Background: an optimization exercise with open tools, aiming at small area and a short achievable clock period. Do not read the settings as production practice. The RTL was checked by simulation tests, not by an equivalence proof against the original design. The series may have gaps, and a smaller design here may also do less where the tests do not look. Power and IR drop assume default switching activity.

==> flow/design.v <==
module add (a, b, c, g, p, s);                    
    input  a, b, c;                               
    output g, p, s;                               
    assign s = a ^ b ^ c;                         
    assign g = a & b;                             
    assign p = a | b;                             
endmodule
module gp (g,p,c_in,g_out,p_out,c_out);  
    input [1:0] g, p;                        
    input       c_in;                        
    output      g_out,p_out,c_out;           
    assign      g_out = g[1] | p[1] & g[0];  
    assign      p_out = p[1] & p[0];         
    assign      c_out = g[0] | p[0] & c_in;  
endmodule
module cla_2 (a, b, c_in, g_out, p_out, s);    
    input  [1:0] a, b;                                   
    input        c_in;                                   
    output       g_out, p_out;                           
    output [1:0] s;                                      
    wire   [1:0] g, p;                                   
    wire         c_out;                                  
    add a0 (a[0], b[0], c_in,  g[0], p[0], s[0]);        
    add a1 (a[1], b[1], c_out, g[1], p[1], s[1]);        
    gp gp0 (g, p, c_in, g_out, p_out, c_out);            
endmodule
module cla_4 (a,b,c_in,g_out,p_out,s);         
    input  [3:0] a, b;                                   
    input        c_in;                                   
    output       g_out, p_out;                           
    output [3:0] s;                                      
    wire   [1:0] g, p;                                   
    wire         c_out;                                  
    cla_2 a0 (a[1:0],b[1:0],c_in, g[0],p[0],s[1:0]);     
    cla_2 a1 (a[3:2],b[3:2],c_out,g[1],p[1],s[3:2]);     
    gp   gp0 (g,p,c_in, g_out,p_out,c_out);              
endmodule
module cla_8 (a,b,c_in,g_out,p_out,s);         
    input  [7:0] a, b;                                   
    input        c_in;                                   
    output       g_out, p_out;                           
    output [7:0] s;                                      
    wire   [1:0] g, p;                                   
    wire         c_out;                                  
    cla_4 a0 (a[3:0],b[3:0],c_in, g[0],p[0],s[3:0]);     
    cla_4 a1 (a[7:4],b[7:4],c_out,g[1],p[1],s[7:4]);     
    gp   gp0 (g,p,c_in, g_out,p_out,c_out);              
endmodule
module cla_16 (a,b,c_in,g_out,p_out,s);       
    input  [15:0] a, b;                                  
    input         c_in;                                  
    output        g_out, p_out;                          
    output [15:0] s;                                     
    wire    [1:0] g, p;                                  
    wire          c_out;                                 
    cla_8 a0 (a[7:0], b[7:0], c_in, g[0],p[0],s[7:0]);   
    cla_8 a1 (a[15:8],b[15:8],c_out,g[1],p[1],s[15:8]);  
    gp   gp0 (g,p,c_in, g_out,p_out,c_out);              
endmodule
module cla_32 (a,b,c_in,g_out,p_out,s);       
    input  [31:0] a, b;                                  
    input         c_in;                                  
    output        g_out, p_out;                          
    output [31:0] s;                                     
    wire    [1:0] g, p;                                  
    wire          c_out;                                 
    cla_16 a0 (a[15:0], b[15:0], c_in, g[0],p[0],s[15:0]);    
    cla_16 a1 (a[31:16],b[31:16],c_out,g[1],p[1],s[31:16]);   
    gp    gp0 (g,p,c_in,g_out,p_out,c_out);
endmodule
module cla32 (a,b,ci,s, cout);     
    input  [31:0] a, b;                                  
    input         ci;                                    
    output [31:0] s;                                     
    output cout;
	 wire          g_out, p_out;                          
	 cla_32 cla (a, b, ci, g_out, p_out, s);              
	 assign cout = g_out | (p_out & ci);
endmodule
module addsub32 (a,b,sub,s, c);                       
    input  [31:0] a, b;                            
    input         sub;                             
    output [31:0] s;                               
	 output c;
    wire   [31:0] b_xor_sub = b ^ {32{sub}};       
    cla32 as32 (a, b_xor_sub, sub, s, c);             
endmodule
module mux2x32 (a0,a1,s,y);                     
    input  [31:0] a0, a1;                       
    input         s;                            
    output [31:0] y;                            
    assign        y = s ? a1 : a0;              
endmodule
module mux4x32 (a0,a1,a2,a3,s,y);  
    input  [31:0] a0, a1, a2, a3;  
    input   [1:0] s;               
    output [31:0] y;               
    function  [31:0] select;       
        input [31:0] a0,a1,a2,a3;  
        input  [1:0] s;            
        case (s)                   
            2'b00: select = a0;    
            2'b01: select = a1;    
            2'b10: select = a2;    
            2'b11: select = a3;    
        endcase
    endfunction
    assign y = select(a0,a1,a2,a3,s);    
endmodule
module mul_signed (a,b,z);                           
    input   [15:0] a, b;                              
    output [31:0] z;                                 
    wire    [15:0] ab0 = a & {16{b[0]}};               
    wire    [15:0] ab1 = a & {16{b[1]}};               
    wire    [15:0] ab2 = a & {16{b[2]}};               
    wire    [15:0] ab3 = a & {16{b[3]}};               
    wire    [15:0] ab4 = a & {16{b[4]}};               
    wire    [15:0] ab5 = a & {16{b[5]}};               
    wire    [15:0] ab6 = a & {16{b[6]}};               
    wire    [15:0] ab7 = a & {16{b[7]}};               
	 wire    [15:0]  ab8 = a & {16{b[8]}};               
    wire    [15:0]  ab9 = a & {16{b[9]}};               
    wire    [15:0] ab10 = a & {16{b[10]}};               
    wire    [15:0] ab11 = a & {16{b[11]}};               
    wire    [15:0] ab12 = a & {16{b[12]}};               
    wire    [15:0] ab13 = a & {16{b[13]}};               
    wire    [15:0] ab14 = a & {16{b[14]}};               
    wire    [15:0] ab15 = a & {16{b[15]}};               
	 assign z = (({16'b1,~ab0[15], ab0[14:0]}        +   
                 {15'b0,~ab1[15], ab1[14:0],1'b0})  +   
                ({14'b0,~ab2[15], ab2[14:0],2'b0}   +   
                 {13'b0,~ab3[15], ab3[14:0],3'b0})) +   
					(({12'b0,~ab4[15], ab4[14:0],4'b0}   +   
                 {11'b0,~ab5[15], ab5[14:0],5'b0})  +   
                ({10'b0,~ab6[15], ab6[14:0],6'b0}   +   
                 { 9'b0,~ab7[15], ab7[14:0],7'b0})) +   
					(({ 8'b0,~ab8[15], ab8[14:0],8'b0}   +   
                 { 7'b0,~ab9[15], ab9[14:0],9'b0})  +   
                ({ 6'b0,~ab10[15],ab10[14:0],10'b0}   +   
                 { 5'b0,~ab11[15], ab11[14:0],11'b0})) +   
					(({ 4'b0,~ab12[15], ab12[14:0],12'b0}   +   
                 { 3'b0,~ab13[15], ab13[14:0],13'b0})  +   
                ({ 2'b0,~ab14[15], ab14[14:0],14'b0}   +   
                 { 1'b1, ab15[15], ~ab15[14:0],15'b0}));   
endmodule
module shift_mux (d,sa,right,arith,sh, c);          
    input  [31:0] d;                             
    input   [4:0] sa;                            
    input         right;                         
    input         arith;                         
    output [31:0] sh;                            
	 output c;                                    
    wire   [31:0] t0, t1, t2, t3, t4;            
    wire   [31:0] s1, s2, s3, s4;                
    wire          a = d[31] & arith;             
    wire   [15:0] e = {16{a}};                   
    parameter     z = 16'b0;                     
	 wire   [31:0] sdl4,sdl3,sdl2,sdl1,sdl0;      
    wire   [31:0] sdr4,sdr3,sdr2,sdr1,sdr0;      
	 wire   c_sdl4,c_sdl3,c_sdl2,c_sdl1,c_sdl0;      
    wire   c_sdr4,c_sdr3,c_sdr2,c_sdr1,c_sdr0;      
	 wire clr0, clr1, clr2, clr3, clr4;                 
	 wire c1, c2, c3, c4;                         
	 assign  sdl4  =  {d[15:0],  z};              
    assign  sdl3  =  {s4[23:0], z[7:0]};         
    assign  sdl2  =  {s3[27:0], z[3:0]};         
    assign  sdl1  =  {s2[29:0], z[1:0]};         
    assign  sdl0  =  {s1[30:0], z[0]};           
	 assign  c_sdl4  =  d[16];          
    assign  c_sdl3  =  s4[24];         
    assign  c_sdl2  =  s3[28];         
    assign  c_sdl1  =  s2[30];         
    assign  c_sdl0  =  s1[31];         
	 assign  sdr4  =  {e,        d[31:16]};       
    assign  sdr3  =  {e[7:0],   s4[31:8]};       
    assign  sdr2  =  {e[3:0],   s3[31:4]};       
    assign  sdr1  =  {e[1:0],   s2[31:2]};       
    assign  sdr0  =  {e[0],     s1[31:1]};       
	 assign  c_sdr4  =  d[15];       
    assign  c_sdr3  =  s4[7];       
    assign  c_sdr2  =  s3[3];       
    assign  c_sdr1  =  s2[1];       
    assign  c_sdr0  =  s1[0];       
	 mux2x32 m_right4 (sdl4, sdr4, right, t4);    
    mux2x32 m_right3 (sdl3, sdr3, right, t3);    
    mux2x32 m_right2 (sdl2, sdr2, right, t2);    
    mux2x32 m_right1 (sdl1, sdr1, right, t1);    
    mux2x32 m_right0 (sdl0, sdr0, right, t0);    
	 mux2x32 c_right4 (c_sdl4, c_sdr4, right, clr4);    
    mux2x32 c_right3 (c_sdl3, c_sdr3, right, clr3);    
    mux2x32 c_right2 (c_sdl2, c_sdr2, right, clr2);    
    mux2x32 c_right1 (c_sdl1, c_sdr1, right, clr1);    
    mux2x32 c_right0 (c_sdl0, c_sdr0, right, clr0);    
	 mux2x32 m_shift4 (d,      t4, sa[4], s4);    
    mux2x32 m_shift3 (s4,     t3, sa[3], s3);    
    mux2x32 m_shift2 (s3,     t2, sa[2], s2);    
    mux2x32 m_shift1 (s2,     t1, sa[1], s1);    
    mux2x32 m_shift0 (s1,     t0, sa[0], sh);    
	 mux2x32 c_shift4 (1'b0,      clr4, sa[4], c4);    
    mux2x32 c_shift3 (c4,     clr3, sa[3], c3);    
    mux2x32 c_shift2 (c3,     clr2, sa[2], c2);    
    mux2x32 c_shift1 (c2,     clr1, sa[1], c1);    
    mux2x32 c_shift0 (c1,     clr0, sa[0], c);    
endmodule
module alu (a,b,op,r,zf,sf,cf);            
    input  [31:0] a, b;               
    input   [3:0] op;               
    output [31:0] r;                  
    output        zf;                  
	 output        sf;					   
	 output        cf; 					   
    wire   [31:0] d_and = a & b;                              
    wire   [31:0] d_or  = a | b;                              
    wire   [31:0] d_xor = a ^ b;                              
	 wire [31:0] d_andor, d_andor_xor;
    mux2x32 select_andor     (d_and   ,d_or  ,op[2] ,d_andor);	 
    mux2x32 select_andor_xor (d_andor ,d_xor ,op[3] ,d_andor_xor);	 
    wire   [31:0] d_as, d_sh, d_mul;  
	 wire cf1, cf2;
    addsub32 as32 (a,b,op[2],d_as, cf1);                         
	 mul_signed mul32 ( a[15:0], b[15:0], d_mul);          
    shift_mux shifter (a,b[4:0],op[2],op[3],d_sh, cf2);            
    mux4x32 res (d_as,d_mul,d_andor_xor,d_sh,op[1:0],r);   
    assign zf = ~|r;                 
	 assign cf = (cf1 & ~op[1] & ~op[0]) | (cf2 & op[1] & op[0]);				 
	 assign sf = r[31];
endmodule
module dff32 (d,clk,clrn,q);                             
    input      [31:0] d;                                 
    input             clk, clrn;                         
    output reg [31:0] q;                                 
    always @(negedge clrn or posedge clk)
        if (!clrn) q <= 0;                               
        else       q <= d;                               
endmodule
module dffe1 (d,clk,clrn,e,q);                          
    input             d;                                 
    input             e;                                 
    input             clk, clrn;                         
    output reg        q;                                 
    always @(negedge clrn or posedge clk)
        if (!clrn)  q <= 0;                              
        else if (e) q <= d;                              
endmodule
module flag_registers (zf,sf,cf,clk,clrn,dzf,dsf,dcf);
    input zf,sf,cf;                                 
    input clk, clrn;                                  
	 output dzf,dsf,dcf;                                 
	 wire [31:0] e = 32'b1;
    wire  register[2:0];  
	 dffe1 reg01  (zf,clk,clrn,e,register[0]);     
    dffe1 reg02  (sf,clk,clrn,e,register[1]);     
    dffe1 reg03  (cf,clk,clrn,e,register[2]);     
	 assign dzf = register[0];
	 assign dsf = register[1];
	 assign dcf = register[2];
endmodule
module regfile (ra1,ra2,rwd,rw,we,clk,clrn,rd1,rd2,reg1,reg2);
    input   [4:0] ra1,ra2,rw;                                 
    input  [31:0] rwd;                                          
    input         we;                                         
    input         clk, clrn;                                  
    output [31:0] rd1,rd2;                                      
    output [31:0] reg1,reg2;                                      
	 wire   [31:0] e;                                          
	 reg [31:0] register [1:5];  
	 assign rd1 = ((ra1 == 0) || (ra1 > 5))? 0 : register[ra1];  
	 assign rd2 = ((ra2 == 0) || (ra2 > 5))? 0 : register[ra2];  
	 assign reg1 = register[5];  
	 assign reg2 = register[4];  
	integer i;
	always @(posedge clk or negedge clrn)  
	if (!clrn)
		for (i = 1; i < 6; i = i + 1)
		register[i] <= 0;  
	else
		if ((rw != 0) && (rw <= 5) && we)  
			register[rw] <= rwd;  
endmodule
module controlunit (op,zf, sf, cf, alu_op, wreg, imm_select, jmp_select);             
	  input  [5:0] op;                           
	  input        zf;                               
	  input        sf;                               
	  input        cf;                               
	  output [3:0] alu_op;                               
	  output       wreg;                              	 
	  output       imm_select;                     		 
	  output       jmp_select;                     		 
	  wire i_add  = ~op[5] & ~op[4] & ~op[3] & ~op[2] & ~op[1] & ~op[0];  
	  wire i_sub  = ~op[5] & ~op[4] & ~op[3] & ~op[2] & ~op[1] &  op[0];  
	  wire i_mul  = ~op[5] & ~op[4] & ~op[3] & ~op[2] &  op[1] & ~op[0];  
	  wire i_and  = ~op[5] & ~op[4] & ~op[3] & ~op[2] &  op[1] &  op[0];  
	  wire i_or   = ~op[5] & ~op[4] & ~op[3] &  op[2] & ~op[1] & ~op[0];  
	  wire i_xor  = ~op[5] & ~op[4] & ~op[3] &  op[2] & ~op[1] &  op[0];  
	  wire i_sll  = ~op[5] & ~op[4] & ~op[3] &  op[2] &  op[1] & ~op[0];  
	  wire i_srl  = ~op[5] & ~op[4] & ~op[3] &  op[2] &  op[1] &  op[0];  
	  wire i_sra  = ~op[5] & ~op[4] &  op[3] & ~op[2] & ~op[1] & ~op[0];  
	  wire i_cmp  = ~op[5] & ~op[4] &  op[3] & ~op[2] & ~op[1] &  op[0];  
	  wire i_addi  = ~op[5] &  op[4] & ~op[3] & ~op[2] & ~op[1] & ~op[0];  
	  wire i_subi  = ~op[5] &  op[4] & ~op[3] & ~op[2] & ~op[1] &  op[0];  
	  wire i_muli  = ~op[5] &  op[4] & ~op[3] & ~op[2] &  op[1] & ~op[0];  
	  wire i_andi  = ~op[5] &  op[4] & ~op[3] & ~op[2] &  op[1] &  op[0];  
	  wire i_ori   = ~op[5] &  op[4] & ~op[3] &  op[2] & ~op[1] & ~op[0];  
	  wire i_xori  = ~op[5] &  op[4] & ~op[3] &  op[2] & ~op[1] &  op[0];  
	  wire i_slli  = ~op[5] &  op[4] & ~op[3] &  op[2] &  op[1] & ~op[0];  
	  wire i_srli  = ~op[5] &  op[4] & ~op[3] &  op[2] &  op[1] &  op[0];  
	  wire i_srai  = ~op[5] &  op[4] &  op[3] & ~op[2] & ~op[1] & ~op[0];  
	  wire i_cmpi  = ~op[5] &  op[4] &  op[3] & ~op[2] & ~op[1] &  op[0];  
	  wire i_jmp   =  op[5] &  op[4] & ~op[3] & ~op[2] & ~op[1] & ~op[0];  
	  wire i_je    =  op[5] &  op[4] & ~op[3] & ~op[2] & ~op[1] &  op[0];  
	  wire i_jne   =  op[5] &  op[4] & ~op[3] & ~op[2] &  op[1] & ~op[0];  
	  wire i_jl    =  op[5] &  op[4] & ~op[3] & ~op[2] &  op[1] &  op[0];  
	  wire i_jle   =  op[5] &  op[4] & ~op[3] &  op[2] & ~op[1] & ~op[0];  
	  wire i_jg    =  op[5] &  op[4] & ~op[3] &  op[2] & ~op[1] &  op[0];  
	  wire i_jge   =  op[5] &  op[4] & ~op[3] &  op[2] &  op[1] & ~op[0];  
	  wire i_jc    =  op[5] &  op[4] & ~op[3] &  op[2] &  op[1] &  op[0];  
	  wire i_jnc   =  op[5] &  op[4] &  op[3] & ~op[2] & ~op[1] & ~op[0];  
	  wire i_jz    =  op[5] &  op[4] &  op[3] & ~op[2] & ~op[1] &  op[0];  
	  wire i_jnz   =  op[5] &  op[4] &  op[3] & ~op[2] &  op[1] & ~op[0];  
	  assign wreg    = i_add  | i_sub  |  i_mul | i_and  | i_or  | i_xor  | i_sll  | i_srl  | i_sra  |
							 i_addi | i_subi |  i_muli| i_andi | i_ori | i_xori | i_slli | i_srli | i_srai;
	  assign imm_select = ~op[5] &  op[4];
	  assign alu_op[3] = i_sra | i_srai | i_xor | i_xori;                         
	  assign alu_op[2] = i_sub  | i_subi | i_srl  | i_srli  | i_or  | i_ori | i_sra | i_srai | i_cmp |i_cmpi;
	  assign alu_op[1] = i_and  | i_andi  | i_or  | i_ori  | i_xor | i_xori | 
							  i_sll | i_slli  | i_srl | i_srli | i_sra | i_srai;
	  assign alu_op[0] = i_mul  | i_muli | i_sll | i_slli  | i_srl | i_srli | i_sra | i_srai;
	  assign jmp_select = i_jmp | (i_je & zf & ~sf) | (i_jne & ~zf) | (i_jl & (sf & ~zf)) | (i_jle & (sf | zf)) |
								 (i_jg & ~sf & ~zf) | (i_jge & (~sf | zf)) | (i_jc & cf) | (i_jnc & ~cf) |
								  (i_jz & zf) | (i_jnz & ~zf);
endmodule
module cpu (clk,clrn,inst,pc,alu_out,reg1,reg2);
    input  [31:0] inst;                            
    input         clk, clrn;                       
	 output [31:0] pc;                              
    output [31:0] alu_out;                             
	 output [31:0] reg1,reg2;                                      
    wire    [5:0] op   = inst[31:26];              
    wire    [4:0] rc   = inst[25:21];              
    wire    [4:0] ra   = inst[20:16];              
    wire    [4:0] rb   = inst[15:11];              
    wire   [15:0] imm  = inst[15:00];              
    wire   [7:0] addr = inst[25:18];              
    wire    [3:0] alu_op;                          
	 wire          imm_select;                      
    wire          wreg;                            
    wire          jmp_select;                      
    wire   [31:0] p1;                              
    wire   [31:0] npc;                             
	 wire   [31:0] alua;                            
    wire   [31:0] alub;                            
    wire   [31:0] r;                               
	 wire   [31:0] rwd;                              
    wire   [31:0] rd1;                              
    wire   [31:0] rd2;                              
	 wire   [15:0] s16 = {16{imm_select & inst[15]}};     
	 wire   [31:0] i32 = {s16,imm};                 
	 wire   [23:0] s24  = {24{1'b0}};
	 wire   [31:0] addr_ext = {s24,addr};
	 wire          zf;                               
	 wire          sf;                               
	 wire          cf;                               
	 wire          dzf;                              
	 wire          dsf;                              
	 wire          dcf;                              
	 controlunit cu(op,dzf, dsf, dcf, alu_op, wreg, imm_select, jmp_select);
	 cla32 pcplus1 (pc,32'h1,1'b0,p1);                
	 mux2x32 ok(p1,addr_ext, jmp_select, npc);
    dff32 inst_pointer (npc,clk,clrn,pc);            
	 mux2x32 iselect (rd2,i32,imm_select,alub);
	 regfile rf (ra,rb,rwd,rc,wreg,clk,clrn,rd1,rd2,reg1,reg2);  
	 assign alua = rd1;
    alu alunit (alua,alub,alu_op,r,zf,sf,cf);   
    flag_registers flag (zf,sf,cf,clk,clrn,dzf,dsf,dcf);  
	 assign alu_out = r;
	 assign rwd = r;
endmodule
==> flow/run.sh <==
#!/bin/bash
# synth_recipe.tcl (not shown) runs the flow's synth.tcl, then flattens the netlist and writes it again
# the make line also repeats each setting of config.mk as NAME=value (left out here)
make -C /OpenROAD-flow-scripts/flow DESIGN_CONFIG=/design/flow/config.mk WORK_HOME=/design/flow/orfs CLKGATE_MAP_FILE= SYNTH_SCRIPT=/design/flow/synth_recipe.tcl finish
==> flow/config.mk <==
export PLATFORM = sky130hd
export DESIGN_NAME = cpu
export DESIGN_NICKNAME = cpu
export VERILOG_FILES = /design/flow/design.v
export SDC_FILE = /design/flow/constraint.sdc
export NUM_CORES = 4
export LEC_CHECK = 0
export CAP_MARGIN = 20
export CORE_MARGIN = 2
export CORE_UTILIZATION = 40
export SLEW_MARGIN = 20
==> flow/constraint.sdc <==
create_clock -name core_clock -period 20.0 [get_ports {clk}]
set_input_delay 4.0000 -clock core_clock [delete_from_list [all_inputs] [get_ports {clk}]]
set_output_delay 4.0000 -clock core_clock [all_outputs]
set_load 0.01 [all_outputs]
### Local utilization, run 1

The die is cut into 27 by 27 equal tiles; black is low, pale yellow is high, 0 to 100% covered.
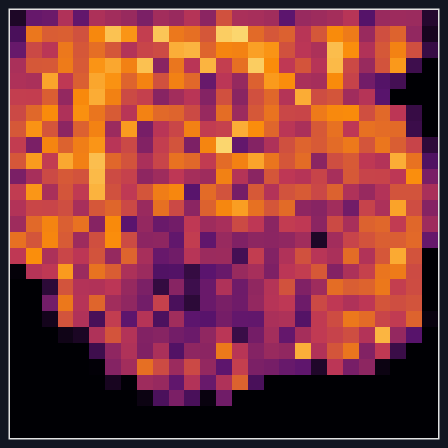
6.7% of the tiles are over 75% full. The fullest tile reaches 91%. The emptiest ninth of the die: south-west. The mean over all tiles is 41%. 18% of the tiles are nearly empty.
fin util: 0.448
Core Area: 0.0687 mm2
Initial Utilization: 0.404

### M2 wires, run 1

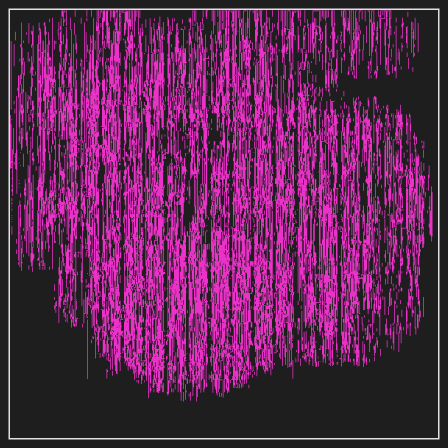
The layer holds 44% of the routed length. 3,071 nets have wire on it.

### Selected gate families, run 1

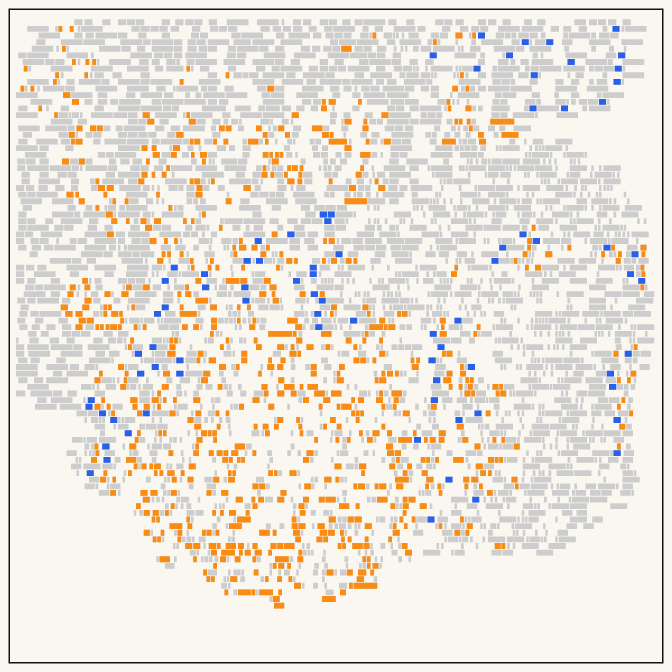
Orange stands for inverting AOI/OAI gates, cells 692. Blue stands for XOR/XNOR gates, cells 80.

### Path with the least slack, run 1

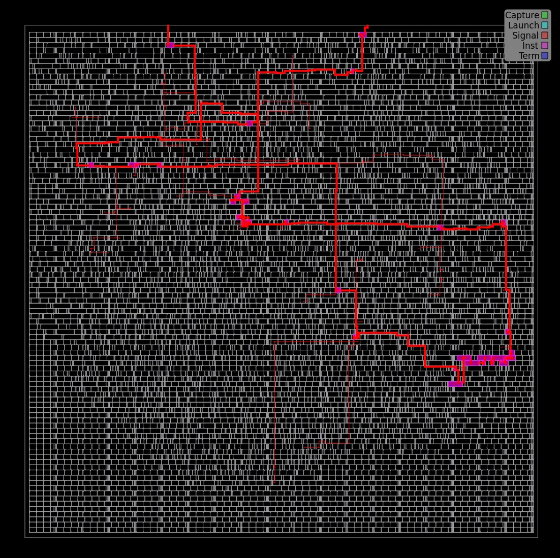
post-route setup slack: 1.08 ns
setup_tns: 0 ns
Finished Layout Cells: 4,228
fin crit period: 18.92 ns

==> results.toml, run 1 <==
[status]
status = "complete, no violations"

[die]
die_x_um = 268
placementRows = 96
nWellTaps = 931
dieArea_mm2 = 0.0716
io_pins = 162

[yosys]
synth_ff_type = "dfrtp_1"
syn_area_mm2 = 0.0278
ys_ff_latch = 195
syn_nets = 3734
synthTopCellsByCount = "nor2_1 (341), inv_1 (319), nand2_1 (304), ha_1 (239), fa_1 (213)"
synth_cell_types = 111
synth_most_common_cell = "nor2_1"
synth-simple-area-share = 0.144
yosys.area_share.xor_xnor = 0.0252
synth-compound-area-share = 0.206
synth_top_family_by_area = "adder cells"
synthTopCellsByArea = "dfrtp_1 (18%), fa_1 (15%), ha_1 (11%), mux2_2 (6.8%), nor2_1 (4.6%)"
yosysTopAreaCell = "dfrtp_1"
synthCells = 3248
synth_top_area_frac = 0.176
synthAdderAreaFrac = 0.261
yosys_warnings = 38
avgSynthCellArea_um2 = 8.55
synth_edf_count = 0
synth.area.mux_share = 0.0945

[critical_path]
cp-start-kind = "primary input"
worstPathArrival_ns = 14.92
cp_top_family = "adder cells"
path_class = "primary input to output port"
critPathMaxFanout = 20
r2r_start = "rf.register[2][13]"
critPathSlowestCell = "and3b_1"
critPathRequiredTime_ns = 16.00
crit_path_start = "inst[17]"
cp.buffers_inverters = 9
crit_path_max_incr_delay_ns = 1.08
cpMostUsedCell = "fa_1"
endpoint_kind = "output port"

[layout]
nFlopsAndLatches = 195
final-clk-cell-share = 0.0208
nClkBuffers = 17
drive_above_1_share = 0.122
buffers_excl_clock = 263
seq_area_mm2 = 0.00488
multi_input_area_mm2 = 0.0204
mostFrequentLayoutCell = "nor2_1"
multi_input_area_share = 0.663
largest_class = "multi-input combinational cells"
seq_share = 0.158
nonClkBufAreaFrac = 0.0790
final_cell_area_mm2 = 0.0308
nMultiInputCombCells = 2468
n_all_inverters = 335
mostFrequentLayoutCells = "nor2_1 (338), inv_1 (318), nand2_1 (304)"
synthToLayoutAreaGrowth_pct = 10.9
antenna-diode-count = 4

[global_routing]
grt_pass1_wl_um = 176000
grt_overflow = 0
antenna_found_initial = 7
track_usage = 0.333
grt_pass1_vias = 25862
grt_max_degree = 97

[place]
place_congestion = 1.03
io_buffers = 161
placed_cell_area_mm2 = 0.0301
detailed_place_hpwl_um = 90100
preCtsSetupSlack_ns = 1.42
placed_cells = 4191

[sta]
worst_pin_slew_ns = 1.17
finalCritPeriodShare = 0.946
slew_headroom = 0.216
rsz0062_at_grt = "no"
clock_skew_ns = 0.0300
hold_slack_ns = 0.497
slew_viol_final = 0
final_hold_viol_count = 0
setup_viol = 0
fmax_mhz = 52.9

[clocking]
clk_path_buf_depth = 2
holdBufCountCts = 0
cts.clk_slew.worst_paths_ns = 0.08
cts_num_sinks = 195
postCtsSetupRepairBufs = 0
cts_tree = "built"
cts_buffers = 17
cts_resized = 0
htreeDepth = 4
clock_latency_ns = 0.46
cts-root-buf = "clkbuf_16"

[drt]
routed-via-count = 26395
drtIter0Drc = 3433
totalWireLength_um = 120000
routedWlPerCell_um = 28.5
first_pass_iters = 6
via_per_inst = 6.24
ant_nets = 0
post-route-drc-count = 0

[pwr]
p_clk_frac = 0.268
p_leak_nw = 13.8
intPower_w = 0.000823
power.total_w = 0.00143
powerClk_w = 0.000383
irDropWorstVdd_mv = 0.0540
switching_share = 0.425
p_sw_w = 0.000608
power_density_mw_per_mm2 = 46.5
comb_power_share = 0.393
pg_seq_w = 0.000485
power.group.top = "combinational cells"
comb_cell_power_w = 0.000563
seq_power_share = 0.339

[worst_hold_path]
hold_class = "flop to flop"
min_from = "inst_pointer.q[0]"

[job]
drv_cap = 0
[run 1: worst paths after layout]
| path | to | slack [ns] | cells past startpoint |
|---|---|---|---|
| max | alu_out[31] | 1.08 | 31 |
| min | inst_pointer.q[0] | 0.50 | 1 |
| max reg2reg | flag.reg01.q | 9.89 | 30 |
| min reg2reg | inst_pointer.q[0] | 0.50 | 1 |
| max in group asynchronous | rf.register[4][24] | 15.28 | 2 |
| min in group asynchronous | inst_pointer.q[24] | 3.55 | 1 |
[run 1: sequential cells by signal (all words and copies together) (netlist names)]
register and cells:
flag.reg01.q 1, flag.reg02.q 1, flag.reg03.q 1, inst_pointer.q 32
rf.register 160
[run 1: layer usage]
| metal | vias to the layer above | wire length [um] | global-route usage |
|---|---|---|---|
| met5 | - | 54 | 0 |
| met4 | 8 | 7580 | 0.177 |
| met3 | 379 | 12300 | 0.0782 |
| met2 | 1615 | 52300 | 0.507 |
| met1 | 13035 | 48000 | 0.438 |
| li1 | 11358 | - | - |
### Placed cells, one colour a class, run 1

Scale bar: 100 um. Fill, decap, tap and diode cells in grey.
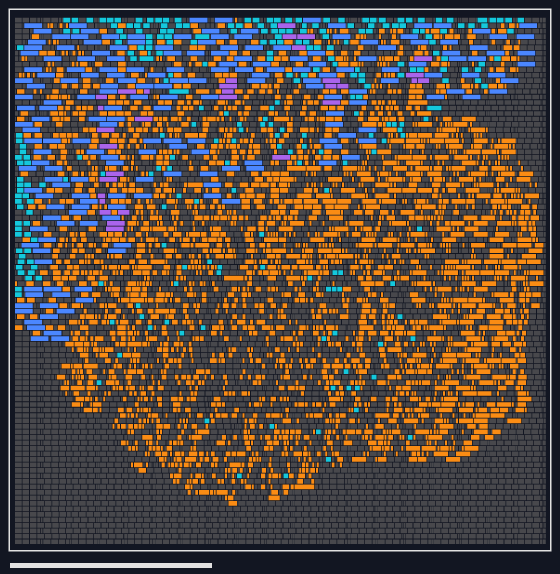

--- run 2 (changed files replaced; the others as in run 1) ---
==> flow/design.v <==
module cpu (clk,clrn,inst,pc,alu_out,reg1,reg2);
    input  [31:0] inst;
    input         clk, clrn;
    output [31:0] pc;
    output [31:0] alu_out;
    output [31:0] reg1, reg2;
    wire [5:0] op = inst[31:26];
    wire [4:0] rc = inst[25:21];
    wire [4:0] ra = inst[20:16];
    wire [4:0] rb = inst[15:11];
    wire [3:0] f  = op[3:0];
    reg  [31:0] pc_q;
    reg  [31:0] r1, r2, r3, r4, r5;
    reg         zf_q, sf_q, cf_q;
    assign pc   = pc_q;
    assign reg1 = r5;
    assign reg2 = r4;
    wire [31:0] a = ({32{ra == 5'd1}} & r1) | ({32{ra == 5'd2}} & r2) |
                    ({32{ra == 5'd3}} & r3) | ({32{ra == 5'd4}} & r4) |
                    ({32{ra == 5'd5}} & r5);
    wire        imm_sel = ~op[5] & op[4];
    wire [31:0] b = ({32{~imm_sel & (rb == 5'd1)}} & r1) | ({32{~imm_sel & (rb == 5'd2)}} & r2) |
                    ({32{~imm_sel & (rb == 5'd3)}} & r3) | ({32{~imm_sel & (rb == 5'd4)}} & r4) |
                    ({32{~imm_sel & (rb == 5'd5)}} & r5) |
                    ({32{imm_sel}} & {{16{inst[15]}}, inst[15:0]});
    wire alu_grp = ~op[5];
    wire d_sub = alu_grp & ((f == 4'd1) | (f == 4'd9));
    wire d_mul = alu_grp & (f == 4'd2);
    wire d_and = alu_grp & (f == 4'd3);
    wire d_or  = alu_grp & (f == 4'd4);
    wire d_xor = alu_grp & (f == 4'd5);
    wire d_sll = alu_grp & (f == 4'd6);
    wire d_srl = alu_grp & (f == 4'd7);
    wire d_sra = alu_grp & (f == 4'd8);
    wire d_sum = ~(d_and | d_or | d_xor | d_sll | d_srl | d_sra);
    wire [15:0] ma = a[15:0];
    wire [15:0] mb = b[15:0];
    wire one0 = mb[0];
    wire two0 = mb[1] & ~mb[0];
    wire neg0 = mb[1];
    wire pp0_0 = (one0 & ma[0]) ^ neg0;
    wire pp0_1 = ((one0 & ma[1]) | (two0 & ma[0])) ^ neg0;
    wire pp0_2 = ((one0 & ma[2]) | (two0 & ma[1])) ^ neg0;
    wire pp0_3 = ((one0 & ma[3]) | (two0 & ma[2])) ^ neg0;
    wire pp0_4 = ((one0 & ma[4]) | (two0 & ma[3])) ^ neg0;
    wire pp0_5 = ((one0 & ma[5]) | (two0 & ma[4])) ^ neg0;
    wire pp0_6 = ((one0 & ma[6]) | (two0 & ma[5])) ^ neg0;
    wire pp0_7 = ((one0 & ma[7]) | (two0 & ma[6])) ^ neg0;
    wire pp0_8 = ((one0 & ma[8]) | (two0 & ma[7])) ^ neg0;
    wire pp0_9 = ((one0 & ma[9]) | (two0 & ma[8])) ^ neg0;
    wire pp0_10 = ((one0 & ma[10]) | (two0 & ma[9])) ^ neg0;
    wire pp0_11 = ((one0 & ma[11]) | (two0 & ma[10])) ^ neg0;
    wire pp0_12 = ((one0 & ma[12]) | (two0 & ma[11])) ^ neg0;
    wire pp0_13 = ((one0 & ma[13]) | (two0 & ma[12])) ^ neg0;
    wire pp0_14 = ((one0 & ma[14]) | (two0 & ma[13])) ^ neg0;
    wire pp0_15 = ((one0 & ma[15]) | (two0 & ma[14])) ^ neg0;
    wire pp0_16 = ((one0 & ma[15]) | (two0 & ma[15])) ^ neg0;
    wire one1 = mb[2] ^ mb[1];
    wire two1 = (mb[3] & ~mb[2] & ~mb[1]) | (~mb[3] & mb[2] & mb[1]);
    wire neg1 = mb[3];
    wire pp1_0 = (one1 & ma[0]) ^ neg1;
    wire pp1_1 = ((one1 & ma[1]) | (two1 & ma[0])) ^ neg1;
    wire pp1_2 = ((one1 & ma[2]) | (two1 & ma[1])) ^ neg1;
    wire pp1_3 = ((one1 & ma[3]) | (two1 & ma[2])) ^ neg1;
    wire pp1_4 = ((one1 & ma[4]) | (two1 & ma[3])) ^ neg1;
    wire pp1_5 = ((one1 & ma[5]) | (two1 & ma[4])) ^ neg1;
    wire pp1_6 = ((one1 & ma[6]) | (two1 & ma[5])) ^ neg1;
    wire pp1_7 = ((one1 & ma[7]) | (two1 & ma[6])) ^ neg1;
    wire pp1_8 = ((one1 & ma[8]) | (two1 & ma[7])) ^ neg1;
    wire pp1_9 = ((one1 & ma[9]) | (two1 & ma[8])) ^ neg1;
    wire pp1_10 = ((one1 & ma[10]) | (two1 & ma[9])) ^ neg1;
    wire pp1_11 = ((one1 & ma[11]) | (two1 & ma[10])) ^ neg1;
    wire pp1_12 = ((one1 & ma[12]) | (two1 & ma[11])) ^ neg1;
    wire pp1_13 = ((one1 & ma[13]) | (two1 & ma[12])) ^ neg1;
    wire pp1_14 = ((one1 & ma[14]) | (two1 & ma[13])) ^ neg1;
    wire pp1_15 = ((one1 & ma[15]) | (two1 & ma[14])) ^ neg1;
    wire pp1_16 = ((one1 & ma[15]) | (two1 & ma[15])) ^ neg1;
    wire one2 = mb[4] ^ mb[3];
    wire two2 = (mb[5] & ~mb[4] & ~mb[3]) | (~mb[5] & mb[4] & mb[3]);
    wire neg2 = mb[5];
    wire pp2_0 = (one2 & ma[0]) ^ neg2;
    wire pp2_1 = ((one2 & ma[1]) | (two2 & ma[0])) ^ neg2;
    wire pp2_2 = ((one2 & ma[2]) | (two2 & ma[1])) ^ neg2;
    wire pp2_3 = ((one2 & ma[3]) | (two2 & ma[2])) ^ neg2;
    wire pp2_4 = ((one2 & ma[4]) | (two2 & ma[3])) ^ neg2;
    wire pp2_5 = ((one2 & ma[5]) | (two2 & ma[4])) ^ neg2;
    wire pp2_6 = ((one2 & ma[6]) | (two2 & ma[5])) ^ neg2;
    wire pp2_7 = ((one2 & ma[7]) | (two2 & ma[6])) ^ neg2;
    wire pp2_8 = ((one2 & ma[8]) | (two2 & ma[7])) ^ neg2;
    wire pp2_9 = ((one2 & ma[9]) | (two2 & ma[8])) ^ neg2;
    wire pp2_10 = ((one2 & ma[10]) | (two2 & ma[9])) ^ neg2;
    wire pp2_11 = ((one2 & ma[11]) | (two2 & ma[10])) ^ neg2;
    wire pp2_12 = ((one2 & ma[12]) | (two2 & ma[11])) ^ neg2;
    wire pp2_13 = ((one2 & ma[13]) | (two2 & ma[12])) ^ neg2;
    wire pp2_14 = ((one2 & ma[14]) | (two2 & ma[13])) ^ neg2;
    wire pp2_15 = ((one2 & ma[15]) | (two2 & ma[14])) ^ neg2;
    wire pp2_16 = ((one2 & ma[15]) | (two2 & ma[15])) ^ neg2;
    wire one3 = mb[6] ^ mb[5];
    wire two3 = (mb[7] & ~mb[6] & ~mb[5]) | (~mb[7] & mb[6] & mb[5]);
    wire neg3 = mb[7];
    wire pp3_0 = (one3 & ma[0]) ^ neg3;
    wire pp3_1 = ((one3 & ma[1]) | (two3 & ma[0])) ^ neg3;
    wire pp3_2 = ((one3 & ma[2]) | (two3 & ma[1])) ^ neg3;
    wire pp3_3 = ((one3 & ma[3]) | (two3 & ma[2])) ^ neg3;
    wire pp3_4 = ((one3 & ma[4]) | (two3 & ma[3])) ^ neg3;
    wire pp3_5 = ((one3 & ma[5]) | (two3 & ma[4])) ^ neg3;
    wire pp3_6 = ((one3 & ma[6]) | (two3 & ma[5])) ^ neg3;
    wire pp3_7 = ((one3 & ma[7]) | (two3 & ma[6])) ^ neg3;
    wire pp3_8 = ((one3 & ma[8]) | (two3 & ma[7])) ^ neg3;
    wire pp3_9 = ((one3 & ma[9]) | (two3 & ma[8])) ^ neg3;
    wire pp3_10 = ((one3 & ma[10]) | (two3 & ma[9])) ^ neg3;
    wire pp3_11 = ((one3 & ma[11]) | (two3 & ma[10])) ^ neg3;
    wire pp3_12 = ((one3 & ma[12]) | (two3 & ma[11])) ^ neg3;
    wire pp3_13 = ((one3 & ma[13]) | (two3 & ma[12])) ^ neg3;
    wire pp3_14 = ((one3 & ma[14]) | (two3 & ma[13])) ^ neg3;
    wire pp3_15 = ((one3 & ma[15]) | (two3 & ma[14])) ^ neg3;
    wire pp3_16 = ((one3 & ma[15]) | (two3 & ma[15])) ^ neg3;
    wire one4 = mb[8] ^ mb[7];
    wire two4 = (mb[9] & ~mb[8] & ~mb[7]) | (~mb[9] & mb[8] & mb[7]);
    wire neg4 = mb[9];
    wire pp4_0 = (one4 & ma[0]) ^ neg4;
    wire pp4_1 = ((one4 & ma[1]) | (two4 & ma[0])) ^ neg4;
    wire pp4_2 = ((one4 & ma[2]) | (two4 & ma[1])) ^ neg4;
    wire pp4_3 = ((one4 & ma[3]) | (two4 & ma[2])) ^ neg4;
    wire pp4_4 = ((one4 & ma[4]) | (two4 & ma[3])) ^ neg4;
    wire pp4_5 = ((one4 & ma[5]) | (two4 & ma[4])) ^ neg4;
    wire pp4_6 = ((one4 & ma[6]) | (two4 & ma[5])) ^ neg4;
    wire pp4_7 = ((one4 & ma[7]) | (two4 & ma[6])) ^ neg4;
    wire pp4_8 = ((one4 & ma[8]) | (two4 & ma[7])) ^ neg4;
    wire pp4_9 = ((one4 & ma[9]) | (two4 & ma[8])) ^ neg4;
    wire pp4_10 = ((one4 & ma[10]) | (two4 & ma[9])) ^ neg4;
    wire pp4_11 = ((one4 & ma[11]) | (two4 & ma[10])) ^ neg4;
    wire pp4_12 = ((one4 & ma[12]) | (two4 & ma[11])) ^ neg4;
    wire pp4_13 = ((one4 & ma[13]) | (two4 & ma[12])) ^ neg4;
    wire pp4_14 = ((one4 & ma[14]) | (two4 & ma[13])) ^ neg4;
    wire pp4_15 = ((one4 & ma[15]) | (two4 & ma[14])) ^ neg4;
    wire pp4_16 = ((one4 & ma[15]) | (two4 & ma[15])) ^ neg4;
    wire one5 = mb[10] ^ mb[9];
    wire two5 = (mb[11] & ~mb[10] & ~mb[9]) | (~mb[11] & mb[10] & mb[9]);
    wire neg5 = mb[11];
    wire pp5_0 = (one5 & ma[0]) ^ neg5;
    wire pp5_1 = ((one5 & ma[1]) | (two5 & ma[0])) ^ neg5;
    wire pp5_2 = ((one5 & ma[2]) | (two5 & ma[1])) ^ neg5;
    wire pp5_3 = ((one5 & ma[3]) | (two5 & ma[2])) ^ neg5;
    wire pp5_4 = ((one5 & ma[4]) | (two5 & ma[3])) ^ neg5;
    wire pp5_5 = ((one5 & ma[5]) | (two5 & ma[4])) ^ neg5;
    wire pp5_6 = ((one5 & ma[6]) | (two5 & ma[5])) ^ neg5;
    wire pp5_7 = ((one5 & ma[7]) | (two5 & ma[6])) ^ neg5;
    wire pp5_8 = ((one5 & ma[8]) | (two5 & ma[7])) ^ neg5;
    wire pp5_9 = ((one5 & ma[9]) | (two5 & ma[8])) ^ neg5;
    wire pp5_10 = ((one5 & ma[10]) | (two5 & ma[9])) ^ neg5;
    wire pp5_11 = ((one5 & ma[11]) | (two5 & ma[10])) ^ neg5;
    wire pp5_12 = ((one5 & ma[12]) | (two5 & ma[11])) ^ neg5;
    wire pp5_13 = ((one5 & ma[13]) | (two5 & ma[12])) ^ neg5;
    wire pp5_14 = ((one5 & ma[14]) | (two5 & ma[13])) ^ neg5;
    wire pp5_15 = ((one5 & ma[15]) | (two5 & ma[14])) ^ neg5;
    wire pp5_16 = ((one5 & ma[15]) | (two5 & ma[15])) ^ neg5;
    wire one6 = mb[12] ^ mb[11];
    wire two6 = (mb[13] & ~mb[12] & ~mb[11]) | (~mb[13] & mb[12] & mb[11]);
    wire neg6 = mb[13];
    wire pp6_0 = (one6 & ma[0]) ^ neg6;
    wire pp6_1 = ((one6 & ma[1]) | (two6 & ma[0])) ^ neg6;
    wire pp6_2 = ((one6 & ma[2]) | (two6 & ma[1])) ^ neg6;
    wire pp6_3 = ((one6 & ma[3]) | (two6 & ma[2])) ^ neg6;
    wire pp6_4 = ((one6 & ma[4]) | (two6 & ma[3])) ^ neg6;
    wire pp6_5 = ((one6 & ma[5]) | (two6 & ma[4])) ^ neg6;
    wire pp6_6 = ((one6 & ma[6]) | (two6 & ma[5])) ^ neg6;
    wire pp6_7 = ((one6 & ma[7]) | (two6 & ma[6])) ^ neg6;
    wire pp6_8 = ((one6 & ma[8]) | (two6 & ma[7])) ^ neg6;
    wire pp6_9 = ((one6 & ma[9]) | (two6 & ma[8])) ^ neg6;
    wire pp6_10 = ((one6 & ma[10]) | (two6 & ma[9])) ^ neg6;
    wire pp6_11 = ((one6 & ma[11]) | (two6 & ma[10])) ^ neg6;
    wire pp6_12 = ((one6 & ma[12]) | (two6 & ma[11])) ^ neg6;
    wire pp6_13 = ((one6 & ma[13]) | (two6 & ma[12])) ^ neg6;
    wire pp6_14 = ((one6 & ma[14]) | (two6 & ma[13])) ^ neg6;
    wire pp6_15 = ((one6 & ma[15]) | (two6 & ma[14])) ^ neg6;
    wire pp6_16 = ((one6 & ma[15]) | (two6 & ma[15])) ^ neg6;
    wire one7 = mb[14] ^ mb[13];
    wire two7 = (mb[15] & ~mb[14] & ~mb[13]) | (~mb[15] & mb[14] & mb[13]);
    wire neg7 = mb[15];
    wire pp7_0 = (one7 & ma[0]) ^ neg7;
    wire pp7_1 = ((one7 & ma[1]) | (two7 & ma[0])) ^ neg7;
    wire pp7_2 = ((one7 & ma[2]) | (two7 & ma[1])) ^ neg7;
    wire pp7_3 = ((one7 & ma[3]) | (two7 & ma[2])) ^ neg7;
    wire pp7_4 = ((one7 & ma[4]) | (two7 & ma[3])) ^ neg7;
    wire pp7_5 = ((one7 & ma[5]) | (two7 & ma[4])) ^ neg7;
    wire pp7_6 = ((one7 & ma[6]) | (two7 & ma[5])) ^ neg7;
    wire pp7_7 = ((one7 & ma[7]) | (two7 & ma[6])) ^ neg7;
    wire pp7_8 = ((one7 & ma[8]) | (two7 & ma[7])) ^ neg7;
    wire pp7_9 = ((one7 & ma[9]) | (two7 & ma[8])) ^ neg7;
    wire pp7_10 = ((one7 & ma[10]) | (two7 & ma[9])) ^ neg7;
    wire pp7_11 = ((one7 & ma[11]) | (two7 & ma[10])) ^ neg7;
    wire pp7_12 = ((one7 & ma[12]) | (two7 & ma[11])) ^ neg7;
    wire pp7_13 = ((one7 & ma[13]) | (two7 & ma[12])) ^ neg7;
    wire pp7_14 = ((one7 & ma[14]) | (two7 & ma[13])) ^ neg7;
    wire pp7_15 = ((one7 & ma[15]) | (two7 & ma[14])) ^ neg7;
    wire pp7_16 = ((one7 & ma[15]) | (two7 & ma[15])) ^ neg7;
    wire hs1 = neg5 ^ pp0_10;
    wire hc2 = neg5 & pp0_10;
    wire hs3 = pp0_11 ^ pp1_9;
    wire hc4 = pp0_11 & pp1_9;
    wire fs5 = neg6 ^ pp0_12 ^ pp1_10;
    wire fc6 = (neg6 & pp0_12) | (neg6 & pp1_10) | (pp0_12 & pp1_10);
    wire hs7 = pp2_8 ^ pp3_6;
    wire hc8 = pp2_8 & pp3_6;
    wire fs9 = pp0_13 ^ pp1_11 ^ pp2_9;
    wire fc10 = (pp0_13 & pp1_11) | (pp0_13 & pp2_9) | (pp1_11 & pp2_9);
    wire hs11 = pp3_7 ^ pp4_5;
    wire hc12 = pp3_7 & pp4_5;
    wire fs13 = neg7 ^ pp0_14 ^ pp1_12;
    wire fc14 = (neg7 & pp0_14) | (neg7 & pp1_12) | (pp0_14 & pp1_12);
    wire fs15 = pp2_10 ^ pp3_8 ^ pp4_6;
    wire fc16 = (pp2_10 & pp3_8) | (pp2_10 & pp4_6) | (pp3_8 & pp4_6);
    wire hs17 = pp5_4 ^ pp6_2;
    wire hc18 = pp5_4 & pp6_2;
    wire fs19 = pp0_15 ^ pp1_13 ^ pp2_11;
    wire fc20 = (pp0_15 & pp1_13) | (pp0_15 & pp2_11) | (pp1_13 & pp2_11);
    wire fs21 = pp3_9 ^ pp4_7 ^ pp5_5;
    wire fc22 = (pp3_9 & pp4_7) | (pp3_9 & pp5_5) | (pp4_7 & pp5_5);
    wire hs23 = pp6_3 ^ pp7_1;
    wire hc24 = pp6_3 & pp7_1;
    wire fs25 = pp0_16 ^ pp1_14 ^ pp2_12;
    wire fc26 = (pp0_16 & pp1_14) | (pp0_16 & pp2_12) | (pp1_14 & pp2_12);
    wire fs27 = pp3_10 ^ pp4_8 ^ pp5_6;
    wire fc28 = (pp3_10 & pp4_8) | (pp3_10 & pp5_6) | (pp4_8 & pp5_6);
    wire hs29 = pp6_4 ^ pp7_2;
    wire hc30 = pp6_4 & pp7_2;
    wire fs31 = pp0_16 ^ pp1_15 ^ pp2_13;
    wire fc32 = (pp0_16 & pp1_15) | (pp0_16 & pp2_13) | (pp1_15 & pp2_13);
    wire fs33 = pp3_11 ^ pp4_9 ^ pp5_7;
    wire fc34 = (pp3_11 & pp4_9) | (pp3_11 & pp5_7) | (pp4_9 & pp5_7);
    wire hs35 = pp6_5 ^ pp7_3;
    wire hc36 = pp6_5 & pp7_3;
    wire fs37 = ~pp0_16 ^ ~pp1_16 ^ pp2_14;
    wire fc38 = (~pp0_16 & ~pp1_16) | (~pp0_16 & pp2_14) | (~pp1_16 & pp2_14);
    wire fs39 = pp3_12 ^ pp4_10 ^ pp5_8;
    wire fc40 = (pp3_12 & pp4_10) | (pp3_12 & pp5_8) | (pp4_10 & pp5_8);
    wire hs41 = pp6_6 ^ pp7_4;
    wire hc42 = pp6_6 & pp7_4;
    wire fs43 = 1'b1 ^ pp2_15 ^ pp3_13;
    wire fc44 = (1'b1 & pp2_15) | (1'b1 & pp3_13) | (pp2_15 & pp3_13);
    wire fs45 = pp4_11 ^ pp5_9 ^ pp6_7;
    wire fc46 = (pp4_11 & pp5_9) | (pp4_11 & pp6_7) | (pp5_9 & pp6_7);
    wire fs47 = ~pp2_16 ^ pp3_14 ^ pp4_12;
    wire fc48 = (~pp2_16 & pp3_14) | (~pp2_16 & pp4_12) | (pp3_14 & pp4_12);
    wire hs49 = 1'b1 ^ pp3_15;
    wire hc50 = 1'b1 & pp3_15;
    wire hs51 = neg3 ^ pp0_6;
    wire hc52 = neg3 & pp0_6;
    wire hs53 = pp0_7 ^ pp1_5;
    wire hc54 = pp0_7 & pp1_5;
    wire fs55 = neg4 ^ pp0_8 ^ pp1_6;
    wire fc56 = (neg4 & pp0_8) | (neg4 & pp1_6) | (pp0_8 & pp1_6);
    wire hs57 = pp2_4 ^ pp3_2;
    wire hc58 = pp2_4 & pp3_2;
    wire fs59 = pp0_9 ^ pp1_7 ^ pp2_5;
    wire fc60 = (pp0_9 & pp1_7) | (pp0_9 & pp2_5) | (pp1_7 & pp2_5);
    wire hs61 = pp3_3 ^ pp4_1;
    wire hc62 = pp3_3 & pp4_1;
    wire fs63 = pp1_8 ^ pp2_6 ^ pp3_4;
    wire fc64 = (pp1_8 & pp2_6) | (pp1_8 & pp3_4) | (pp2_6 & pp3_4);
    wire fs65 = pp4_2 ^ pp5_0 ^ hs1;
    wire fc66 = (pp4_2 & pp5_0) | (pp4_2 & hs1) | (pp5_0 & hs1);
    wire fs67 = pp2_7 ^ pp3_5 ^ pp4_3;
    wire fc68 = (pp2_7 & pp3_5) | (pp2_7 & pp4_3) | (pp3_5 & pp4_3);
    wire fs69 = pp5_1 ^ hc2 ^ hs3;
    wire fc70 = (pp5_1 & hc2) | (pp5_1 & hs3) | (hc2 & hs3);
    wire fs71 = pp4_4 ^ pp5_2 ^ pp6_0;
    wire fc72 = (pp4_4 & pp5_2) | (pp4_4 & pp6_0) | (pp5_2 & pp6_0);
    wire fs73 = hc4 ^ hs7 ^ fs5;
    wire fc74 = (hc4 & hs7) | (hc4 & fs5) | (hs7 & fs5);
    wire fs75 = pp5_3 ^ pp6_1 ^ hc8;
    wire fc76 = (pp5_3 & pp6_1) | (pp5_3 & hc8) | (pp6_1 & hc8);
    wire fs77 = hs11 ^ fc6 ^ fs9;
    wire fc78 = (hs11 & fc6) | (hs11 & fs9) | (fc6 & fs9);
    wire fs79 = pp7_0 ^ hc12 ^ hs17;
    wire fc80 = (pp7_0 & hc12) | (pp7_0 & hs17) | (hc12 & hs17);
    wire fs81 = fc10 ^ fs13 ^ fs15;
    wire fc82 = (fc10 & fs13) | (fc10 & fs15) | (fs13 & fs15);
    wire fs83 = hc18 ^ hs23 ^ fc14;
    wire fc84 = (hc18 & hs23) | (hc18 & fc14) | (hs23 & fc14);
    wire fs85 = fc16 ^ fs19 ^ fs21;
    wire fc86 = (fc16 & fs19) | (fc16 & fs21) | (fs19 & fs21);
    wire fs87 = hc24 ^ hs29 ^ fc20;
    wire fc88 = (hc24 & hs29) | (hc24 & fc20) | (hs29 & fc20);
    wire fs89 = fc22 ^ fs25 ^ fs27;
    wire fc90 = (fc22 & fs25) | (fc22 & fs27) | (fs25 & fs27);
    wire fs91 = hc30 ^ hs35 ^ fc26;
    wire fc92 = (hc30 & hs35) | (hc30 & fc26) | (hs35 & fc26);
    wire fs93 = fc28 ^ fs31 ^ fs33;
    wire fc94 = (fc28 & fs31) | (fc28 & fs33) | (fs31 & fs33);
    wire fs95 = hc36 ^ hs41 ^ fc32;
    wire fc96 = (hc36 & hs41) | (hc36 & fc32) | (hs41 & fc32);
    wire fs97 = fc34 ^ fs37 ^ fs39;
    wire fc98 = (fc34 & fs37) | (fc34 & fs39) | (fs37 & fs39);
    wire fs99 = pp7_5 ^ hc42 ^ fc38;
    wire fc100 = (pp7_5 & hc42) | (pp7_5 & fc38) | (hc42 & fc38);
    wire fs101 = fc40 ^ fs43 ^ fs45;
    wire fc102 = (fc40 & fs43) | (fc40 & fs45) | (fs43 & fs45);
    wire fs103 = pp5_10 ^ pp6_8 ^ pp7_6;
    wire fc104 = (pp5_10 & pp6_8) | (pp5_10 & pp7_6) | (pp6_8 & pp7_6);
    wire fs105 = fc44 ^ fc46 ^ fs47;
    wire fc106 = (fc44 & fc46) | (fc44 & fs47) | (fc46 & fs47);
    wire fs107 = pp4_13 ^ pp5_11 ^ pp6_9;
    wire fc108 = (pp4_13 & pp5_11) | (pp4_13 & pp6_9) | (pp5_11 & pp6_9);
    wire fs109 = pp7_7 ^ hs49 ^ fc48;
    wire fc110 = (pp7_7 & hs49) | (pp7_7 & fc48) | (hs49 & fc48);
    wire fs111 = ~pp3_16 ^ pp4_14 ^ pp5_12;
    wire fc112 = (~pp3_16 & pp4_14) | (~pp3_16 & pp5_12) | (pp4_14 & pp5_12);
    wire fs113 = pp6_10 ^ pp7_8 ^ hc50;
    wire fc114 = (pp6_10 & pp7_8) | (pp6_10 & hc50) | (pp7_8 & hc50);
    wire fs115 = 1'b1 ^ pp4_15 ^ pp5_13;
    wire fc116 = (1'b1 & pp4_15) | (1'b1 & pp5_13) | (pp4_15 & pp5_13);
    wire hs117 = pp6_11 ^ pp7_9;
    wire hc118 = pp6_11 & pp7_9;
    wire fs119 = ~pp4_16 ^ pp5_14 ^ pp6_12;
    wire fc120 = (~pp4_16 & pp5_14) | (~pp4_16 & pp6_12) | (pp5_14 & pp6_12);
    wire hs121 = 1'b1 ^ pp5_15;
    wire hc122 = 1'b1 & pp5_15;
    wire hs123 = neg2 ^ pp0_4;
    wire hc124 = neg2 & pp0_4;
    wire hs125 = pp0_5 ^ pp1_3;
    wire hc126 = pp0_5 & pp1_3;
    wire fs127 = pp1_4 ^ pp2_2 ^ pp3_0;
    wire fc128 = (pp1_4 & pp2_2) | (pp1_4 & pp3_0) | (pp2_2 & pp3_0);
    wire fs129 = pp2_3 ^ pp3_1 ^ hc52;
    wire fc130 = (pp2_3 & pp3_1) | (pp2_3 & hc52) | (pp3_1 & hc52);
    wire fs131 = pp4_0 ^ hc54 ^ hs57;
    wire fc132 = (pp4_0 & hc54) | (pp4_0 & hs57) | (hc54 & hs57);
    wire fs133 = hc58 ^ hs61 ^ fc56;
    wire fc134 = (hc58 & hs61) | (hc58 & fc56) | (hs61 & fc56);
    wire fs135 = hc62 ^ fc60 ^ fs63;
    wire fc136 = (hc62 & fc60) | (hc62 & fs63) | (fc60 & fs63);
    wire fs137 = fc64 ^ fs67 ^ fc66;
    wire fc138 = (fc64 & fs67) | (fc64 & fc66) | (fs67 & fc66);
    wire fs139 = fc68 ^ fs71 ^ fc70;
    wire fc140 = (fc68 & fs71) | (fc68 & fc70) | (fs71 & fc70);
    wire fs141 = fc72 ^ fs75 ^ fc74;
    wire fc142 = (fc72 & fs75) | (fc72 & fc74) | (fs75 & fc74);
    wire fs143 = fc76 ^ fs79 ^ fc78;
    wire fc144 = (fc76 & fs79) | (fc76 & fc78) | (fs79 & fc78);
    wire fs145 = fc80 ^ fs83 ^ fc82;
    wire fc146 = (fc80 & fs83) | (fc80 & fc82) | (fs83 & fc82);
    wire fs147 = fc84 ^ fs87 ^ fc86;
    wire fc148 = (fc84 & fs87) | (fc84 & fc86) | (fs87 & fc86);
    wire fs149 = fc88 ^ fs91 ^ fc90;
    wire fc150 = (fc88 & fs91) | (fc88 & fc90) | (fs91 & fc90);
    wire fs151 = fc92 ^ fs95 ^ fc94;
    wire fc152 = (fc92 & fs95) | (fc92 & fc94) | (fs95 & fc94);
    wire fs153 = fc96 ^ fs99 ^ fc98;
    wire fc154 = (fc96 & fs99) | (fc96 & fc98) | (fs99 & fc98);
    wire fs155 = fs103 ^ fc100 ^ fc102;
    wire fc156 = (fs103 & fc100) | (fs103 & fc102) | (fc100 & fc102);
    wire fs157 = fc104 ^ fs107 ^ fs109;
    wire fc158 = (fc104 & fs107) | (fc104 & fs109) | (fs107 & fs109);
    wire fs159 = fc108 ^ fs111 ^ fs113;
    wire fc160 = (fc108 & fs111) | (fc108 & fs113) | (fs111 & fs113);
    wire fs161 = hs117 ^ fc112 ^ fs115;
    wire fc162 = (hs117 & fc112) | (hs117 & fs115) | (fc112 & fs115);
    wire fs163 = pp7_10 ^ hc118 ^ fc116;
    wire fc164 = (pp7_10 & hc118) | (pp7_10 & fc116) | (hc118 & fc116);
    wire fs165 = pp6_13 ^ pp7_11 ^ hs121;
    wire fc166 = (pp6_13 & pp7_11) | (pp6_13 & hs121) | (pp7_11 & hs121);
    wire fs167 = ~pp5_16 ^ pp6_14 ^ pp7_12;
    wire fc168 = (~pp5_16 & pp6_14) | (~pp5_16 & pp7_12) | (pp6_14 & pp7_12);
    wire hs169 = 1'b1 ^ pp6_15;
    wire hc170 = 1'b1 & pp6_15;
    wire hs171 = neg1 ^ pp0_2;
    wire hc172 = neg1 & pp0_2;
    wire hs173 = pp0_3 ^ pp1_1;
    wire hc174 = pp0_3 & pp1_1;
    wire fs175 = pp1_2 ^ pp2_0 ^ hs123;
    wire fc176 = (pp1_2 & pp2_0) | (pp1_2 & hs123) | (pp2_0 & hs123);
    wire fs177 = pp2_1 ^ hc124 ^ hs125;
    wire fc178 = (pp2_1 & hc124) | (pp2_1 & hs125) | (hc124 & hs125);
    wire fs179 = hc126 ^ hs51 ^ fs127;
    wire fc180 = (hc126 & hs51) | (hc126 & fs127) | (hs51 & fs127);
    wire fs181 = hs53 ^ fc128 ^ fs129;
    wire fc182 = (hs53 & fc128) | (hs53 & fs129) | (fc128 & fs129);
    wire fs183 = fs55 ^ fc130 ^ fs131;
    wire fc184 = (fs55 & fc130) | (fs55 & fs131) | (fc130 & fs131);
    wire fs185 = fs59 ^ fc132 ^ fs133;
    wire fc186 = (fs59 & fc132) | (fs59 & fs133) | (fc132 & fs133);
    wire fs187 = fs65 ^ fc134 ^ fs135;
    wire fc188 = (fs65 & fc134) | (fs65 & fs135) | (fc134 & fs135);
    wire fs189 = fs69 ^ fc136 ^ fs137;
    wire fc190 = (fs69 & fc136) | (fs69 & fs137) | (fc136 & fs137);
    wire fs191 = fs73 ^ fc138 ^ fs139;
    wire fc192 = (fs73 & fc138) | (fs73 & fs139) | (fc138 & fs139);
    wire fs193 = fs77 ^ fc140 ^ fs141;
    wire fc194 = (fs77 & fc140) | (fs77 & fs141) | (fc140 & fs141);
    wire fs195 = fs81 ^ fc142 ^ fs143;
    wire fc196 = (fs81 & fc142) | (fs81 & fs143) | (fc142 & fs143);
    wire fs197 = fs85 ^ fc144 ^ fs145;
    wire fc198 = (fs85 & fc144) | (fs85 & fs145) | (fc144 & fs145);
    wire fs199 = fs89 ^ fc146 ^ fs147;
    wire fc200 = (fs89 & fc146) | (fs89 & fs147) | (fc146 & fs147);
    wire fs201 = fs93 ^ fc148 ^ fs149;
    wire fc202 = (fs93 & fc148) | (fs93 & fs149) | (fc148 & fs149);
    wire fs203 = fs97 ^ fc150 ^ fs151;
    wire fc204 = (fs97 & fc150) | (fs97 & fs151) | (fc150 & fs151);
    wire fs205 = fs101 ^ fc152 ^ fs153;
    wire fc206 = (fs101 & fc152) | (fs101 & fs153) | (fc152 & fs153);
    wire fs207 = fs105 ^ fc154 ^ fs155;
    wire fc208 = (fs105 & fc154) | (fs105 & fs155) | (fc154 & fs155);
    wire fs209 = fc106 ^ fc156 ^ fs157;
    wire fc210 = (fc106 & fc156) | (fc106 & fs157) | (fc156 & fs157);
    wire fs211 = fc110 ^ fs159 ^ fc158;
    wire fc212 = (fc110 & fs159) | (fc110 & fc158) | (fs159 & fc158);
    wire fs213 = fc114 ^ fs161 ^ fc160;
    wire fc214 = (fc114 & fs161) | (fc114 & fc160) | (fs161 & fc160);
    wire fs215 = fs119 ^ fs163 ^ fc162;
    wire fc216 = (fs119 & fs163) | (fs119 & fc162) | (fs163 & fc162);
    wire fs217 = fc120 ^ fs165 ^ fc164;
    wire fc218 = (fc120 & fs165) | (fc120 & fc164) | (fs165 & fc164);
    wire fs219 = hc122 ^ fs167 ^ fc166;
    wire fc220 = (hc122 & fs167) | (hc122 & fc166) | (fs167 & fc166);
    wire fs221 = pp7_13 ^ hs169 ^ fc168;
    wire fc222 = (pp7_13 & hs169) | (pp7_13 & fc168) | (hs169 & fc168);
    wire fs223 = ~pp6_16 ^ pp7_14 ^ hc170;
    wire fc224 = (~pp6_16 & pp7_14) | (~pp6_16 & hc170) | (pp7_14 & hc170);
    wire hs225 = 1'b1 ^ pp7_15;
    wire hc226 = 1'b1 & pp7_15;
    wire [31:0] ms = {1'b1, ~pp7_16, hs225, fs223, fs221, fs219, fs217, fs215, fs213, fs211, fs209, fs207, fs205, fs203, fs201, fs199, fs197, fs195, fs193, fs191, fs189, fs187, fs185, fs183, fs181, fs179, fs177, fs175, hs173, hs171, pp0_1, neg0};
    wire [31:0] mc = {1'b0, hc226, fc224, fc222, fc220, fc218, fc216, fc214, fc212, fc210, fc208, fc206, fc204, fc202, fc200, fc198, fc196, fc194, fc192, fc190, fc188, fc186, fc184, fc182, fc180, fc178, fc176, hc174, hc172, pp1_0, 1'b0, pp0_0};
    wire [31:0] x = d_mul ? ms : a;
    wire [31:0] y = d_mul ? mc : (b ^ {32{d_sub}});
    wire        cin = d_sub;
    wire g0_0 = x[0] & y[0];
    wire p0_0 = x[0] ^ y[0];
    wire g0_1 = x[1] & y[1];
    wire p0_1 = x[1] ^ y[1];
    wire g0_2 = x[2] & y[2];
    wire p0_2 = x[2] ^ y[2];
    wire g0_3 = x[3] & y[3];
    wire p0_3 = x[3] ^ y[3];
    wire g0_4 = x[4] & y[4];
    wire p0_4 = x[4] ^ y[4];
    wire g0_5 = x[5] & y[5];
    wire p0_5 = x[5] ^ y[5];
    wire g0_6 = x[6] & y[6];
    wire p0_6 = x[6] ^ y[6];
    wire g0_7 = x[7] & y[7];
    wire p0_7 = x[7] ^ y[7];
    wire g0_8 = x[8] & y[8];
    wire p0_8 = x[8] ^ y[8];
    wire g0_9 = x[9] & y[9];
    wire p0_9 = x[9] ^ y[9];
    wire g0_10 = x[10] & y[10];
    wire p0_10 = x[10] ^ y[10];
    wire g0_11 = x[11] & y[11];
    wire p0_11 = x[11] ^ y[11];
    wire g0_12 = x[12] & y[12];
    wire p0_12 = x[12] ^ y[12];
    wire g0_13 = x[13] & y[13];
    wire p0_13 = x[13] ^ y[13];
    wire g0_14 = x[14] & y[14];
    wire p0_14 = x[14] ^ y[14];
    wire g0_15 = x[15] & y[15];
    wire p0_15 = x[15] ^ y[15];
    wire g0_16 = x[16] & y[16];
    wire p0_16 = x[16] ^ y[16];
    wire g0_17 = x[17] & y[17];
    wire p0_17 = x[17] ^ y[17];
    wire g0_18 = x[18] & y[18];
    wire p0_18 = x[18] ^ y[18];
    wire g0_19 = x[19] & y[19];
    wire p0_19 = x[19] ^ y[19];
    wire g0_20 = x[20] & y[20];
    wire p0_20 = x[20] ^ y[20];
    wire g0_21 = x[21] & y[21];
    wire p0_21 = x[21] ^ y[21];
    wire g0_22 = x[22] & y[22];
    wire p0_22 = x[22] ^ y[22];
    wire g0_23 = x[23] & y[23];
    wire p0_23 = x[23] ^ y[23];
    wire g0_24 = x[24] & y[24];
    wire p0_24 = x[24] ^ y[24];
    wire g0_25 = x[25] & y[25];
    wire p0_25 = x[25] ^ y[25];
    wire g0_26 = x[26] & y[26];
    wire p0_26 = x[26] ^ y[26];
    wire g0_27 = x[27] & y[27];
    wire p0_27 = x[27] ^ y[27];
    wire g0_28 = x[28] & y[28];
    wire p0_28 = x[28] ^ y[28];
    wire g0_29 = x[29] & y[29];
    wire p0_29 = x[29] ^ y[29];
    wire g0_30 = x[30] & y[30];
    wire p0_30 = x[30] ^ y[30];
    wire g0_31 = x[31] & y[31];
    wire p0_31 = x[31] ^ y[31];
    wire gg0 = g0_0 | (p0_0 & cin);
    wire G227 = g0_1 | (p0_1 & gg0);
    wire G229 = g0_3 | (p0_3 & g0_2);
    wire P230 = p0_3 & p0_2;
    wire G231 = g0_5 | (p0_5 & g0_4);
    wire P232 = p0_5 & p0_4;
    wire G233 = g0_7 | (p0_7 & g0_6);
    wire P234 = p0_7 & p0_6;
    wire G235 = g0_9 | (p0_9 & g0_8);
    wire P236 = p0_9 & p0_8;
    wire G237 = g0_11 | (p0_11 & g0_10);
    wire P238 = p0_11 & p0_10;
    wire G239 = g0_13 | (p0_13 & g0_12);
    wire P240 = p0_13 & p0_12;
    wire G241 = g0_15 | (p0_15 & g0_14);
    wire P242 = p0_15 & p0_14;
    wire G243 = g0_17 | (p0_17 & g0_16);
    wire P244 = p0_17 & p0_16;
    wire G245 = g0_19 | (p0_19 & g0_18);
    wire P246 = p0_19 & p0_18;
    wire G247 = g0_21 | (p0_21 & g0_20);
    wire P248 = p0_21 & p0_20;
    wire G249 = g0_23 | (p0_23 & g0_22);
    wire P250 = p0_23 & p0_22;
    wire G251 = g0_25 | (p0_25 & g0_24);
    wire P252 = p0_25 & p0_24;
    wire G253 = g0_27 | (p0_27 & g0_26);
    wire P254 = p0_27 & p0_26;
    wire G255 = g0_29 | (p0_29 & g0_28);
    wire P256 = p0_29 & p0_28;
    wire G257 = g0_31 | (p0_31 & g0_30);
    wire P258 = p0_31 & p0_30;
    wire G259 = g0_2 | (p0_2 & G227);
    wire G261 = G229 | (P230 & G227);
    wire G263 = g0_6 | (p0_6 & G231);
    wire P264 = p0_6 & P232;
    wire G265 = G233 | (P234 & G231);
    wire P266 = P234 & P232;
    wire G267 = g0_10 | (p0_10 & G235);
    wire P268 = p0_10 & P236;
    wire G269 = G237 | (P238 & G235);
    wire P270 = P238 & P236;
    wire G271 = g0_14 | (p0_14 & G239);
    wire P272 = p0_14 & P240;
    wire G273 = G241 | (P242 & G239);
    wire P274 = P242 & P240;
    wire G275 = g0_18 | (p0_18 & G243);
    wire P276 = p0_18 & P244;
    wire G277 = G245 | (P246 & G243);
    wire P278 = P246 & P244;
    wire G279 = g0_22 | (p0_22 & G247);
    wire P280 = p0_22 & P248;
    wire G281 = G249 | (P250 & G247);
    wire P282 = P250 & P248;
    wire G283 = g0_26 | (p0_26 & G251);
    wire P284 = p0_26 & P252;
    wire G285 = G253 | (P254 & G251);
    wire P286 = P254 & P252;
    wire G287 = g0_30 | (p0_30 & G255);
    wire P288 = p0_30 & P256;
    wire G289 = G257 | (P258 & G255);
    wire P290 = P258 & P256;
    wire G291 = g0_4 | (p0_4 & G261);
    wire G293 = G231 | (P232 & G261);
    wire G295 = G263 | (P264 & G261);
    wire G297 = G265 | (P266 & G261);
    wire G299 = g0_12 | (p0_12 & G269);
    wire P300 = p0_12 & P270;
    wire G301 = G239 | (P240 & G269);
    wire P302 = P240 & P270;
    wire G303 = G271 | (P272 & G269);
    wire P304 = P272 & P270;
    wire G305 = G273 | (P274 & G269);
    wire P306 = P274 & P270;
    wire G307 = g0_20 | (p0_20 & G277);
    wire P308 = p0_20 & P278;
    wire G309 = G247 | (P248 & G277);
    wire P310 = P248 & P278;
    wire G311 = G279 | (P280 & G277);
    wire P312 = P280 & P278;
    wire G313 = G281 | (P282 & G277);
    wire P314 = P282 & P278;
    wire G315 = g0_28 | (p0_28 & G285);
    wire P316 = p0_28 & P286;
    wire G317 = G255 | (P256 & G285);
    wire P318 = P256 & P286;
    wire G319 = G287 | (P288 & G285);
    wire P320 = P288 & P286;
    wire G321 = G289 | (P290 & G285);
    wire P322 = P290 & P286;
    wire G323 = g0_8 | (p0_8 & G297);
    wire G325 = G235 | (P236 & G297);
    wire G327 = G267 | (P268 & G297);
    wire G329 = G269 | (P270 & G297);
    wire G331 = G299 | (P300 & G297);
    wire G333 = G301 | (P302 & G297);
    wire G335 = G303 | (P304 & G297);
    wire G337 = G305 | (P306 & G297);
    wire G339 = g0_24 | (p0_24 & G313);
    wire P340 = p0_24 & P314;
    wire G341 = G251 | (P252 & G313);
    wire P342 = P252 & P314;
    wire G343 = G283 | (P284 & G313);
    wire P344 = P284 & P314;
    wire G345 = G285 | (P286 & G313);
    wire P346 = P286 & P314;
    wire G347 = G315 | (P316 & G313);
    wire P348 = P316 & P314;
    wire G349 = G317 | (P318 & G313);
    wire P350 = P318 & P314;
    wire G351 = G319 | (P320 & G313);
    wire P352 = P320 & P314;
    wire G353 = G321 | (P322 & G313);
    wire P354 = P322 & P314;
    wire G355 = g0_16 | (p0_16 & G337);
    wire G357 = G243 | (P244 & G337);
    wire G359 = G275 | (P276 & G337);
    wire G361 = G277 | (P278 & G337);
    wire G363 = G307 | (P308 & G337);
    wire G365 = G309 | (P310 & G337);
    wire G367 = G311 | (P312 & G337);
    wire G369 = G313 | (P314 & G337);
    wire G371 = G339 | (P340 & G337);
    wire G373 = G341 | (P342 & G337);
    wire G375 = G343 | (P344 & G337);
    wire G377 = G345 | (P346 & G337);
    wire G379 = G347 | (P348 & G337);
    wire G381 = G349 | (P350 & G337);
    wire G383 = G351 | (P352 & G337);
    wire G385 = G353 | (P354 & G337);
    wire [31:0] g = {g0_31, g0_30, g0_29, g0_28, g0_27, g0_26, g0_25, g0_24, g0_23, g0_22, g0_21, g0_20, g0_19, g0_18, g0_17, g0_16, g0_15, g0_14, g0_13, g0_12, g0_11, g0_10, g0_9, g0_8, g0_7, g0_6, g0_5, g0_4, g0_3, g0_2, g0_1, g0_0};
    wire [31:0] p = {p0_31, p0_30, p0_29, p0_28, p0_27, p0_26, p0_25, p0_24, p0_23, p0_22, p0_21, p0_20, p0_19, p0_18, p0_17, p0_16, p0_15, p0_14, p0_13, p0_12, p0_11, p0_10, p0_9, p0_8, p0_7, p0_6, p0_5, p0_4, p0_3, p0_2, p0_1, p0_0};
    wire [31:0] c = {G383, G381, G379, G377, G375, G373, G371, G369, G367, G365, G363, G361, G359, G357, G355, G337, G335, G333, G331, G329, G327, G325, G323, G297, G295, G293, G291, G261, G259, G227, gg0, cin};
    wire        cout = G385;
    wire [31:0] sum = p ^ c;
    wire        right = d_srl | d_sra;
    wire        fill  = d_sra & a[31];
    reg  [31:0] a_rev;
    integer i;
    always @* for (i = 0; i < 32; i = i + 1) a_rev[i] = a[31-i];
    wire [32:0] sw = {right ? a : a_rev, 1'b0};
    wire [4:0]  n  = b[4:0];
    wire [32:0] s0 = n[0] ? {{1{fill}},  sw[32:1]}  : sw;
    wire [32:0] s1 = n[1] ? {{2{fill}},  s0[32:2]}  : s0;
    wire [32:0] s2 = n[2] ? {{4{fill}},  s1[32:4]}  : s1;
    wire [32:0] s3 = n[3] ? {{8{fill}},  s2[32:8]}  : s2;
    wire [32:0] s4 = n[4] ? {{16{fill}}, s3[32:16]} : s3;
    reg  [31:0] shl;
    always @* for (i = 0; i < 32; i = i + 1) shl[i] = s4[32-i];
    wire [31:0] r = ({32{d_sum}} & sum) |
                    ({32{d_and | d_or}} & g) |
                    ({32{d_or | d_xor}} & p) |
                    ({32{d_sll}} & shl) |
                    ({32{right}} & s4[32:1]);
    wire cf = (d_sum & ~d_mul & cout) | ((d_sll | right) & s4[0]);
    assign alu_out = r;
    wire wreg = alu_grp & (f <= 4'd8);
    always @(posedge clk or negedge clrn)
        if (!clrn) begin
            r1 <= 0; r2 <= 0; r3 <= 0; r4 <= 0; r5 <= 0;
        end else if (wreg) begin
            if (rc == 5'd1) r1 <= r;
            if (rc == 5'd2) r2 <= r;
            if (rc == 5'd3) r3 <= r;
            if (rc == 5'd4) r4 <= r;
            if (rc == 5'd5) r5 <= r;
        end
    always @(posedge clk or negedge clrn)
        if (!clrn) begin
            zf_q <= 0; sf_q <= 0; cf_q <= 0;
        end else begin
            zf_q <= ~|r; sf_q <= r[31]; cf_q <= cf;
        end
    reg take;
    always @* begin
        case (f)
            4'd0:  take = 1'b1;
            4'd1:  take = zf_q & ~sf_q;
            4'd2:  take = ~zf_q;
            4'd3:  take = sf_q & ~zf_q;
            4'd4:  take = sf_q | zf_q;
            4'd5:  take = ~sf_q & ~zf_q;
            4'd6:  take = ~sf_q | zf_q;
            4'd7:  take = cf_q;
            4'd8:  take = ~cf_q;
            4'd9:  take = zf_q;
            4'd10: take = ~zf_q;
            default: take = 1'b0;
        endcase
    end
    wire jmp = op[5] & op[4] & take;
    wire [32:0] ic;
    assign ic[0] = 1'b1;
    genvar k;
    generate for (k = 0; k < 32; k = k + 1) begin : inc
        assign ic[k+1] = ic[k] & pc_q[k];
    end endgenerate
    wire [31:0] pc1 = pc_q ^ ic[31:0];
    always @(posedge clk or negedge clrn)
        if (!clrn) pc_q <= 0;
        else       pc_q <= jmp ? {24'b0, inst[25:18]} : pc1;
endmodule
### Placed cells, one colour a class, run 2

Scale bar: 50 um. Fill, decap, tap and diode cells in grey.
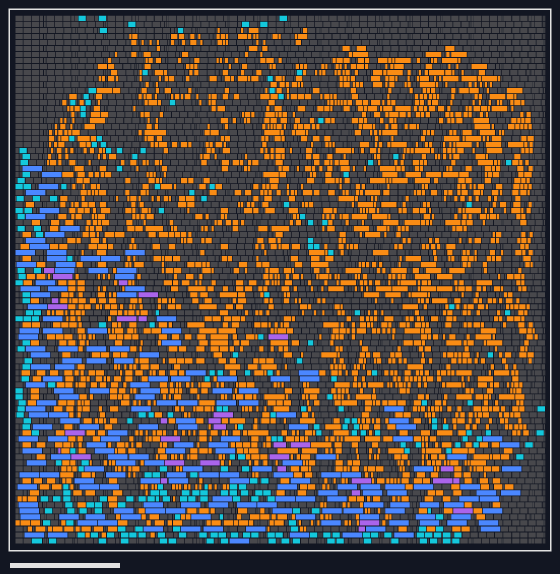
Purple stands for clock drivers and dummy loads, cells 32, share of their area 2.4%. Cyan stands for other buffers and delay cells, cells 265, share of their area 9.4%. Orange stands for combinational and other logic, cells 2,356, share of their area 69%. Blue stands for flops, cells 195, share of their area 19%.

### Path with the least slack, run 2

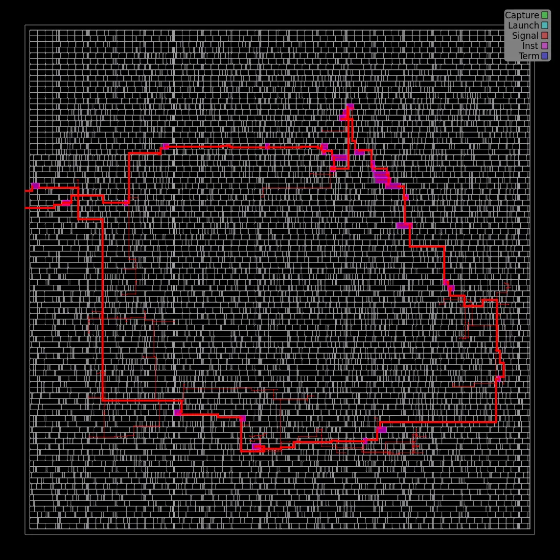
post-route setup slack: 1.70 ns
Finished Layout Cells: 3,613
fin util: 0.456
fin crit period: 18.30 ns

### Clock routing, run 2

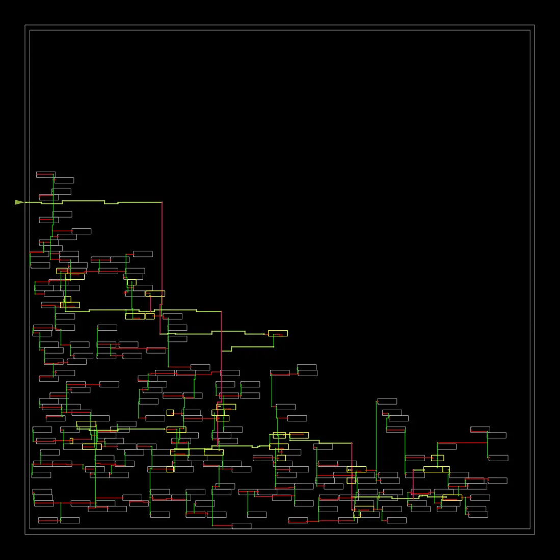
CLK BUF: 19
clock network power: 0.000352 W

### Selected gate families, run 2

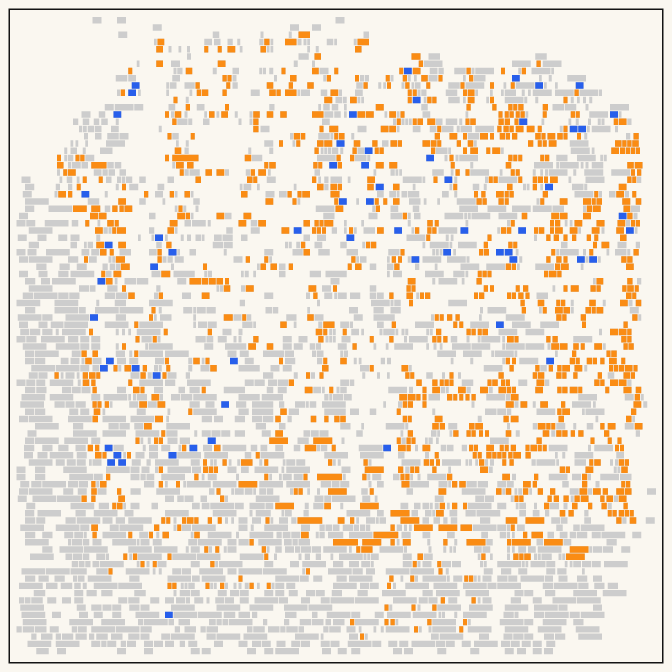
Blue stands for XOR/XNOR gates, cells 61. Orange stands for inverting AOI/OAI gates, cells 960, where widely spread.
commonest non-fill, non-tap cell in the layout: o21ai_0
fraction of area in multi-input gates: 0.646

==> run 2 against run 1 <==
  * Sequential share of layout area up 2.8 points
  * Cell count decreased by 15%
  * Design area decreased by 15%
  * Critical path depth decreased by 3
  * Utilization is 0.78 points higher
  * Total power increased by 2.0%
  * Worst setup slack improved by 0.62 ns
  * Count of clock-buffer cells in the layout rose by 2
  * Clock skew is 0.015 ns lower
  * Clock power is 8.1% lower
  * Critical endpoint is now alu_out[17]
==> results.toml, run 2 <==
[status]
status = "complete, no violations"

[critical_path]
critPathSlowestCell = "a211oi_1"
path_class = "primary input to output port"
cpMostUsedCell = "fa_1"
endpoint_kind = "output port"
cp-start-kind = "primary input"
worstPathArrival_ns = 14.30
critPathMaxFanout = 31
cp.buffers_inverters = 5
cp_top_family = "compound AO/OA/AOI/OAI gates"
crit_path_max_incr_delay_ns = 0.85
critPathRequiredTime_ns = 16.00

[layout]
nonClkBufAreaFrac = 0.0907
multi_input_area_mm2 = 0.0169
final_cell_area_mm2 = 0.0262
seq_area_mm2 = 0.00488
final-clk-cell-share = 0.0228
synthToLayoutAreaGrowth_pct = 13.3
drive_above_1_share = 0.125
nMultiInputCombCells = 2232
largest_class = "multi-input combinational cells"
nFlopsAndLatches = 195
buffers_excl_clock = 265
n_all_inverters = 124
seq_share = 0.186
antenna-diode-count = 0

[die]
start_util = 0.403
io_pins = 162
dieArea_mm2 = 0.0598
core_mm2 = 0.0575
placementRows = 88

[yosys]
synthAdderAreaFrac = 0.133
synth_most_common_cell = "o21ai_0"
synth_top_area_frac = 0.211
synth.area.mux_share = 0.141
synth-simple-area-share = 0.127
avgSynthCellArea_um2 = 8.15
yosysTopAreaCell = "dfrtp_1"
ys_ff_latch = 195
synthTopCellsByCount = "o21ai_0 (268), a21oi_1 (249), nor2_1 (238), clkbuf_1 (222), dfrtp_1 (195)"
synth-compound-area-share = 0.292
synth_ff_type = "dfrtp_1"
yosys.area_share.xor_xnor = 0.0231
syn_area_mm2 = 0.0231
syn_nets = 3050
synth_top_family_by_area = "compound AO/OA/AOI/OAI gates"
synthCells = 2840
synth_cell_types = 97
synthTopCellsByArea = "dfrtp_1 (21%), fa_1 (8.2%), mux2i_1 (7.0%), mux2_2 (5.9%), o21ai_0 (5.8%)"
yosys_warnings = 1
synth_edf_count = 0

[clocking]
clock_latency_ns = 0.47
cts-root-buf = "clkbuf_16"
cts.clk_slew.worst_paths_ns = 0.08
cts_resized = 0
holdBufCountCts = 0
cts_buffers = 17
cts_num_sinks = 195
cts_tree = "built"
postCtsSetupRepairBufs = 0
htreeDepth = 4
clk_path_buf_depth = 2

[place]
placed_cell_area_mm2 = 0.0256
place_congestion = 1.01
detailed_place_hpwl_um = 81500
placed_cells = 3580

[sta]
clock_skew_ns = 0.0155
slew_viol_final = 0
setup_viol = 0
finalCritPeriodShare = 0.915
fmax_mhz = 54.7
rsz0062_at_grt = "no"
hold_slack_ns = 0.499
finalSetupTns_ns = 0

[pwr]
power_density_mw_per_mm2 = 55.7
switching_share = 0.414
intPower_w = 0.000855
p_leak_nw = 10.9
p_sw_w = 0.000605
comb_power_share = 0.418
power.total_w = 0.00146
seq_power_share = 0.341
p_clk_frac = 0.241

[global_routing]
grt.busiest_layer = "met2"
antenna_found_initial = 3
use_met1 = 0.484
grt_pass1_vias = 23421
use_met2 = 0.578
grt_use_met3 = 0.0671
grt_overflow = 0
grt_max_degree = 114
grt_pass1_wl_um = 163000

[drt]
first_pass_iters = 7
routed-via-count = 24447
routedWlPerCell_um = 30.8
highest-signal-layer = "met5"
m1WireLength_um = 45000
drtIter0Drc = 3104
wl_met2_um = 50200
ant_nets = 0
totalWireLength_um = 111000
wl_met3_um = 10100
via_per_inst = 6.77
post-route-drc-count = 0

[job]
drv_cap = 0
run 2: path summary, 6_finish.rpt:
check	end	slack (ns)	cells after the start	start
worst min-delay path	pc_q[0]	0.50	1	pc_q[0]
max in group asynchronous	r3[6]	15.06	2	clrn
worst max-delay path	alu_out[17]	1.70	28	inst[30]
worst max register to register	zf_q	10.31	31	r4[2]
worst min register to register	pc_q[0]	0.50	1	pc_q[0]
min in group asynchronous	pc_q[11]	3.65	1	clrn
run 2: through the flow:
stage                     utilization  setup slack (ns)
final                           0.456              1.70
after global routing            0.456              1.26
after CTS                       0.456              1.88
after detailed placement        0.446              1.90
after global placement          0.445              1.79
after floorplan                     -              4.65
run 2: kinds of logic after synthesis:
logic type               count (synthesis)
AND/OR/NAND/NOR                        636
adder cells (fa/ha/maj)                192
buffers and inverters                  413
AO/OA/AOI/OAI                         1047
multiplexers                           296
XOR/XNOR                                61
flip-flops                             195
run 2: power groups by stage:
stage	combinational, W	sequential [W]	clock [W]
floorplan	0.000321	0.000497	0
detailed placement	0.000593	0.000505	0
CTS	0.000599	0.000498	0.000357
global placement	0.000588	0.000502	0
global route	0.000652	0.000505	0.000373
finish	0.000610	0.000499	0.000352
==> inputs of run 3 (changes only) <==
--- a/flow/config.mk
+++ b/flow/config.mk
@@ -7,2 +7,3 @@
 export LEC_CHECK = 0
+export ABC_AREA = 1
 export CAP_MARGIN = 20
### Placed cells, one colour a class, run 3

Scale bar: 50 um. Fill, decap, tap and diode cells in grey.
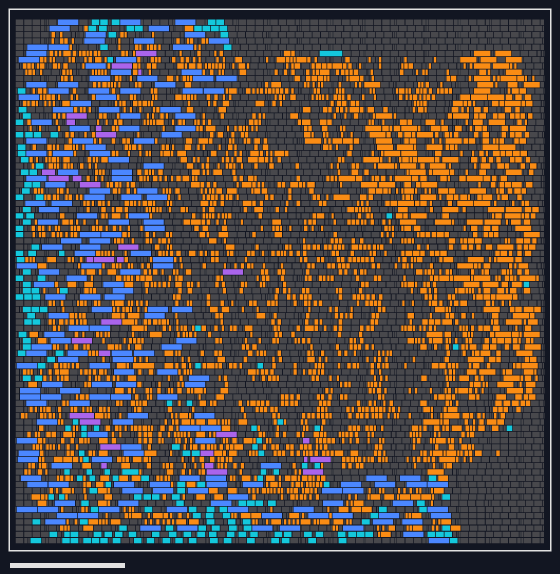
Cyan stands for other buffers and delay cells, cells 203, share of their area 8.5%. Blue stands for flops, cells 195, share of their area 21%. Purple stands for clock drivers and dummy loads, cells 31, share of their area 2.5%. Orange stands for combinational and other logic, cells 2,683, share of their area 68%.
Core Area: 0.0527 mm2
fin util: 0.456
Rows: 84

### Selected gate families, run 3

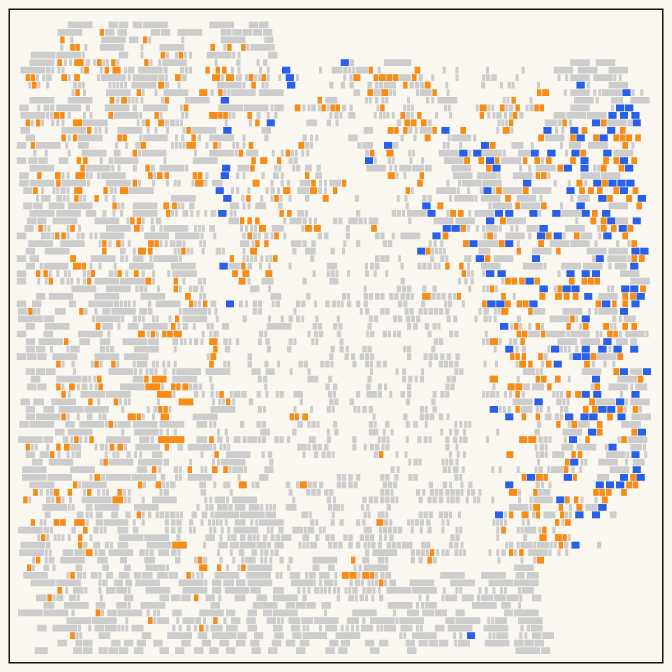
Orange stands for inverting AOI/OAI gates, cells 521, where widely spread. Blue stands for XOR/XNOR gates, cells 153.

### Clock routing, run 3

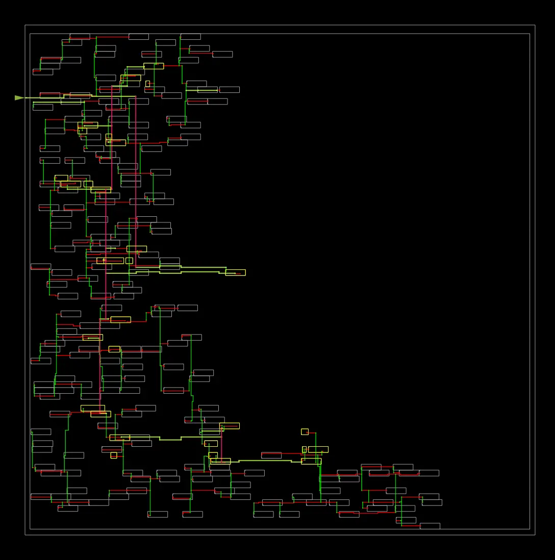
CLK BUF: 18
sequential cell count: 195
clock network power: 0.000355 W
clk latency of the worst-skew pair: 0.46 ns
number of clock buffers inserted by TritonCTS: 17

### M2 wires, run 3

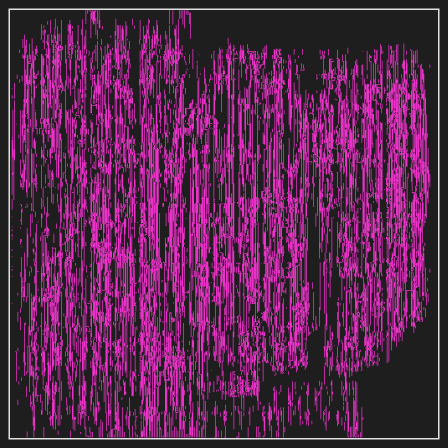
The longest straight run is 93.2 um. The wires run mostly vertical. The layer carries 42.1 mm of wire. 2,717 nets have wire on it.

==> run 3 against run 2 <==
  * Global-route usage is 1.6 points lower
  * Clock power is essentially flat
  * Register-to-register slack improved by 0.40 ns
  * Still clean
  * Critical path depth grew 1
  * First-iteration DRC count is 3.4% lower
==> results.toml, run 3 <==
[clocking]
clk_path_buf_depth = 2
cts-root-buf = "clkbuf_16"
cts.clk_slew.worst_paths_ns = 0.07
htreeDepth = 4
postCtsSetupRepairBufs = 0
cts_num_sinks = 195
cts_tree = "built"
cts_resized = 0

[yosys]
synth_top_family_by_area = "simple AND/OR/NAND/NOR gates"
synthCells = 3068
ys_ff_latch = 195
synthAdderAreaFrac = 0.136
synth_ff_type = "dfrtp_1"
async_reset_ff_frac = 1.00
synth_cell_types = 54
synth_top_area_frac = 0.228
yosys_warnings = 1
synth_edf_count = 0
yosys.area_share.xor_xnor = 0.0627
synth_most_common_cell = "nand2_1"
syn_area_mm2 = 0.0214
synth.area.mux_share = 0.0205
synthTopCellsByArea = "dfrtp_1 (23%), nand3_1 (11%), nand2_1 (9.7%), fa_1 (8.9%), inv_1 (7.1%)"
synth-compound-area-share = 0.147
avgSynthCellArea_um2 = 6.97
synth-simple-area-share = 0.290
yosysTopAreaCell = "dfrtp_1"
syn_nets = 3278

[sta]
fin_ws_ns = 1.77
min_period_ns = 18.23
clock_skew_ns = 0.0163
setup_viol = 0
finalSetupTns_ns = 0
slew_viol_final = 0
finalCritPeriodShare = 0.912
rsz0062_at_grt = "no"
fmax_mhz = 54.9
worst_pin_slew_ns = 1.13

[status]
status = "complete, no violations"

[drt]
drtIter0Drc = 3000
routedWlPerCell_um = 26.0
ant_nets = 0
routed-via-count = 23023
totalWireLength_um = 98800
post-route-drc-count = 0
first_pass_iters = 6

[global_routing]
grt_overflow = 0
grt_pass1_wl_um = 146000
antenna_found_initial = 1
grt_max_degree = 85
grt_pass1_vias = 21863

[pwr]
intPower_w = 0.000984
seq_power_share = 0.298
p_sw_w = 0.000808
power.total_w = 0.00179
power.group.top = "combinational cells"
comb_power_share = 0.504
pg_seq_w = 0.000533
p_leak_nw = 11.8
comb_cell_power_w = 0.000903
power_density_mw_per_mm2 = 74.7
switching_share = 0.451
p_clk_frac = 0.198

[layout]
drive_above_1_share = 0.0684
final_cell_area_mm2 = 0.0240
n_all_inverters = 423
final_cell_count_no_fill = 3800
nMultiInputCombCells = 2260
seq_share = 0.203
multi_input_area_share = 0.588
antenna-diode-count = 0
final-clk-cell-share = 0.0244
largest_class = "multi-input combinational cells"
fin_nets = 3310
multi_input_area_mm2 = 0.0141
buffers_excl_clock = 203
seq_area_mm2 = 0.00488
nonClkBufAreaFrac = 0.0818
mostFrequentLayoutCell = "nand2_1"
synthToLayoutAreaGrowth_pct = 12.3

[place]
placed_cell_area_mm2 = 0.0234
placed_cells = 3767
detailed_place_hpwl_um = 73300
preCtsSetupSlack_ns = 2.10
place_congestion = 1.02

[critical_path]
cpMostUsedCell = "fa_1"
cp.buffers_inverters = 6
critPathMaxFanout = 24
critPathSlowestCell = "o21ai_1"
cp-start-kind = "primary input"
worstPathArrival_ns = 14.23
critPathRequiredTime_ns = 16.00
cp_top_family = "simple AND/OR/NAND/NOR gates"
path_class = "primary input to output port"
crit_path_max_incr_delay_ns = 1.00
endpoint_kind = "output port"

[die]
io_pins = 162
nWellTaps = 688
start_util = 0.406

[job]
drv_cap = 0
## run 3: changes by cell type in the layout (fill, tap and decap cells not counted), moves of 62 or more
cell	previous run	this run
o221ai_1	65	3
nand3_1	48	470
mux2_2	122	39
a21oi_1	249	60
inv_1	122	401
buf_4	102	40
xor2_1	20	143
mux2i_1	162	0
nand2_1	173	550
## run 3: metal layers
layer  routed length (um)  share of wire  GRT usage  up-vias
met2                42100           0.43      0.518     1433
li1                     -              -          -    10254
met5                   13        0.00013          0        -
met1                41900           0.42      0.493    11085
met3                 9950           0.10     0.0694      249
met4                 4920          0.050      0.155        2
## run 3: worst paths after layout
check | from | end | cells past startpoint | slack, ns
setup / recovery | inst[30] | alu_out[17] | 29 | 1.77
hold / removal | pc_q[0] | pc_q[0] | 1 | 0.52
setup reg to reg | r5[5] | zf_q | 29 | 10.71
hold reg to reg | pc_q[0] | pc_q[0] | 1 | 0.52
max in group asynchronous | clrn | r3[25] | 2 | 15.17
min in group asynchronous | clrn | r3[4] | 1 | 3.46
### Path with the least slack, run 3

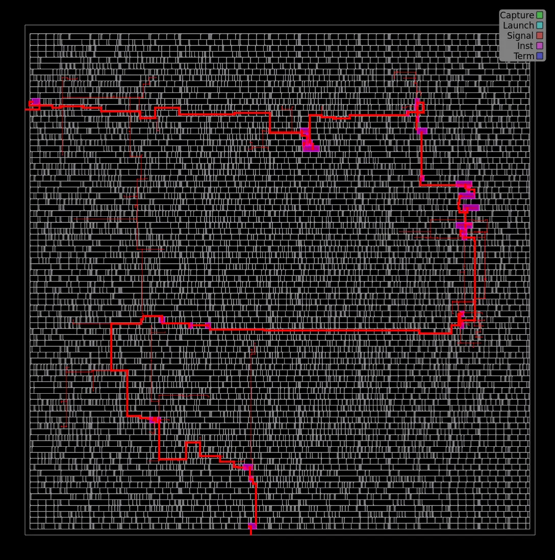

==> inputs of run 4 (changes only) <==
--- a/flow/config.mk
+++ b/flow/config.mk
@@ -11,2 +11,3 @@
 export CORE_UTILIZATION = 40
+export SETUP_SLACK_MARGIN = 5
 export SLEW_MARGIN = 20
### Path with the least slack, run 4

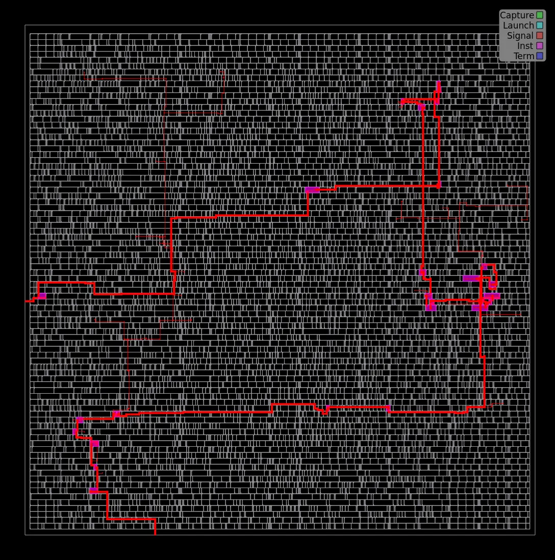
Finished Layout Cells: 3,979
fin util: 0.508
post-route setup slack: 5.09 ns

### Clock routing, run 4

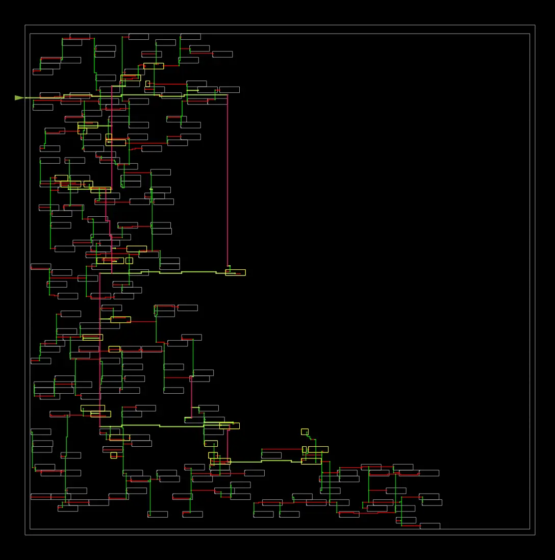
clock network power: 0.000357 W
Setup Skew: 0.0177 ns
clk latency of the worst-skew pair: 0.47 ns
sink count of the clock tree: 195

==> run 4 against run 3 <==
  * Register-to-register slack gained 1.7 ns
  * Utilization grew 5.2 points
  * Critical endpoint is now alu_out[13]
  * Total power grew 6.4%
  * Hold slack lost 0.0054 ns
  * Sequential share of layout area shrank 2.1 points
  * First-iteration DRC count grew 8.6%
  * Largest power group unchanged
  * Clock power is essentially flat
  * Clock skew grew 0.0014 ns
  * Maximum frequency grew 22%
==> results.toml, run 4 <==
[status]
status = "complete, no violations"

[critical_path]
cp.depth = 28
worstPathArrival_ns = 10.91
path_class = "primary input to output port"
critPathSlowestCell = "clkdlybuf4s50_1"
critPathMaxFanout = 17
critPathRequiredTime_ns = 16.00
endpoint_kind = "output port"
cp-start-kind = "primary input"
cp.buffers_inverters = 8
rr_worst_depth = 34
cpMostUsedCell = "nor2_1"
crit_path_max_incr_delay_ns = 0.58
cp_top_family = "buffers and inverters"

[global_routing]
track_usage = 0.369
grt_pass1_vias = 22831
grt_max_degree = 85
grt_overflow = 0
use_met2 = 0.544
grt.busiest_layer = "met2"
grt_pass1_wl_um = 153000
grt_use_met3 = 0.0875
use_met1 = 0.501
antenna_found_initial = 3

[clocking]
holdBufCountCts = 0
cts_resized = 214
cts_buffers = 17
htreeDepth = 4
clk_path_buf_depth = 2
cts_tree = "built"
cts-root-buf = "clkbuf_16"
cts.clk_slew.worst_paths_ns = 0.07
postCtsSetupRepairBufs = 105

[yosys]
synth_ff_type = "dfrtp_1"
yosys_warnings = 1
syn_area_mm2 = 0.0214
synth_cell_types = 54
synth_edf_count = 0
ys_ff_latch = 195
async_reset_ff_frac = 1.00
synthTopCellsByArea = "dfrtp_1 (23%), nand3_1 (11%), nand2_1 (9.7%), fa_1 (8.9%), inv_1 (7.1%)"
synth_top_area_frac = 0.228
synthCells = 3068
synthTopCellsByCount = "nand2_1 (551), nand3_1 (470), inv_1 (402), o21ai_0 (219), nor2_1 (218)"
syn_nets = 3278
synth_most_common_cell = "nand2_1"
yosysTopAreaCell = "dfrtp_1"
avgSynthCellArea_um2 = 6.97
seq_area_frac_synth = 0.228

[sta]
slew_viol_final = 0
finalSetupTns_ns = 0
hold_slack_ns = 0.519
finalCritPeriodShare = 0.745
fmax_mhz = 67.1
slew_headroom = 0.151
rsz0062_at_grt = "yes"
final_hold_viol_count = 0
setup_viol = 0
worst_pin_slew_ns = 1.27
min_period_ns = 14.91

[layout]
drive_above_1_share = 0.163
multi_input_area_mm2 = 0.0150
nMultiInputCombCells = 2265
fillers = 5252
mostFrequentLayoutCell = "nand2_1"
fin_nets = 3488
nClkBuffers = 18
multi_input_area_share = 0.559
seq_share = 0.182
final_cell_area_mm2 = 0.0268
antenna-diode-count = 1
nFlopsAndLatches = 195
largest_class = "multi-input combinational cells"
n_all_inverters = 423
synthToLayoutAreaGrowth_pct = 25.1
mostFrequentLayoutCells = "nand2_1 (525), nand3_1 (466), inv_1 (373)"
nonClkBufAreaFrac = 0.139
seq_area_mm2 = 0.00488
final-clk-cell-share = 0.0219
buffers_excl_clock = 376

[drt]
ant_nets = 0
highest-signal-layer = "met5"
wl_met2_um = 45200
routed-via-count = 24437
totalWireLength_um = 107000
wl_met3_um = 11900
post-route-drc-count = 0
via_per_inst = 6.14
m1WireLength_um = 42700
routedWlPerCell_um = 26.9
drtIter0Drc = 3258
first_pass_iters = 6

[place]
placed_cells = 3767
io_buffers = 161
placed_cell_area_mm2 = 0.0234
place_congestion = 1.02
detailed_place_hpwl_um = 73300

[pwr]
switching_share = 0.452
comb_cell_power_w = 0.00102
power.group.top = "combinational cells"
p_sw_w = 0.000863
p_leak_nw = 13.1
intPower_w = 0.00104
pg_seq_w = 0.000535
seq_power_share = 0.281
p_clk_frac = 0.187
irDropWorstVdd_mv = 0.0660
comb_power_share = 0.532
power_density_mw_per_mm2 = 71.3
power.total_w = 0.00191

[die]
nWellTaps = 688
placementRows = 84
start_util = 0.406
die_x_um = 235
die_h_um = 235
core_mm2 = 0.0527
io_pins = 162
dieArea_mm2 = 0.0553

[worst_hold_path]
hold_class = "flop to flop"
hold_depth = 1

[job]
drv_cap = 0
### Placed cells, one colour a class, run 4

Scale bar: 50 um. Fill, decap, tap and diode cells in grey.
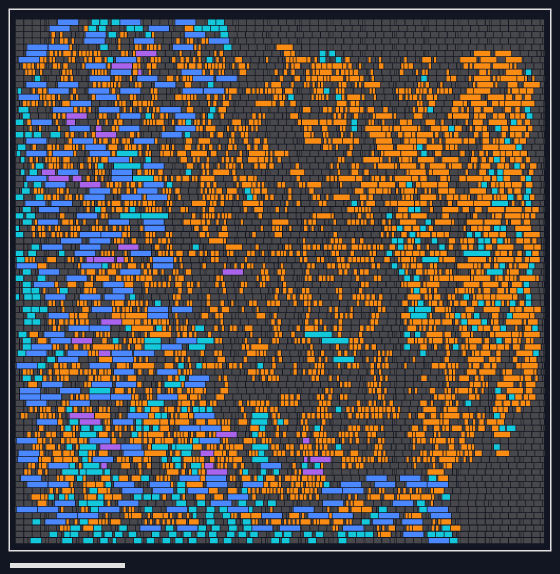
Blue stands for flops, cells 195, share of their area 19%. Purple stands for clock drivers and dummy loads, cells 31, share of their area 2.3%. Orange stands for combinational and other logic, cells 2,688, share of their area 65%. Cyan stands for other buffers and delay cells, cells 376, share of their area 14%.

### M2 wires, run 4

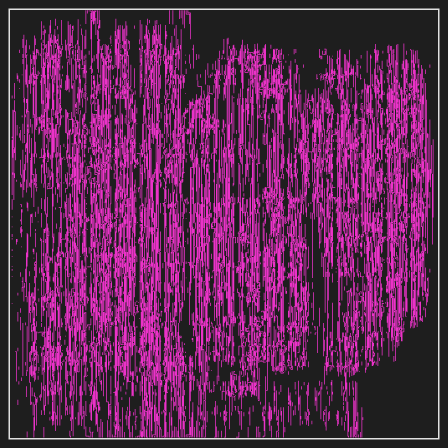
The layer holds 42% of the routed length. The longest straight run is 91.5 um.

[run 4: changes by cell type in the layout (fill, tap and decap cells not counted), moves of 13 or more]
cell,delta
nor2_4,+17
clkdlybuf4s50_1,-26
o21ai_0,-15
buf_4,+135
nor2_1,-25
nand2_1,-25
buf_12,+22
nand2_2,+13
clkinvlp_4,+17
inv_1,-28
[run 4: stage by stage]
step	utilization	setup slack, ns
after detailed placement	0.444	2.10
after CTS	0.489	4.86
after global placement	0.444	2.14
final	0.508	5.09
after floorplan	-	5.94
after global routing	0.508	4.94
[run 4: cells by family after synthesis]
group,after synthesis,share of synthesized area
flip-flops,195,0.228
AND/OR/NAND/NOR,1364,0.290
buffers and inverters,613,0.116
adder cells (fa/ha/maj),176,0.136
XOR/XNOR,153,0.0627
multiplexers,39,0.0205
AO/OA/AOI/OAI,528,0.147
[run 4: worst paths after layout]
check | endpoint | start | slack [ns]
setup / recovery | alu_out[13] | inst[20] | 5.09
hold / removal | pc_q[0] | pc_q[0] | 0.52
setup reg to reg | zf_q | r4[11] | 12.40
hold reg to reg | pc_q[0] | pc_q[0] | 0.52
max in group asynchronous | r5[21] | clrn | 15.16
min in group asynchronous | r3[4] | clrn | 3.46
==> inputs of run 5 (changes only) <==
==> flow/flow/run.sh (new file) <==
#!/bin/bash
# The standard layout, with the port buffers made from sky130_fd_sc_hd__buf_1
# cells instead of the cell buffer_ports picks by default, and gates off the
# critical paths downsized after global routing (RECOVER_POWER).
set -euo pipefail
bash standard.sh synth > synth.log 2>&1
bash standard.sh "BUFFER_PORTS_ARGS=-buffer_cell sky130_fd_sc_hd__buf_1" RECOVER_POWER=100 finish > layout.log 2>&1
==> flow/standard.sh (new file) <==
#!/bin/bash
# synth_recipe.tcl (not shown) runs the flow's synth.tcl, then flattens the netlist and writes it again
# the make line also repeats each setting of config.mk as NAME=value (left out here)
make -C /OpenROAD-flow-scripts/flow DESIGN_CONFIG=/design/flow/config.mk WORK_HOME=/design/flow/orfs CLKGATE_MAP_FILE= SYNTH_SCRIPT=/design/flow/synth_recipe.tcl "${@:-finish}"
--- a/flow/config.mk
+++ b/flow/config.mk
@@ -11,2 +11,3 @@
 export CORE_UTILIZATION = 40
+export CTS_BUF_LIST = sky130_fd_sc_hd__clkbuf_4 sky130_fd_sc_hd__clkbuf_8
 export SETUP_SLACK_MARGIN = 5
removed: flow/run.sh
==> run 5 against run 4 <==
  * The layout now fails its checks (capacitance limit, slew limit)
  * Count of clock-buffer cells in the layout grew 3
  * Non-clock buffer count shrank 36
  * Critical path depth grew 8
  * Hold slack gained 0.040 ns
  * Wire length shrank 3.6%
  * Total power shrank 10%
  * Largest cell class unchanged
  * Largest power group unchanged
==> results.toml, run 5 <==
[worst_hold_path]
hold_class = "flop to flop"
min_from = "r3[9]"

[yosys]
synthTopCellsByArea = "dfrtp_1 (23%), nand3_1 (11%), nand2_1 (9.7%), fa_1 (8.9%), inv_1 (7.1%)"
synth_top_area_frac = 0.228
synth_ff_type = "dfrtp_1"
synth_edf_count = 0
syn_area_mm2 = 0.0214
synthCells = 3068
synth_cell_types = 54
synth_most_common_cell = "nand2_1"
yosys_warnings = 1
async_reset_ff_frac = 1.00
seq_area_frac_synth = 0.228
ys_ff_latch = 195
yosysTopAreaCell = "dfrtp_1"
synthTopCellsByCount = "nand2_1 (551), nand3_1 (470), inv_1 (402), o21ai_0 (219), nor2_1 (218)"
avgSynthCellArea_um2 = 6.97
syn_nets = 3278

[clocking]
cts-root-buf = "clkbuf_8"
cts_num_sinks = 195
cts_resized = 115
htreeDepth = 4
cts_tree = "built"
cts.clk_slew.worst_paths_ns = 0.11
clk_path_buf_depth = 2
holdBufCountCts = 0
cts_buffers = 17
postCtsSetupRepairBufs = 61

[die]
placementRows = 84
die_x_um = 235
nWellTaps = 688
core_mm2 = 0.0527
io_pins = 162
dieArea_mm2 = 0.0553
die_h_um = 235
start_util = 0.406

[critical_path]
crit_path_max_incr_delay_ns = 1.44
worst_r2r_endpoint = "zf_q"
r2r_slack_ns = 12.60
critPathRequiredTime_ns = 16.00
cp_top_family = "buffers and inverters"
path_class = "primary input to output port"
r2r_start = "r2[0]"
cp.buffers_inverters = 12
endpoint_kind = "output port"
cp.depth = 36
worstPathArrival_ns = 13.25
crit_path_start = "inst[17]"
critPathMaxFanout = 28
rr_worst_depth = 33
cp-start-kind = "primary input"
crit_end = "alu_out[29]"
cpMostUsedCell = "nand2_1"
critPathSlowestCell = "clkbuf_1"

[layout]
final-clk-cell-share = 0.0161
mostFrequentLayoutCells = "nand2_1 (537), nand3_1 (479), inv_1 (378)"
antenna-diode-count = 1
mostFrequentLayoutCell = "nand2_1"
fillers = 5380
nonClkBufAreaFrac = 0.0931
nFlopsAndLatches = 195
fin_nets = 3452
buffers_excl_clock = 340
n_all_inverters = 423
nMultiInputCombCells = 2265
largest_class = "multi-input combinational cells"
drive_above_1_share = 0.130
synthToLayoutAreaGrowth_pct = 15.8
multi_input_area_mm2 = 0.0146
multi_input_area_share = 0.590
seq_area_mm2 = 0.00488

[drt]
via_per_inst = 6.06
wl_met3_um = 10700
highest-signal-layer = "met4"
post-route-drc-count = 0
routedWlPerCell_um = 26.1
first_pass_iters = 6
wl_met2_um = 44900
ant_nets = 0
routed-via-count = 23890
m1WireLength_um = 42000
totalWireLength_um = 103000
drtIter0Drc = 3194

[global_routing]
grt_pass1_vias = 22755
grt_max_degree = 93
track_usage = 0.360
grt_use_met3 = 0.0738
grt_overflow = 0
grt.busiest_layer = "met2"
antenna_found_initial = 1
use_met2 = 0.548
grt_pass1_wl_um = 150000
use_met1 = 0.492

[pwr]
irDropWorstVdd_mv = 0.0855
p_clk_frac = 0.159
comb_cell_power_w = 0.000910
pg_seq_w = 0.000533
power.total_w = 0.00172
intPower_w = 0.000891
p_sw_w = 0.000825
switching_share = 0.481
comb_power_share = 0.530
power_density_mw_per_mm2 = 69.3
seq_power_share = 0.310
power.group.top = "combinational cells"
p_leak_nw = 12.0

[place]
detailed_place_hpwl_um = 73500
preCtsSetupSlack_ns = 2.96
place_congestion = 0.974
placed_cells = 3770
placed_cell_area_mm2 = 0.0224
io_buffers = 161

[sta]
final_hold_viol_count = 0
finalCritPeriodShare = 0.862
slew_viol_final = 231
hold_slack_ns = 0.559
fmax_mhz = 58.0
finalSetupTns_ns = 0
rsz0062_at_grt = "no"
slew_headroom = -1.73
setup_viol = 0
worst_pin_slew_ns = 4.09

[job]
drv_cap = 5

[status]
check.faults = "capacitance limit, slew limit"
status = "failed layout checks"
run 5: cell types whose count changed in the layout (fill, tap and decap cells not counted), sizes merged:
cell / change
clkinv: -3
nor2: +2
inv: +1
bufbuf: -4
dlygate4sd2: -3
nand2: -2
clkdlybuf4s15: -3
clkbuf: +15
buf: +104
dlymetal6s2s: -8
clkdlybuf4s50: -134
run 5: cell families (layout without fill, tap and decap cells):
kind of cell | after synthesis | in the layout | synth area share
DFF | 195 | 195 | 0.228
buffers and inverters | 613 | 795 | 0.116
adders and majority gates | 176 | 176 | 0.136
AOI/OAI and AO/OA | 528 | 528 | 0.147
xor gates and xnor gates | 153 | 153 | 0.0627
muxes | 39 | 39 | 0.0205
and+or+nand+nor | 1364 | 1369 | 0.290
other | 0 | 1 | 0
run 5: worst min-delay path by stage:
stage	end	slack, ns	cells past startpoint
2_1_floorplan	r1[31]	0.50	1
3_3_place_gp	pc_q[0]	0.50	1
3_5_place_dp	r3[11]	0.53	1
4_1_cts	r1[30]	0.55	1
5_1_grt	r2[14]	0.58	1
6_report	r3[9]	0.56	1
### Placed cells, one colour a class, run 5

Scale bar: 50 um. Fill, decap, tap and diode cells in grey.
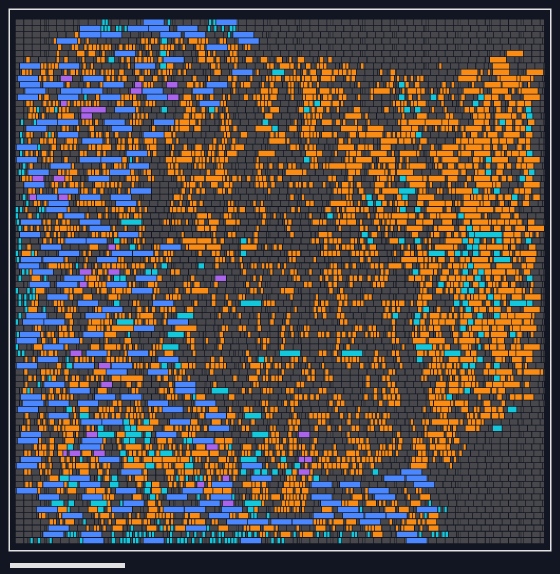
Purple stands for clock drivers and dummy loads, cells 32, share of their area 1.7%. Orange stands for combinational and other logic, cells 2,688, share of their area 68%. Blue stands for flops, cells 195, share of their area 20%. Cyan stands for other buffers and delay cells, cells 340, share of their area 9.6%.
Seq area share: 0.197
fin util: 0.470
fin area: 0.0248 mm2

### Clock routing, run 5

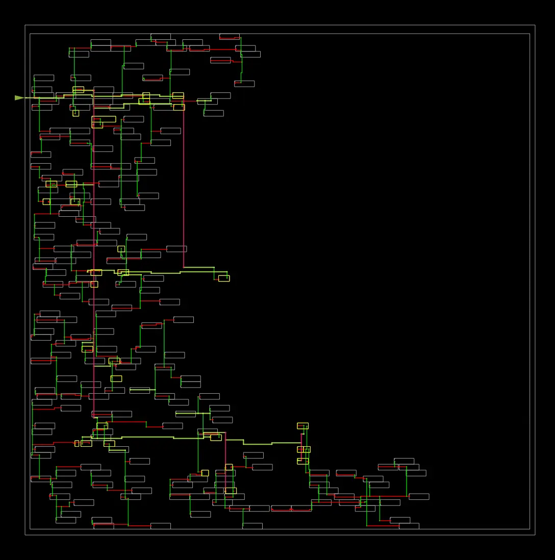
clock network power: 0.000273 W
CLK BUF: 21
clk latency of the worst-skew pair: 0.54 ns
Setup Skew: 0.0265 ns

### Path with the least slack, run 5

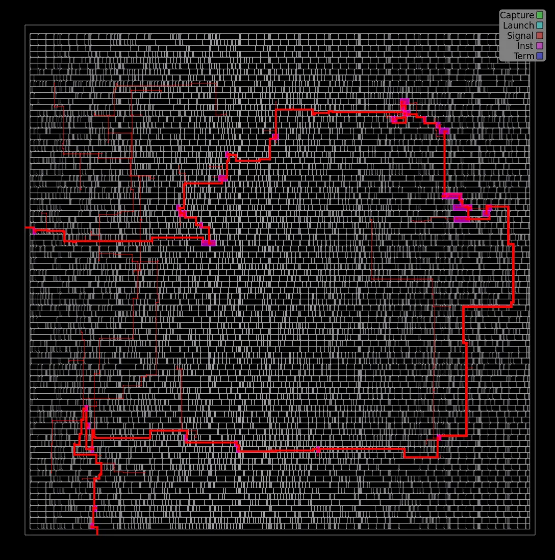
post-route setup slack: 2.75 ns
fin crit period: 17.25 ns
Finished Layout Cells: 3,944

### M2 wires, run 5

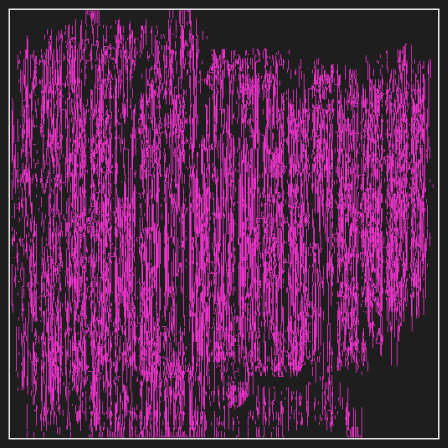
2,885 nets have wire on it. The layer carries 44.9 mm of wire. The layer holds 44% of the routed length. The wires run mostly vertical.

==> inputs of run 6 (changes only) <==
==> flow/flow/run.sh (replaced) <==
#!/bin/bash
# The standard layout, with the port buffers made from sky130_fd_sc_hd__buf_1
# cells instead of the cell buffer_ports picks by default.
set -euo pipefail
bash standard.sh synth > synth.log 2>&1
bash standard.sh "BUFFER_PORTS_ARGS=-buffer_cell sky130_fd_sc_hd__buf_1" finish > layout.log 2>&1
--- a/flow/config.mk
+++ b/flow/config.mk
@@ -10,5 +10,6 @@
 export CORE_MARGIN = 2
-export CORE_UTILIZATION = 40
-export CTS_BUF_LIST = sky130_fd_sc_hd__clkbuf_4 sky130_fd_sc_hd__clkbuf_8
+export CORE_UTILIZATION = 60
+export PLACE_DENSITY = 0.75
 export SETUP_SLACK_MARGIN = 5
 export SLEW_MARGIN = 20
+export TNS_END_PERCENT = 10
### Local utilization, run 6

The die is cut into 19 by 19 equal tiles; black is low, pale yellow is high, 0 to 100% covered.
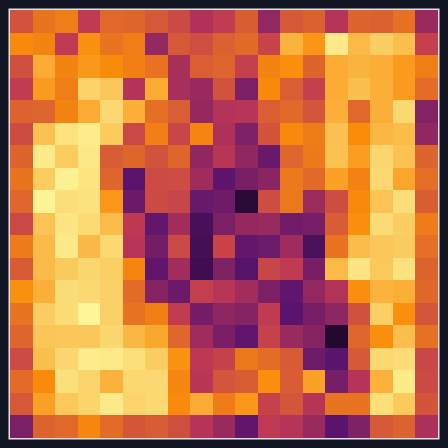
The mean over all tiles is 65%. The emptiest ninth of the die: centre. The fullest tile reaches 98%. 35% of the tiles are over 75% full.
Core Area: 0.0353 mm2
Initial Utilization: 0.606

### Path with the least slack, run 6

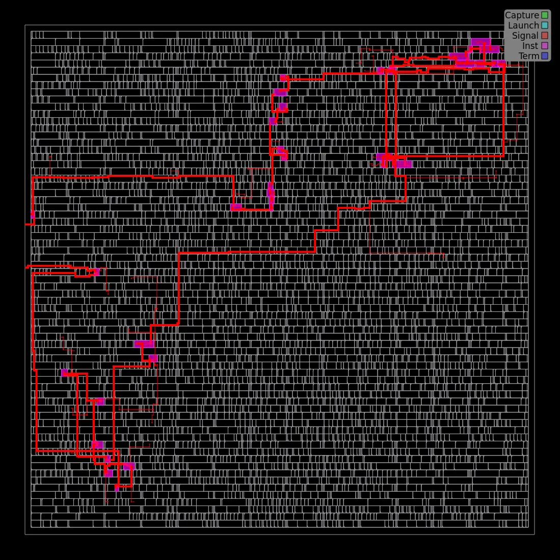
fin crit period: 15.05 ns
post-route setup slack: 4.95 ns
Finished Layout Cells: 3,693
fin util: 0.696

==> run 6 against run 5 <==
  * Now clean on timing, DRC and antenna
  * Maximum frequency grew 15%
  * Worst setup slack improved by 2.2 ns
  * Hold slack lost 0.051 ns
  * Total power rose by 3.5%
  * Die area decreased by 33%
  * Non-clock buffer count decreased by 22
  * Utilization increased by 23 points
  * Global-route usage increased by 14 points
  * Cell count is 6.4% lower
  * Clock power grew 28%
  * Count of clock-buffer cells in the layout decreased by 3
  * Wire length decreased by 5.2%
  * Critical path type unchanged
==> results.toml, run 6 <==
[critical_path]
critPathMaxFanout = 15
critPathSlowestCell = "fa_1"
cp_top_family = "adder cells"
r2r_start = "r2[11]"
worst_r2r_endpoint = "zf_q"
rr_worst_depth = 33
r2r_slack_ns = 12.52
crit_path_max_incr_delay_ns = 0.48
cp.buffers_inverters = 10
endpoint_kind = "output port"
worstPathArrival_ns = 11.05
path_class = "primary input to output port"

[layout]
largest_class = "multi-input combinational cells"
multi_input_area_mm2 = 0.0147
multi_input_area_share = 0.597
n_all_inverters = 423
seq_share = 0.198
nMultiInputCombCells = 2264
mostFrequentLayoutCell = "nand2_1"
nonClkBufAreaFrac = 0.0878
mostFrequentLayoutCells = "nand2_1 (531), nand3_1 (466), inv_1 (376)"
fillers = 2841
drive_above_1_share = 0.134
fin_nets = 3429
antenna-diode-count = 0
nFlopsAndLatches = 195
buffers_excl_clock = 318

[sta]
worst_pin_slew_ns = 1.20
final_hold_viol_count = 0
clock_skew_ns = 0.0170
hold_slack_ns = 0.508
slew_headroom = 0.195
setup_viol = 0
rsz0062_at_grt = "yes"
fmax_mhz = 66.4
finalCritPeriodShare = 0.753
slew_viol_final = 0
finalSetupTns_ns = 0

[clocking]
cts_resized = 90
cts_tree = "built"
cts_buffers = 17
htreeDepth = 4
postCtsSetupRepairBufs = 54
cts-root-buf = "clkbuf_16"
holdBufCountCts = 0
cts_num_sinks = 195
clk_path_buf_depth = 2
cts.clk_slew.worst_paths_ns = 0.09

[yosys]
syn_area_mm2 = 0.0214
synthCells = 3068
synth_ff_type = "dfrtp_1"
yosysTopAreaCell = "dfrtp_1"
async_reset_ff_frac = 1.00
yosys.area_share.xor_xnor = 0.0627
synth-simple-area-share = 0.290
synth_most_common_cell = "nand2_1"
synthTopCellsByCount = "nand2_1 (551), nand3_1 (470), inv_1 (402), o21ai_0 (219), nor2_1 (218)"
synth_cell_types = 54
synth-compound-area-share = 0.147
avgSynthCellArea_um2 = 6.97
synth_edf_count = 0
synthTopCellsByArea = "dfrtp_1 (23%), nand3_1 (11%), nand2_1 (9.7%), fa_1 (8.9%), inv_1 (7.1%)"
ys_ff_latch = 195
yosys_warnings = 1
synth_top_area_frac = 0.228
synthAdderAreaFrac = 0.136
synth.area.mux_share = 0.0205
seq_area_frac_synth = 0.228

[place]
placed_cell_area_mm2 = 0.0220
place_congestion = 1.09
io_buffers = 161

[drt]
post-route-drc-count = 0
routed-via-count = 25022
drtIter0Drc = 4182
via_per_inst = 6.78
wl_met3_um = 15600
routedWlPerCell_um = 26.4
wl_met2_um = 39500
ant_nets = 0
highest-signal-layer = "met5"
totalWireLength_um = 97600
m1WireLength_um = 33900
first_pass_iters = 10

[pwr]
p_clk_frac = 0.196
comb_cell_power_w = 0.000891
seq_power_share = 0.302
p_leak_nw = 12.2
pg_seq_w = 0.000537
p_sw_w = 0.000833
irDropWorstVdd_mv = 0.105
powerClk_w = 0.000349
switching_share = 0.469
power_density_mw_per_mm2 = 72.3
power.group.top = "combinational cells"
intPower_w = 0.000943

[die]
placementRows = 69
die_x_um = 193
io_pins = 162
die_h_um = 193
dieArea_mm2 = 0.0372
nWellTaps = 461

[global_routing]
grt_pass1_wl_um = 138000
antenna_found_initial = 2
grt.busiest_layer = "met2"
use_met1 = 0.646
grt_use_met3 = 0.163
grt_max_degree = 101
track_usage = 0.502
grt_overflow = 0
use_met2 = 0.730
grt_pass1_vias = 22634

[worst_hold_path]
holdPathEnd = "pc_q[0]"
hold_class = "flop to flop"
min_from = "pc_q[0]"

[job]
drv_cap = 0

[status]
status = "complete, no violations"
### Placed cells, one colour a class, run 6

Scale bar: 50 um. Fill, decap, tap and diode cells in grey.
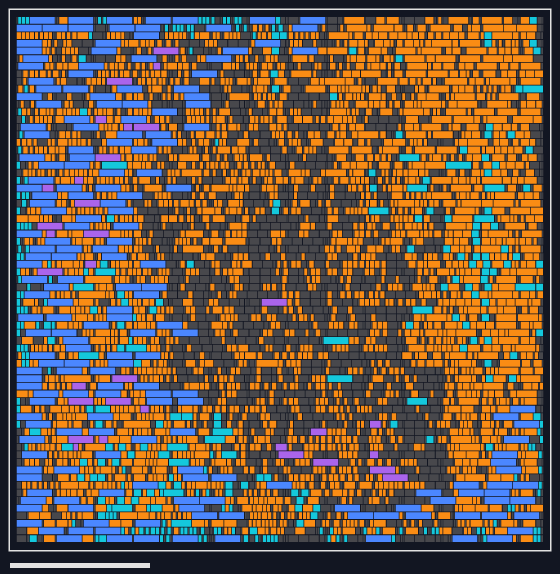
Purple stands for clock drivers and dummy loads, cells 32, share of their area 2.4%. Blue stands for flops, cells 195, share of their area 20%. Cyan stands for other buffers and delay cells, cells 318, share of their area 9.0%. Orange stands for combinational and other logic, cells 2,687, share of their area 68%.

### M2 wires, run 6

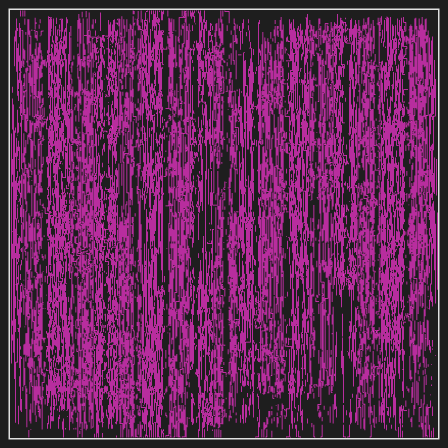
2,924 nets have wire on it. The layer holds 41% of the routed length. The layer carries 39.5 mm of wire. The longest straight run is 112 um. The wires run mostly vertical.

-- run 6: cell counts after synthesis --
No cell type changed its count.
-- run 6: worst register-to-register path: cells and delay by family, from the launching register on --
kind / cells / cell delay, ns
buffers and inverters: 7 / 1.02
adder cells (fa/ha/maj): 6 / 2.73
AO/OA/AOI/OAI: 6 / 0.85
XOR/XNOR: 2 / 0.32
AND/OR/NAND/NOR: 12 / 2.05
flip-flops: 1 / 0.41
-- run 6: per-stage QoR --
step / util / power [W] / std cells / worst slack (ns)
after global placement: 0.624 / 0.00128 / 3535 / 3.25
final: 0.696 / 0.00178 / 3693 / 4.95
after global routing: 0.696 / 0.00186 / 3693 / 4.61
after detailed placement: 0.624 / 0.00131 / 3535 / 3.09
after floorplan: - / 0.00102 / 3068 / 5.94
after CTS: 0.665 / 0.00168 / 3624 / 4.98
-- run 6: how the worst max path moves through the flow --
stage	start	cells after the start	to
finish	inst[12]	35	alu_out[25]
global route	inst[18]	38	alu_out[31]
CTS	inst[31]	32	alu_out[17]
detailed placement	inst[30]	30	alu_out[17]
global placement	inst[30]	33	alu_out[24]
floorplan	inst[30]	37	alu_out[17]

==> screenshots <==
Local utilization.
The die is cut into 24 by 24 equal tiles; black is low, pale yellow is high, 0 to 100% covered.
panel A
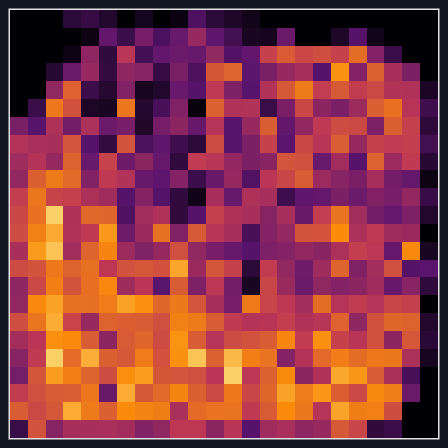
panel B
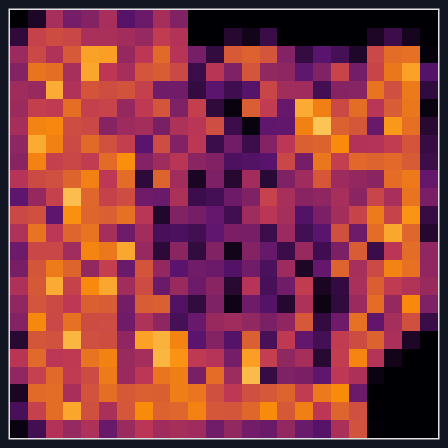
| from | picture |
|---|---|
| run 3 | panel B |
| run 2 | panel A |

Key to panel A:
The emptiest ninth of the die: north-west. 5.2% of the tiles are over 75% full. The fullest tile reaches 90%. The mean over all tiles is 42%. 7.6% of the tiles are nearly empty.


==> notes/layouts.md <==
Pictures saved along the way, in no particular order.

Selected gate families.
(a)
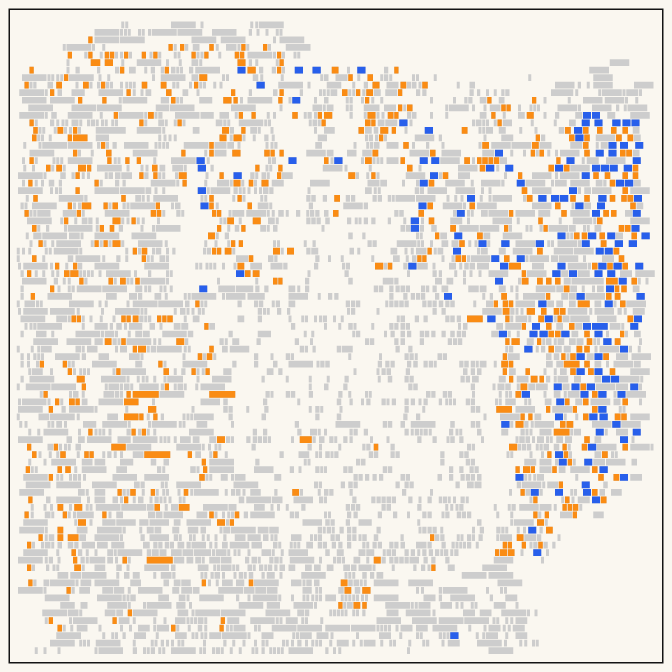
(b)
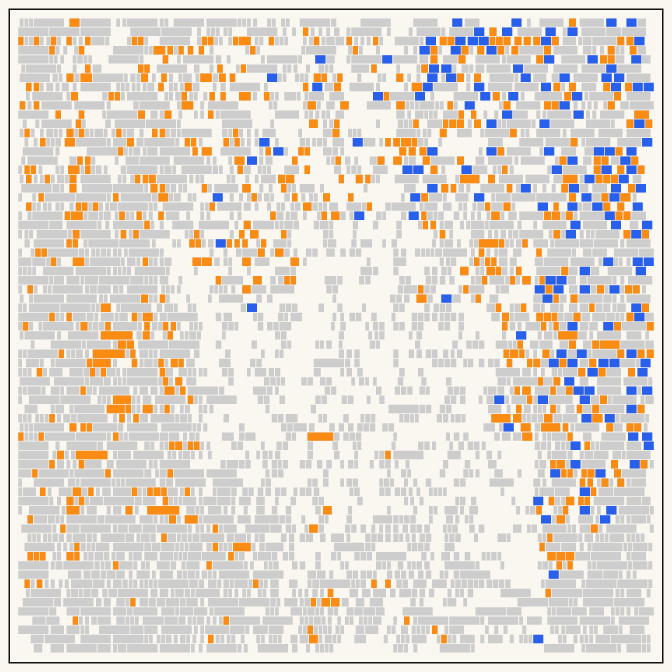
For run 6, see (b).
For run 5, see (a).

==> port drivers added, routing unchanged <==
The results above use ideal ports. As a check the final layouts listed here were re-extracted and re-timed, cells and wires unchanged.
Step 1 sets driving cells, clkbuf_16 on the clock port and buf_2 on the other inputs (assumed; they add their load-dependent delay and slew).
Step 2 adds t to the input delays and takes it off the output delays; t is the mean of the earliest and latest rising clock arrival at the registers after step 1. Input paths then give back, and output paths get back, about the clock's delay inside the block.
Three values: no drivers, after step 1, after step 2; two values: the first two.
| run | shift t [ns] | setup WS [ns] | hold WS [ns] |
|---|---|---|---|
| run 1 | 0.509 | 1.083 / 1.057 / 1.057 | 0.497 / 0.497 / 0.497 |
| run 2 | 0.525 | 1.704 / 1.681 / 1.681 | 0.499 / 0.499 / 0.499 |
| run 3 | 0.512 | 1.770 / 1.747 / 1.747 | 0.524 / 0.524 / 0.524 |
| run 4 | 0.514 | 5.093 / 5.033 / 5.033 | 0.519 / 0.519 / 0.519 |
| run 5 | 0.576 | 2.754 / 2.731 / 2.731 | 0.559 / 0.559 / 0.559 |
| run 6 | 0.520 | 4.947 / 4.892 / 4.892 | 0.508 / 0.508 / 0.508 |
For run 4, which loses most, drivers alone change the setup slack by -0.060 ns; drivers and shift together by -0.060 ns.
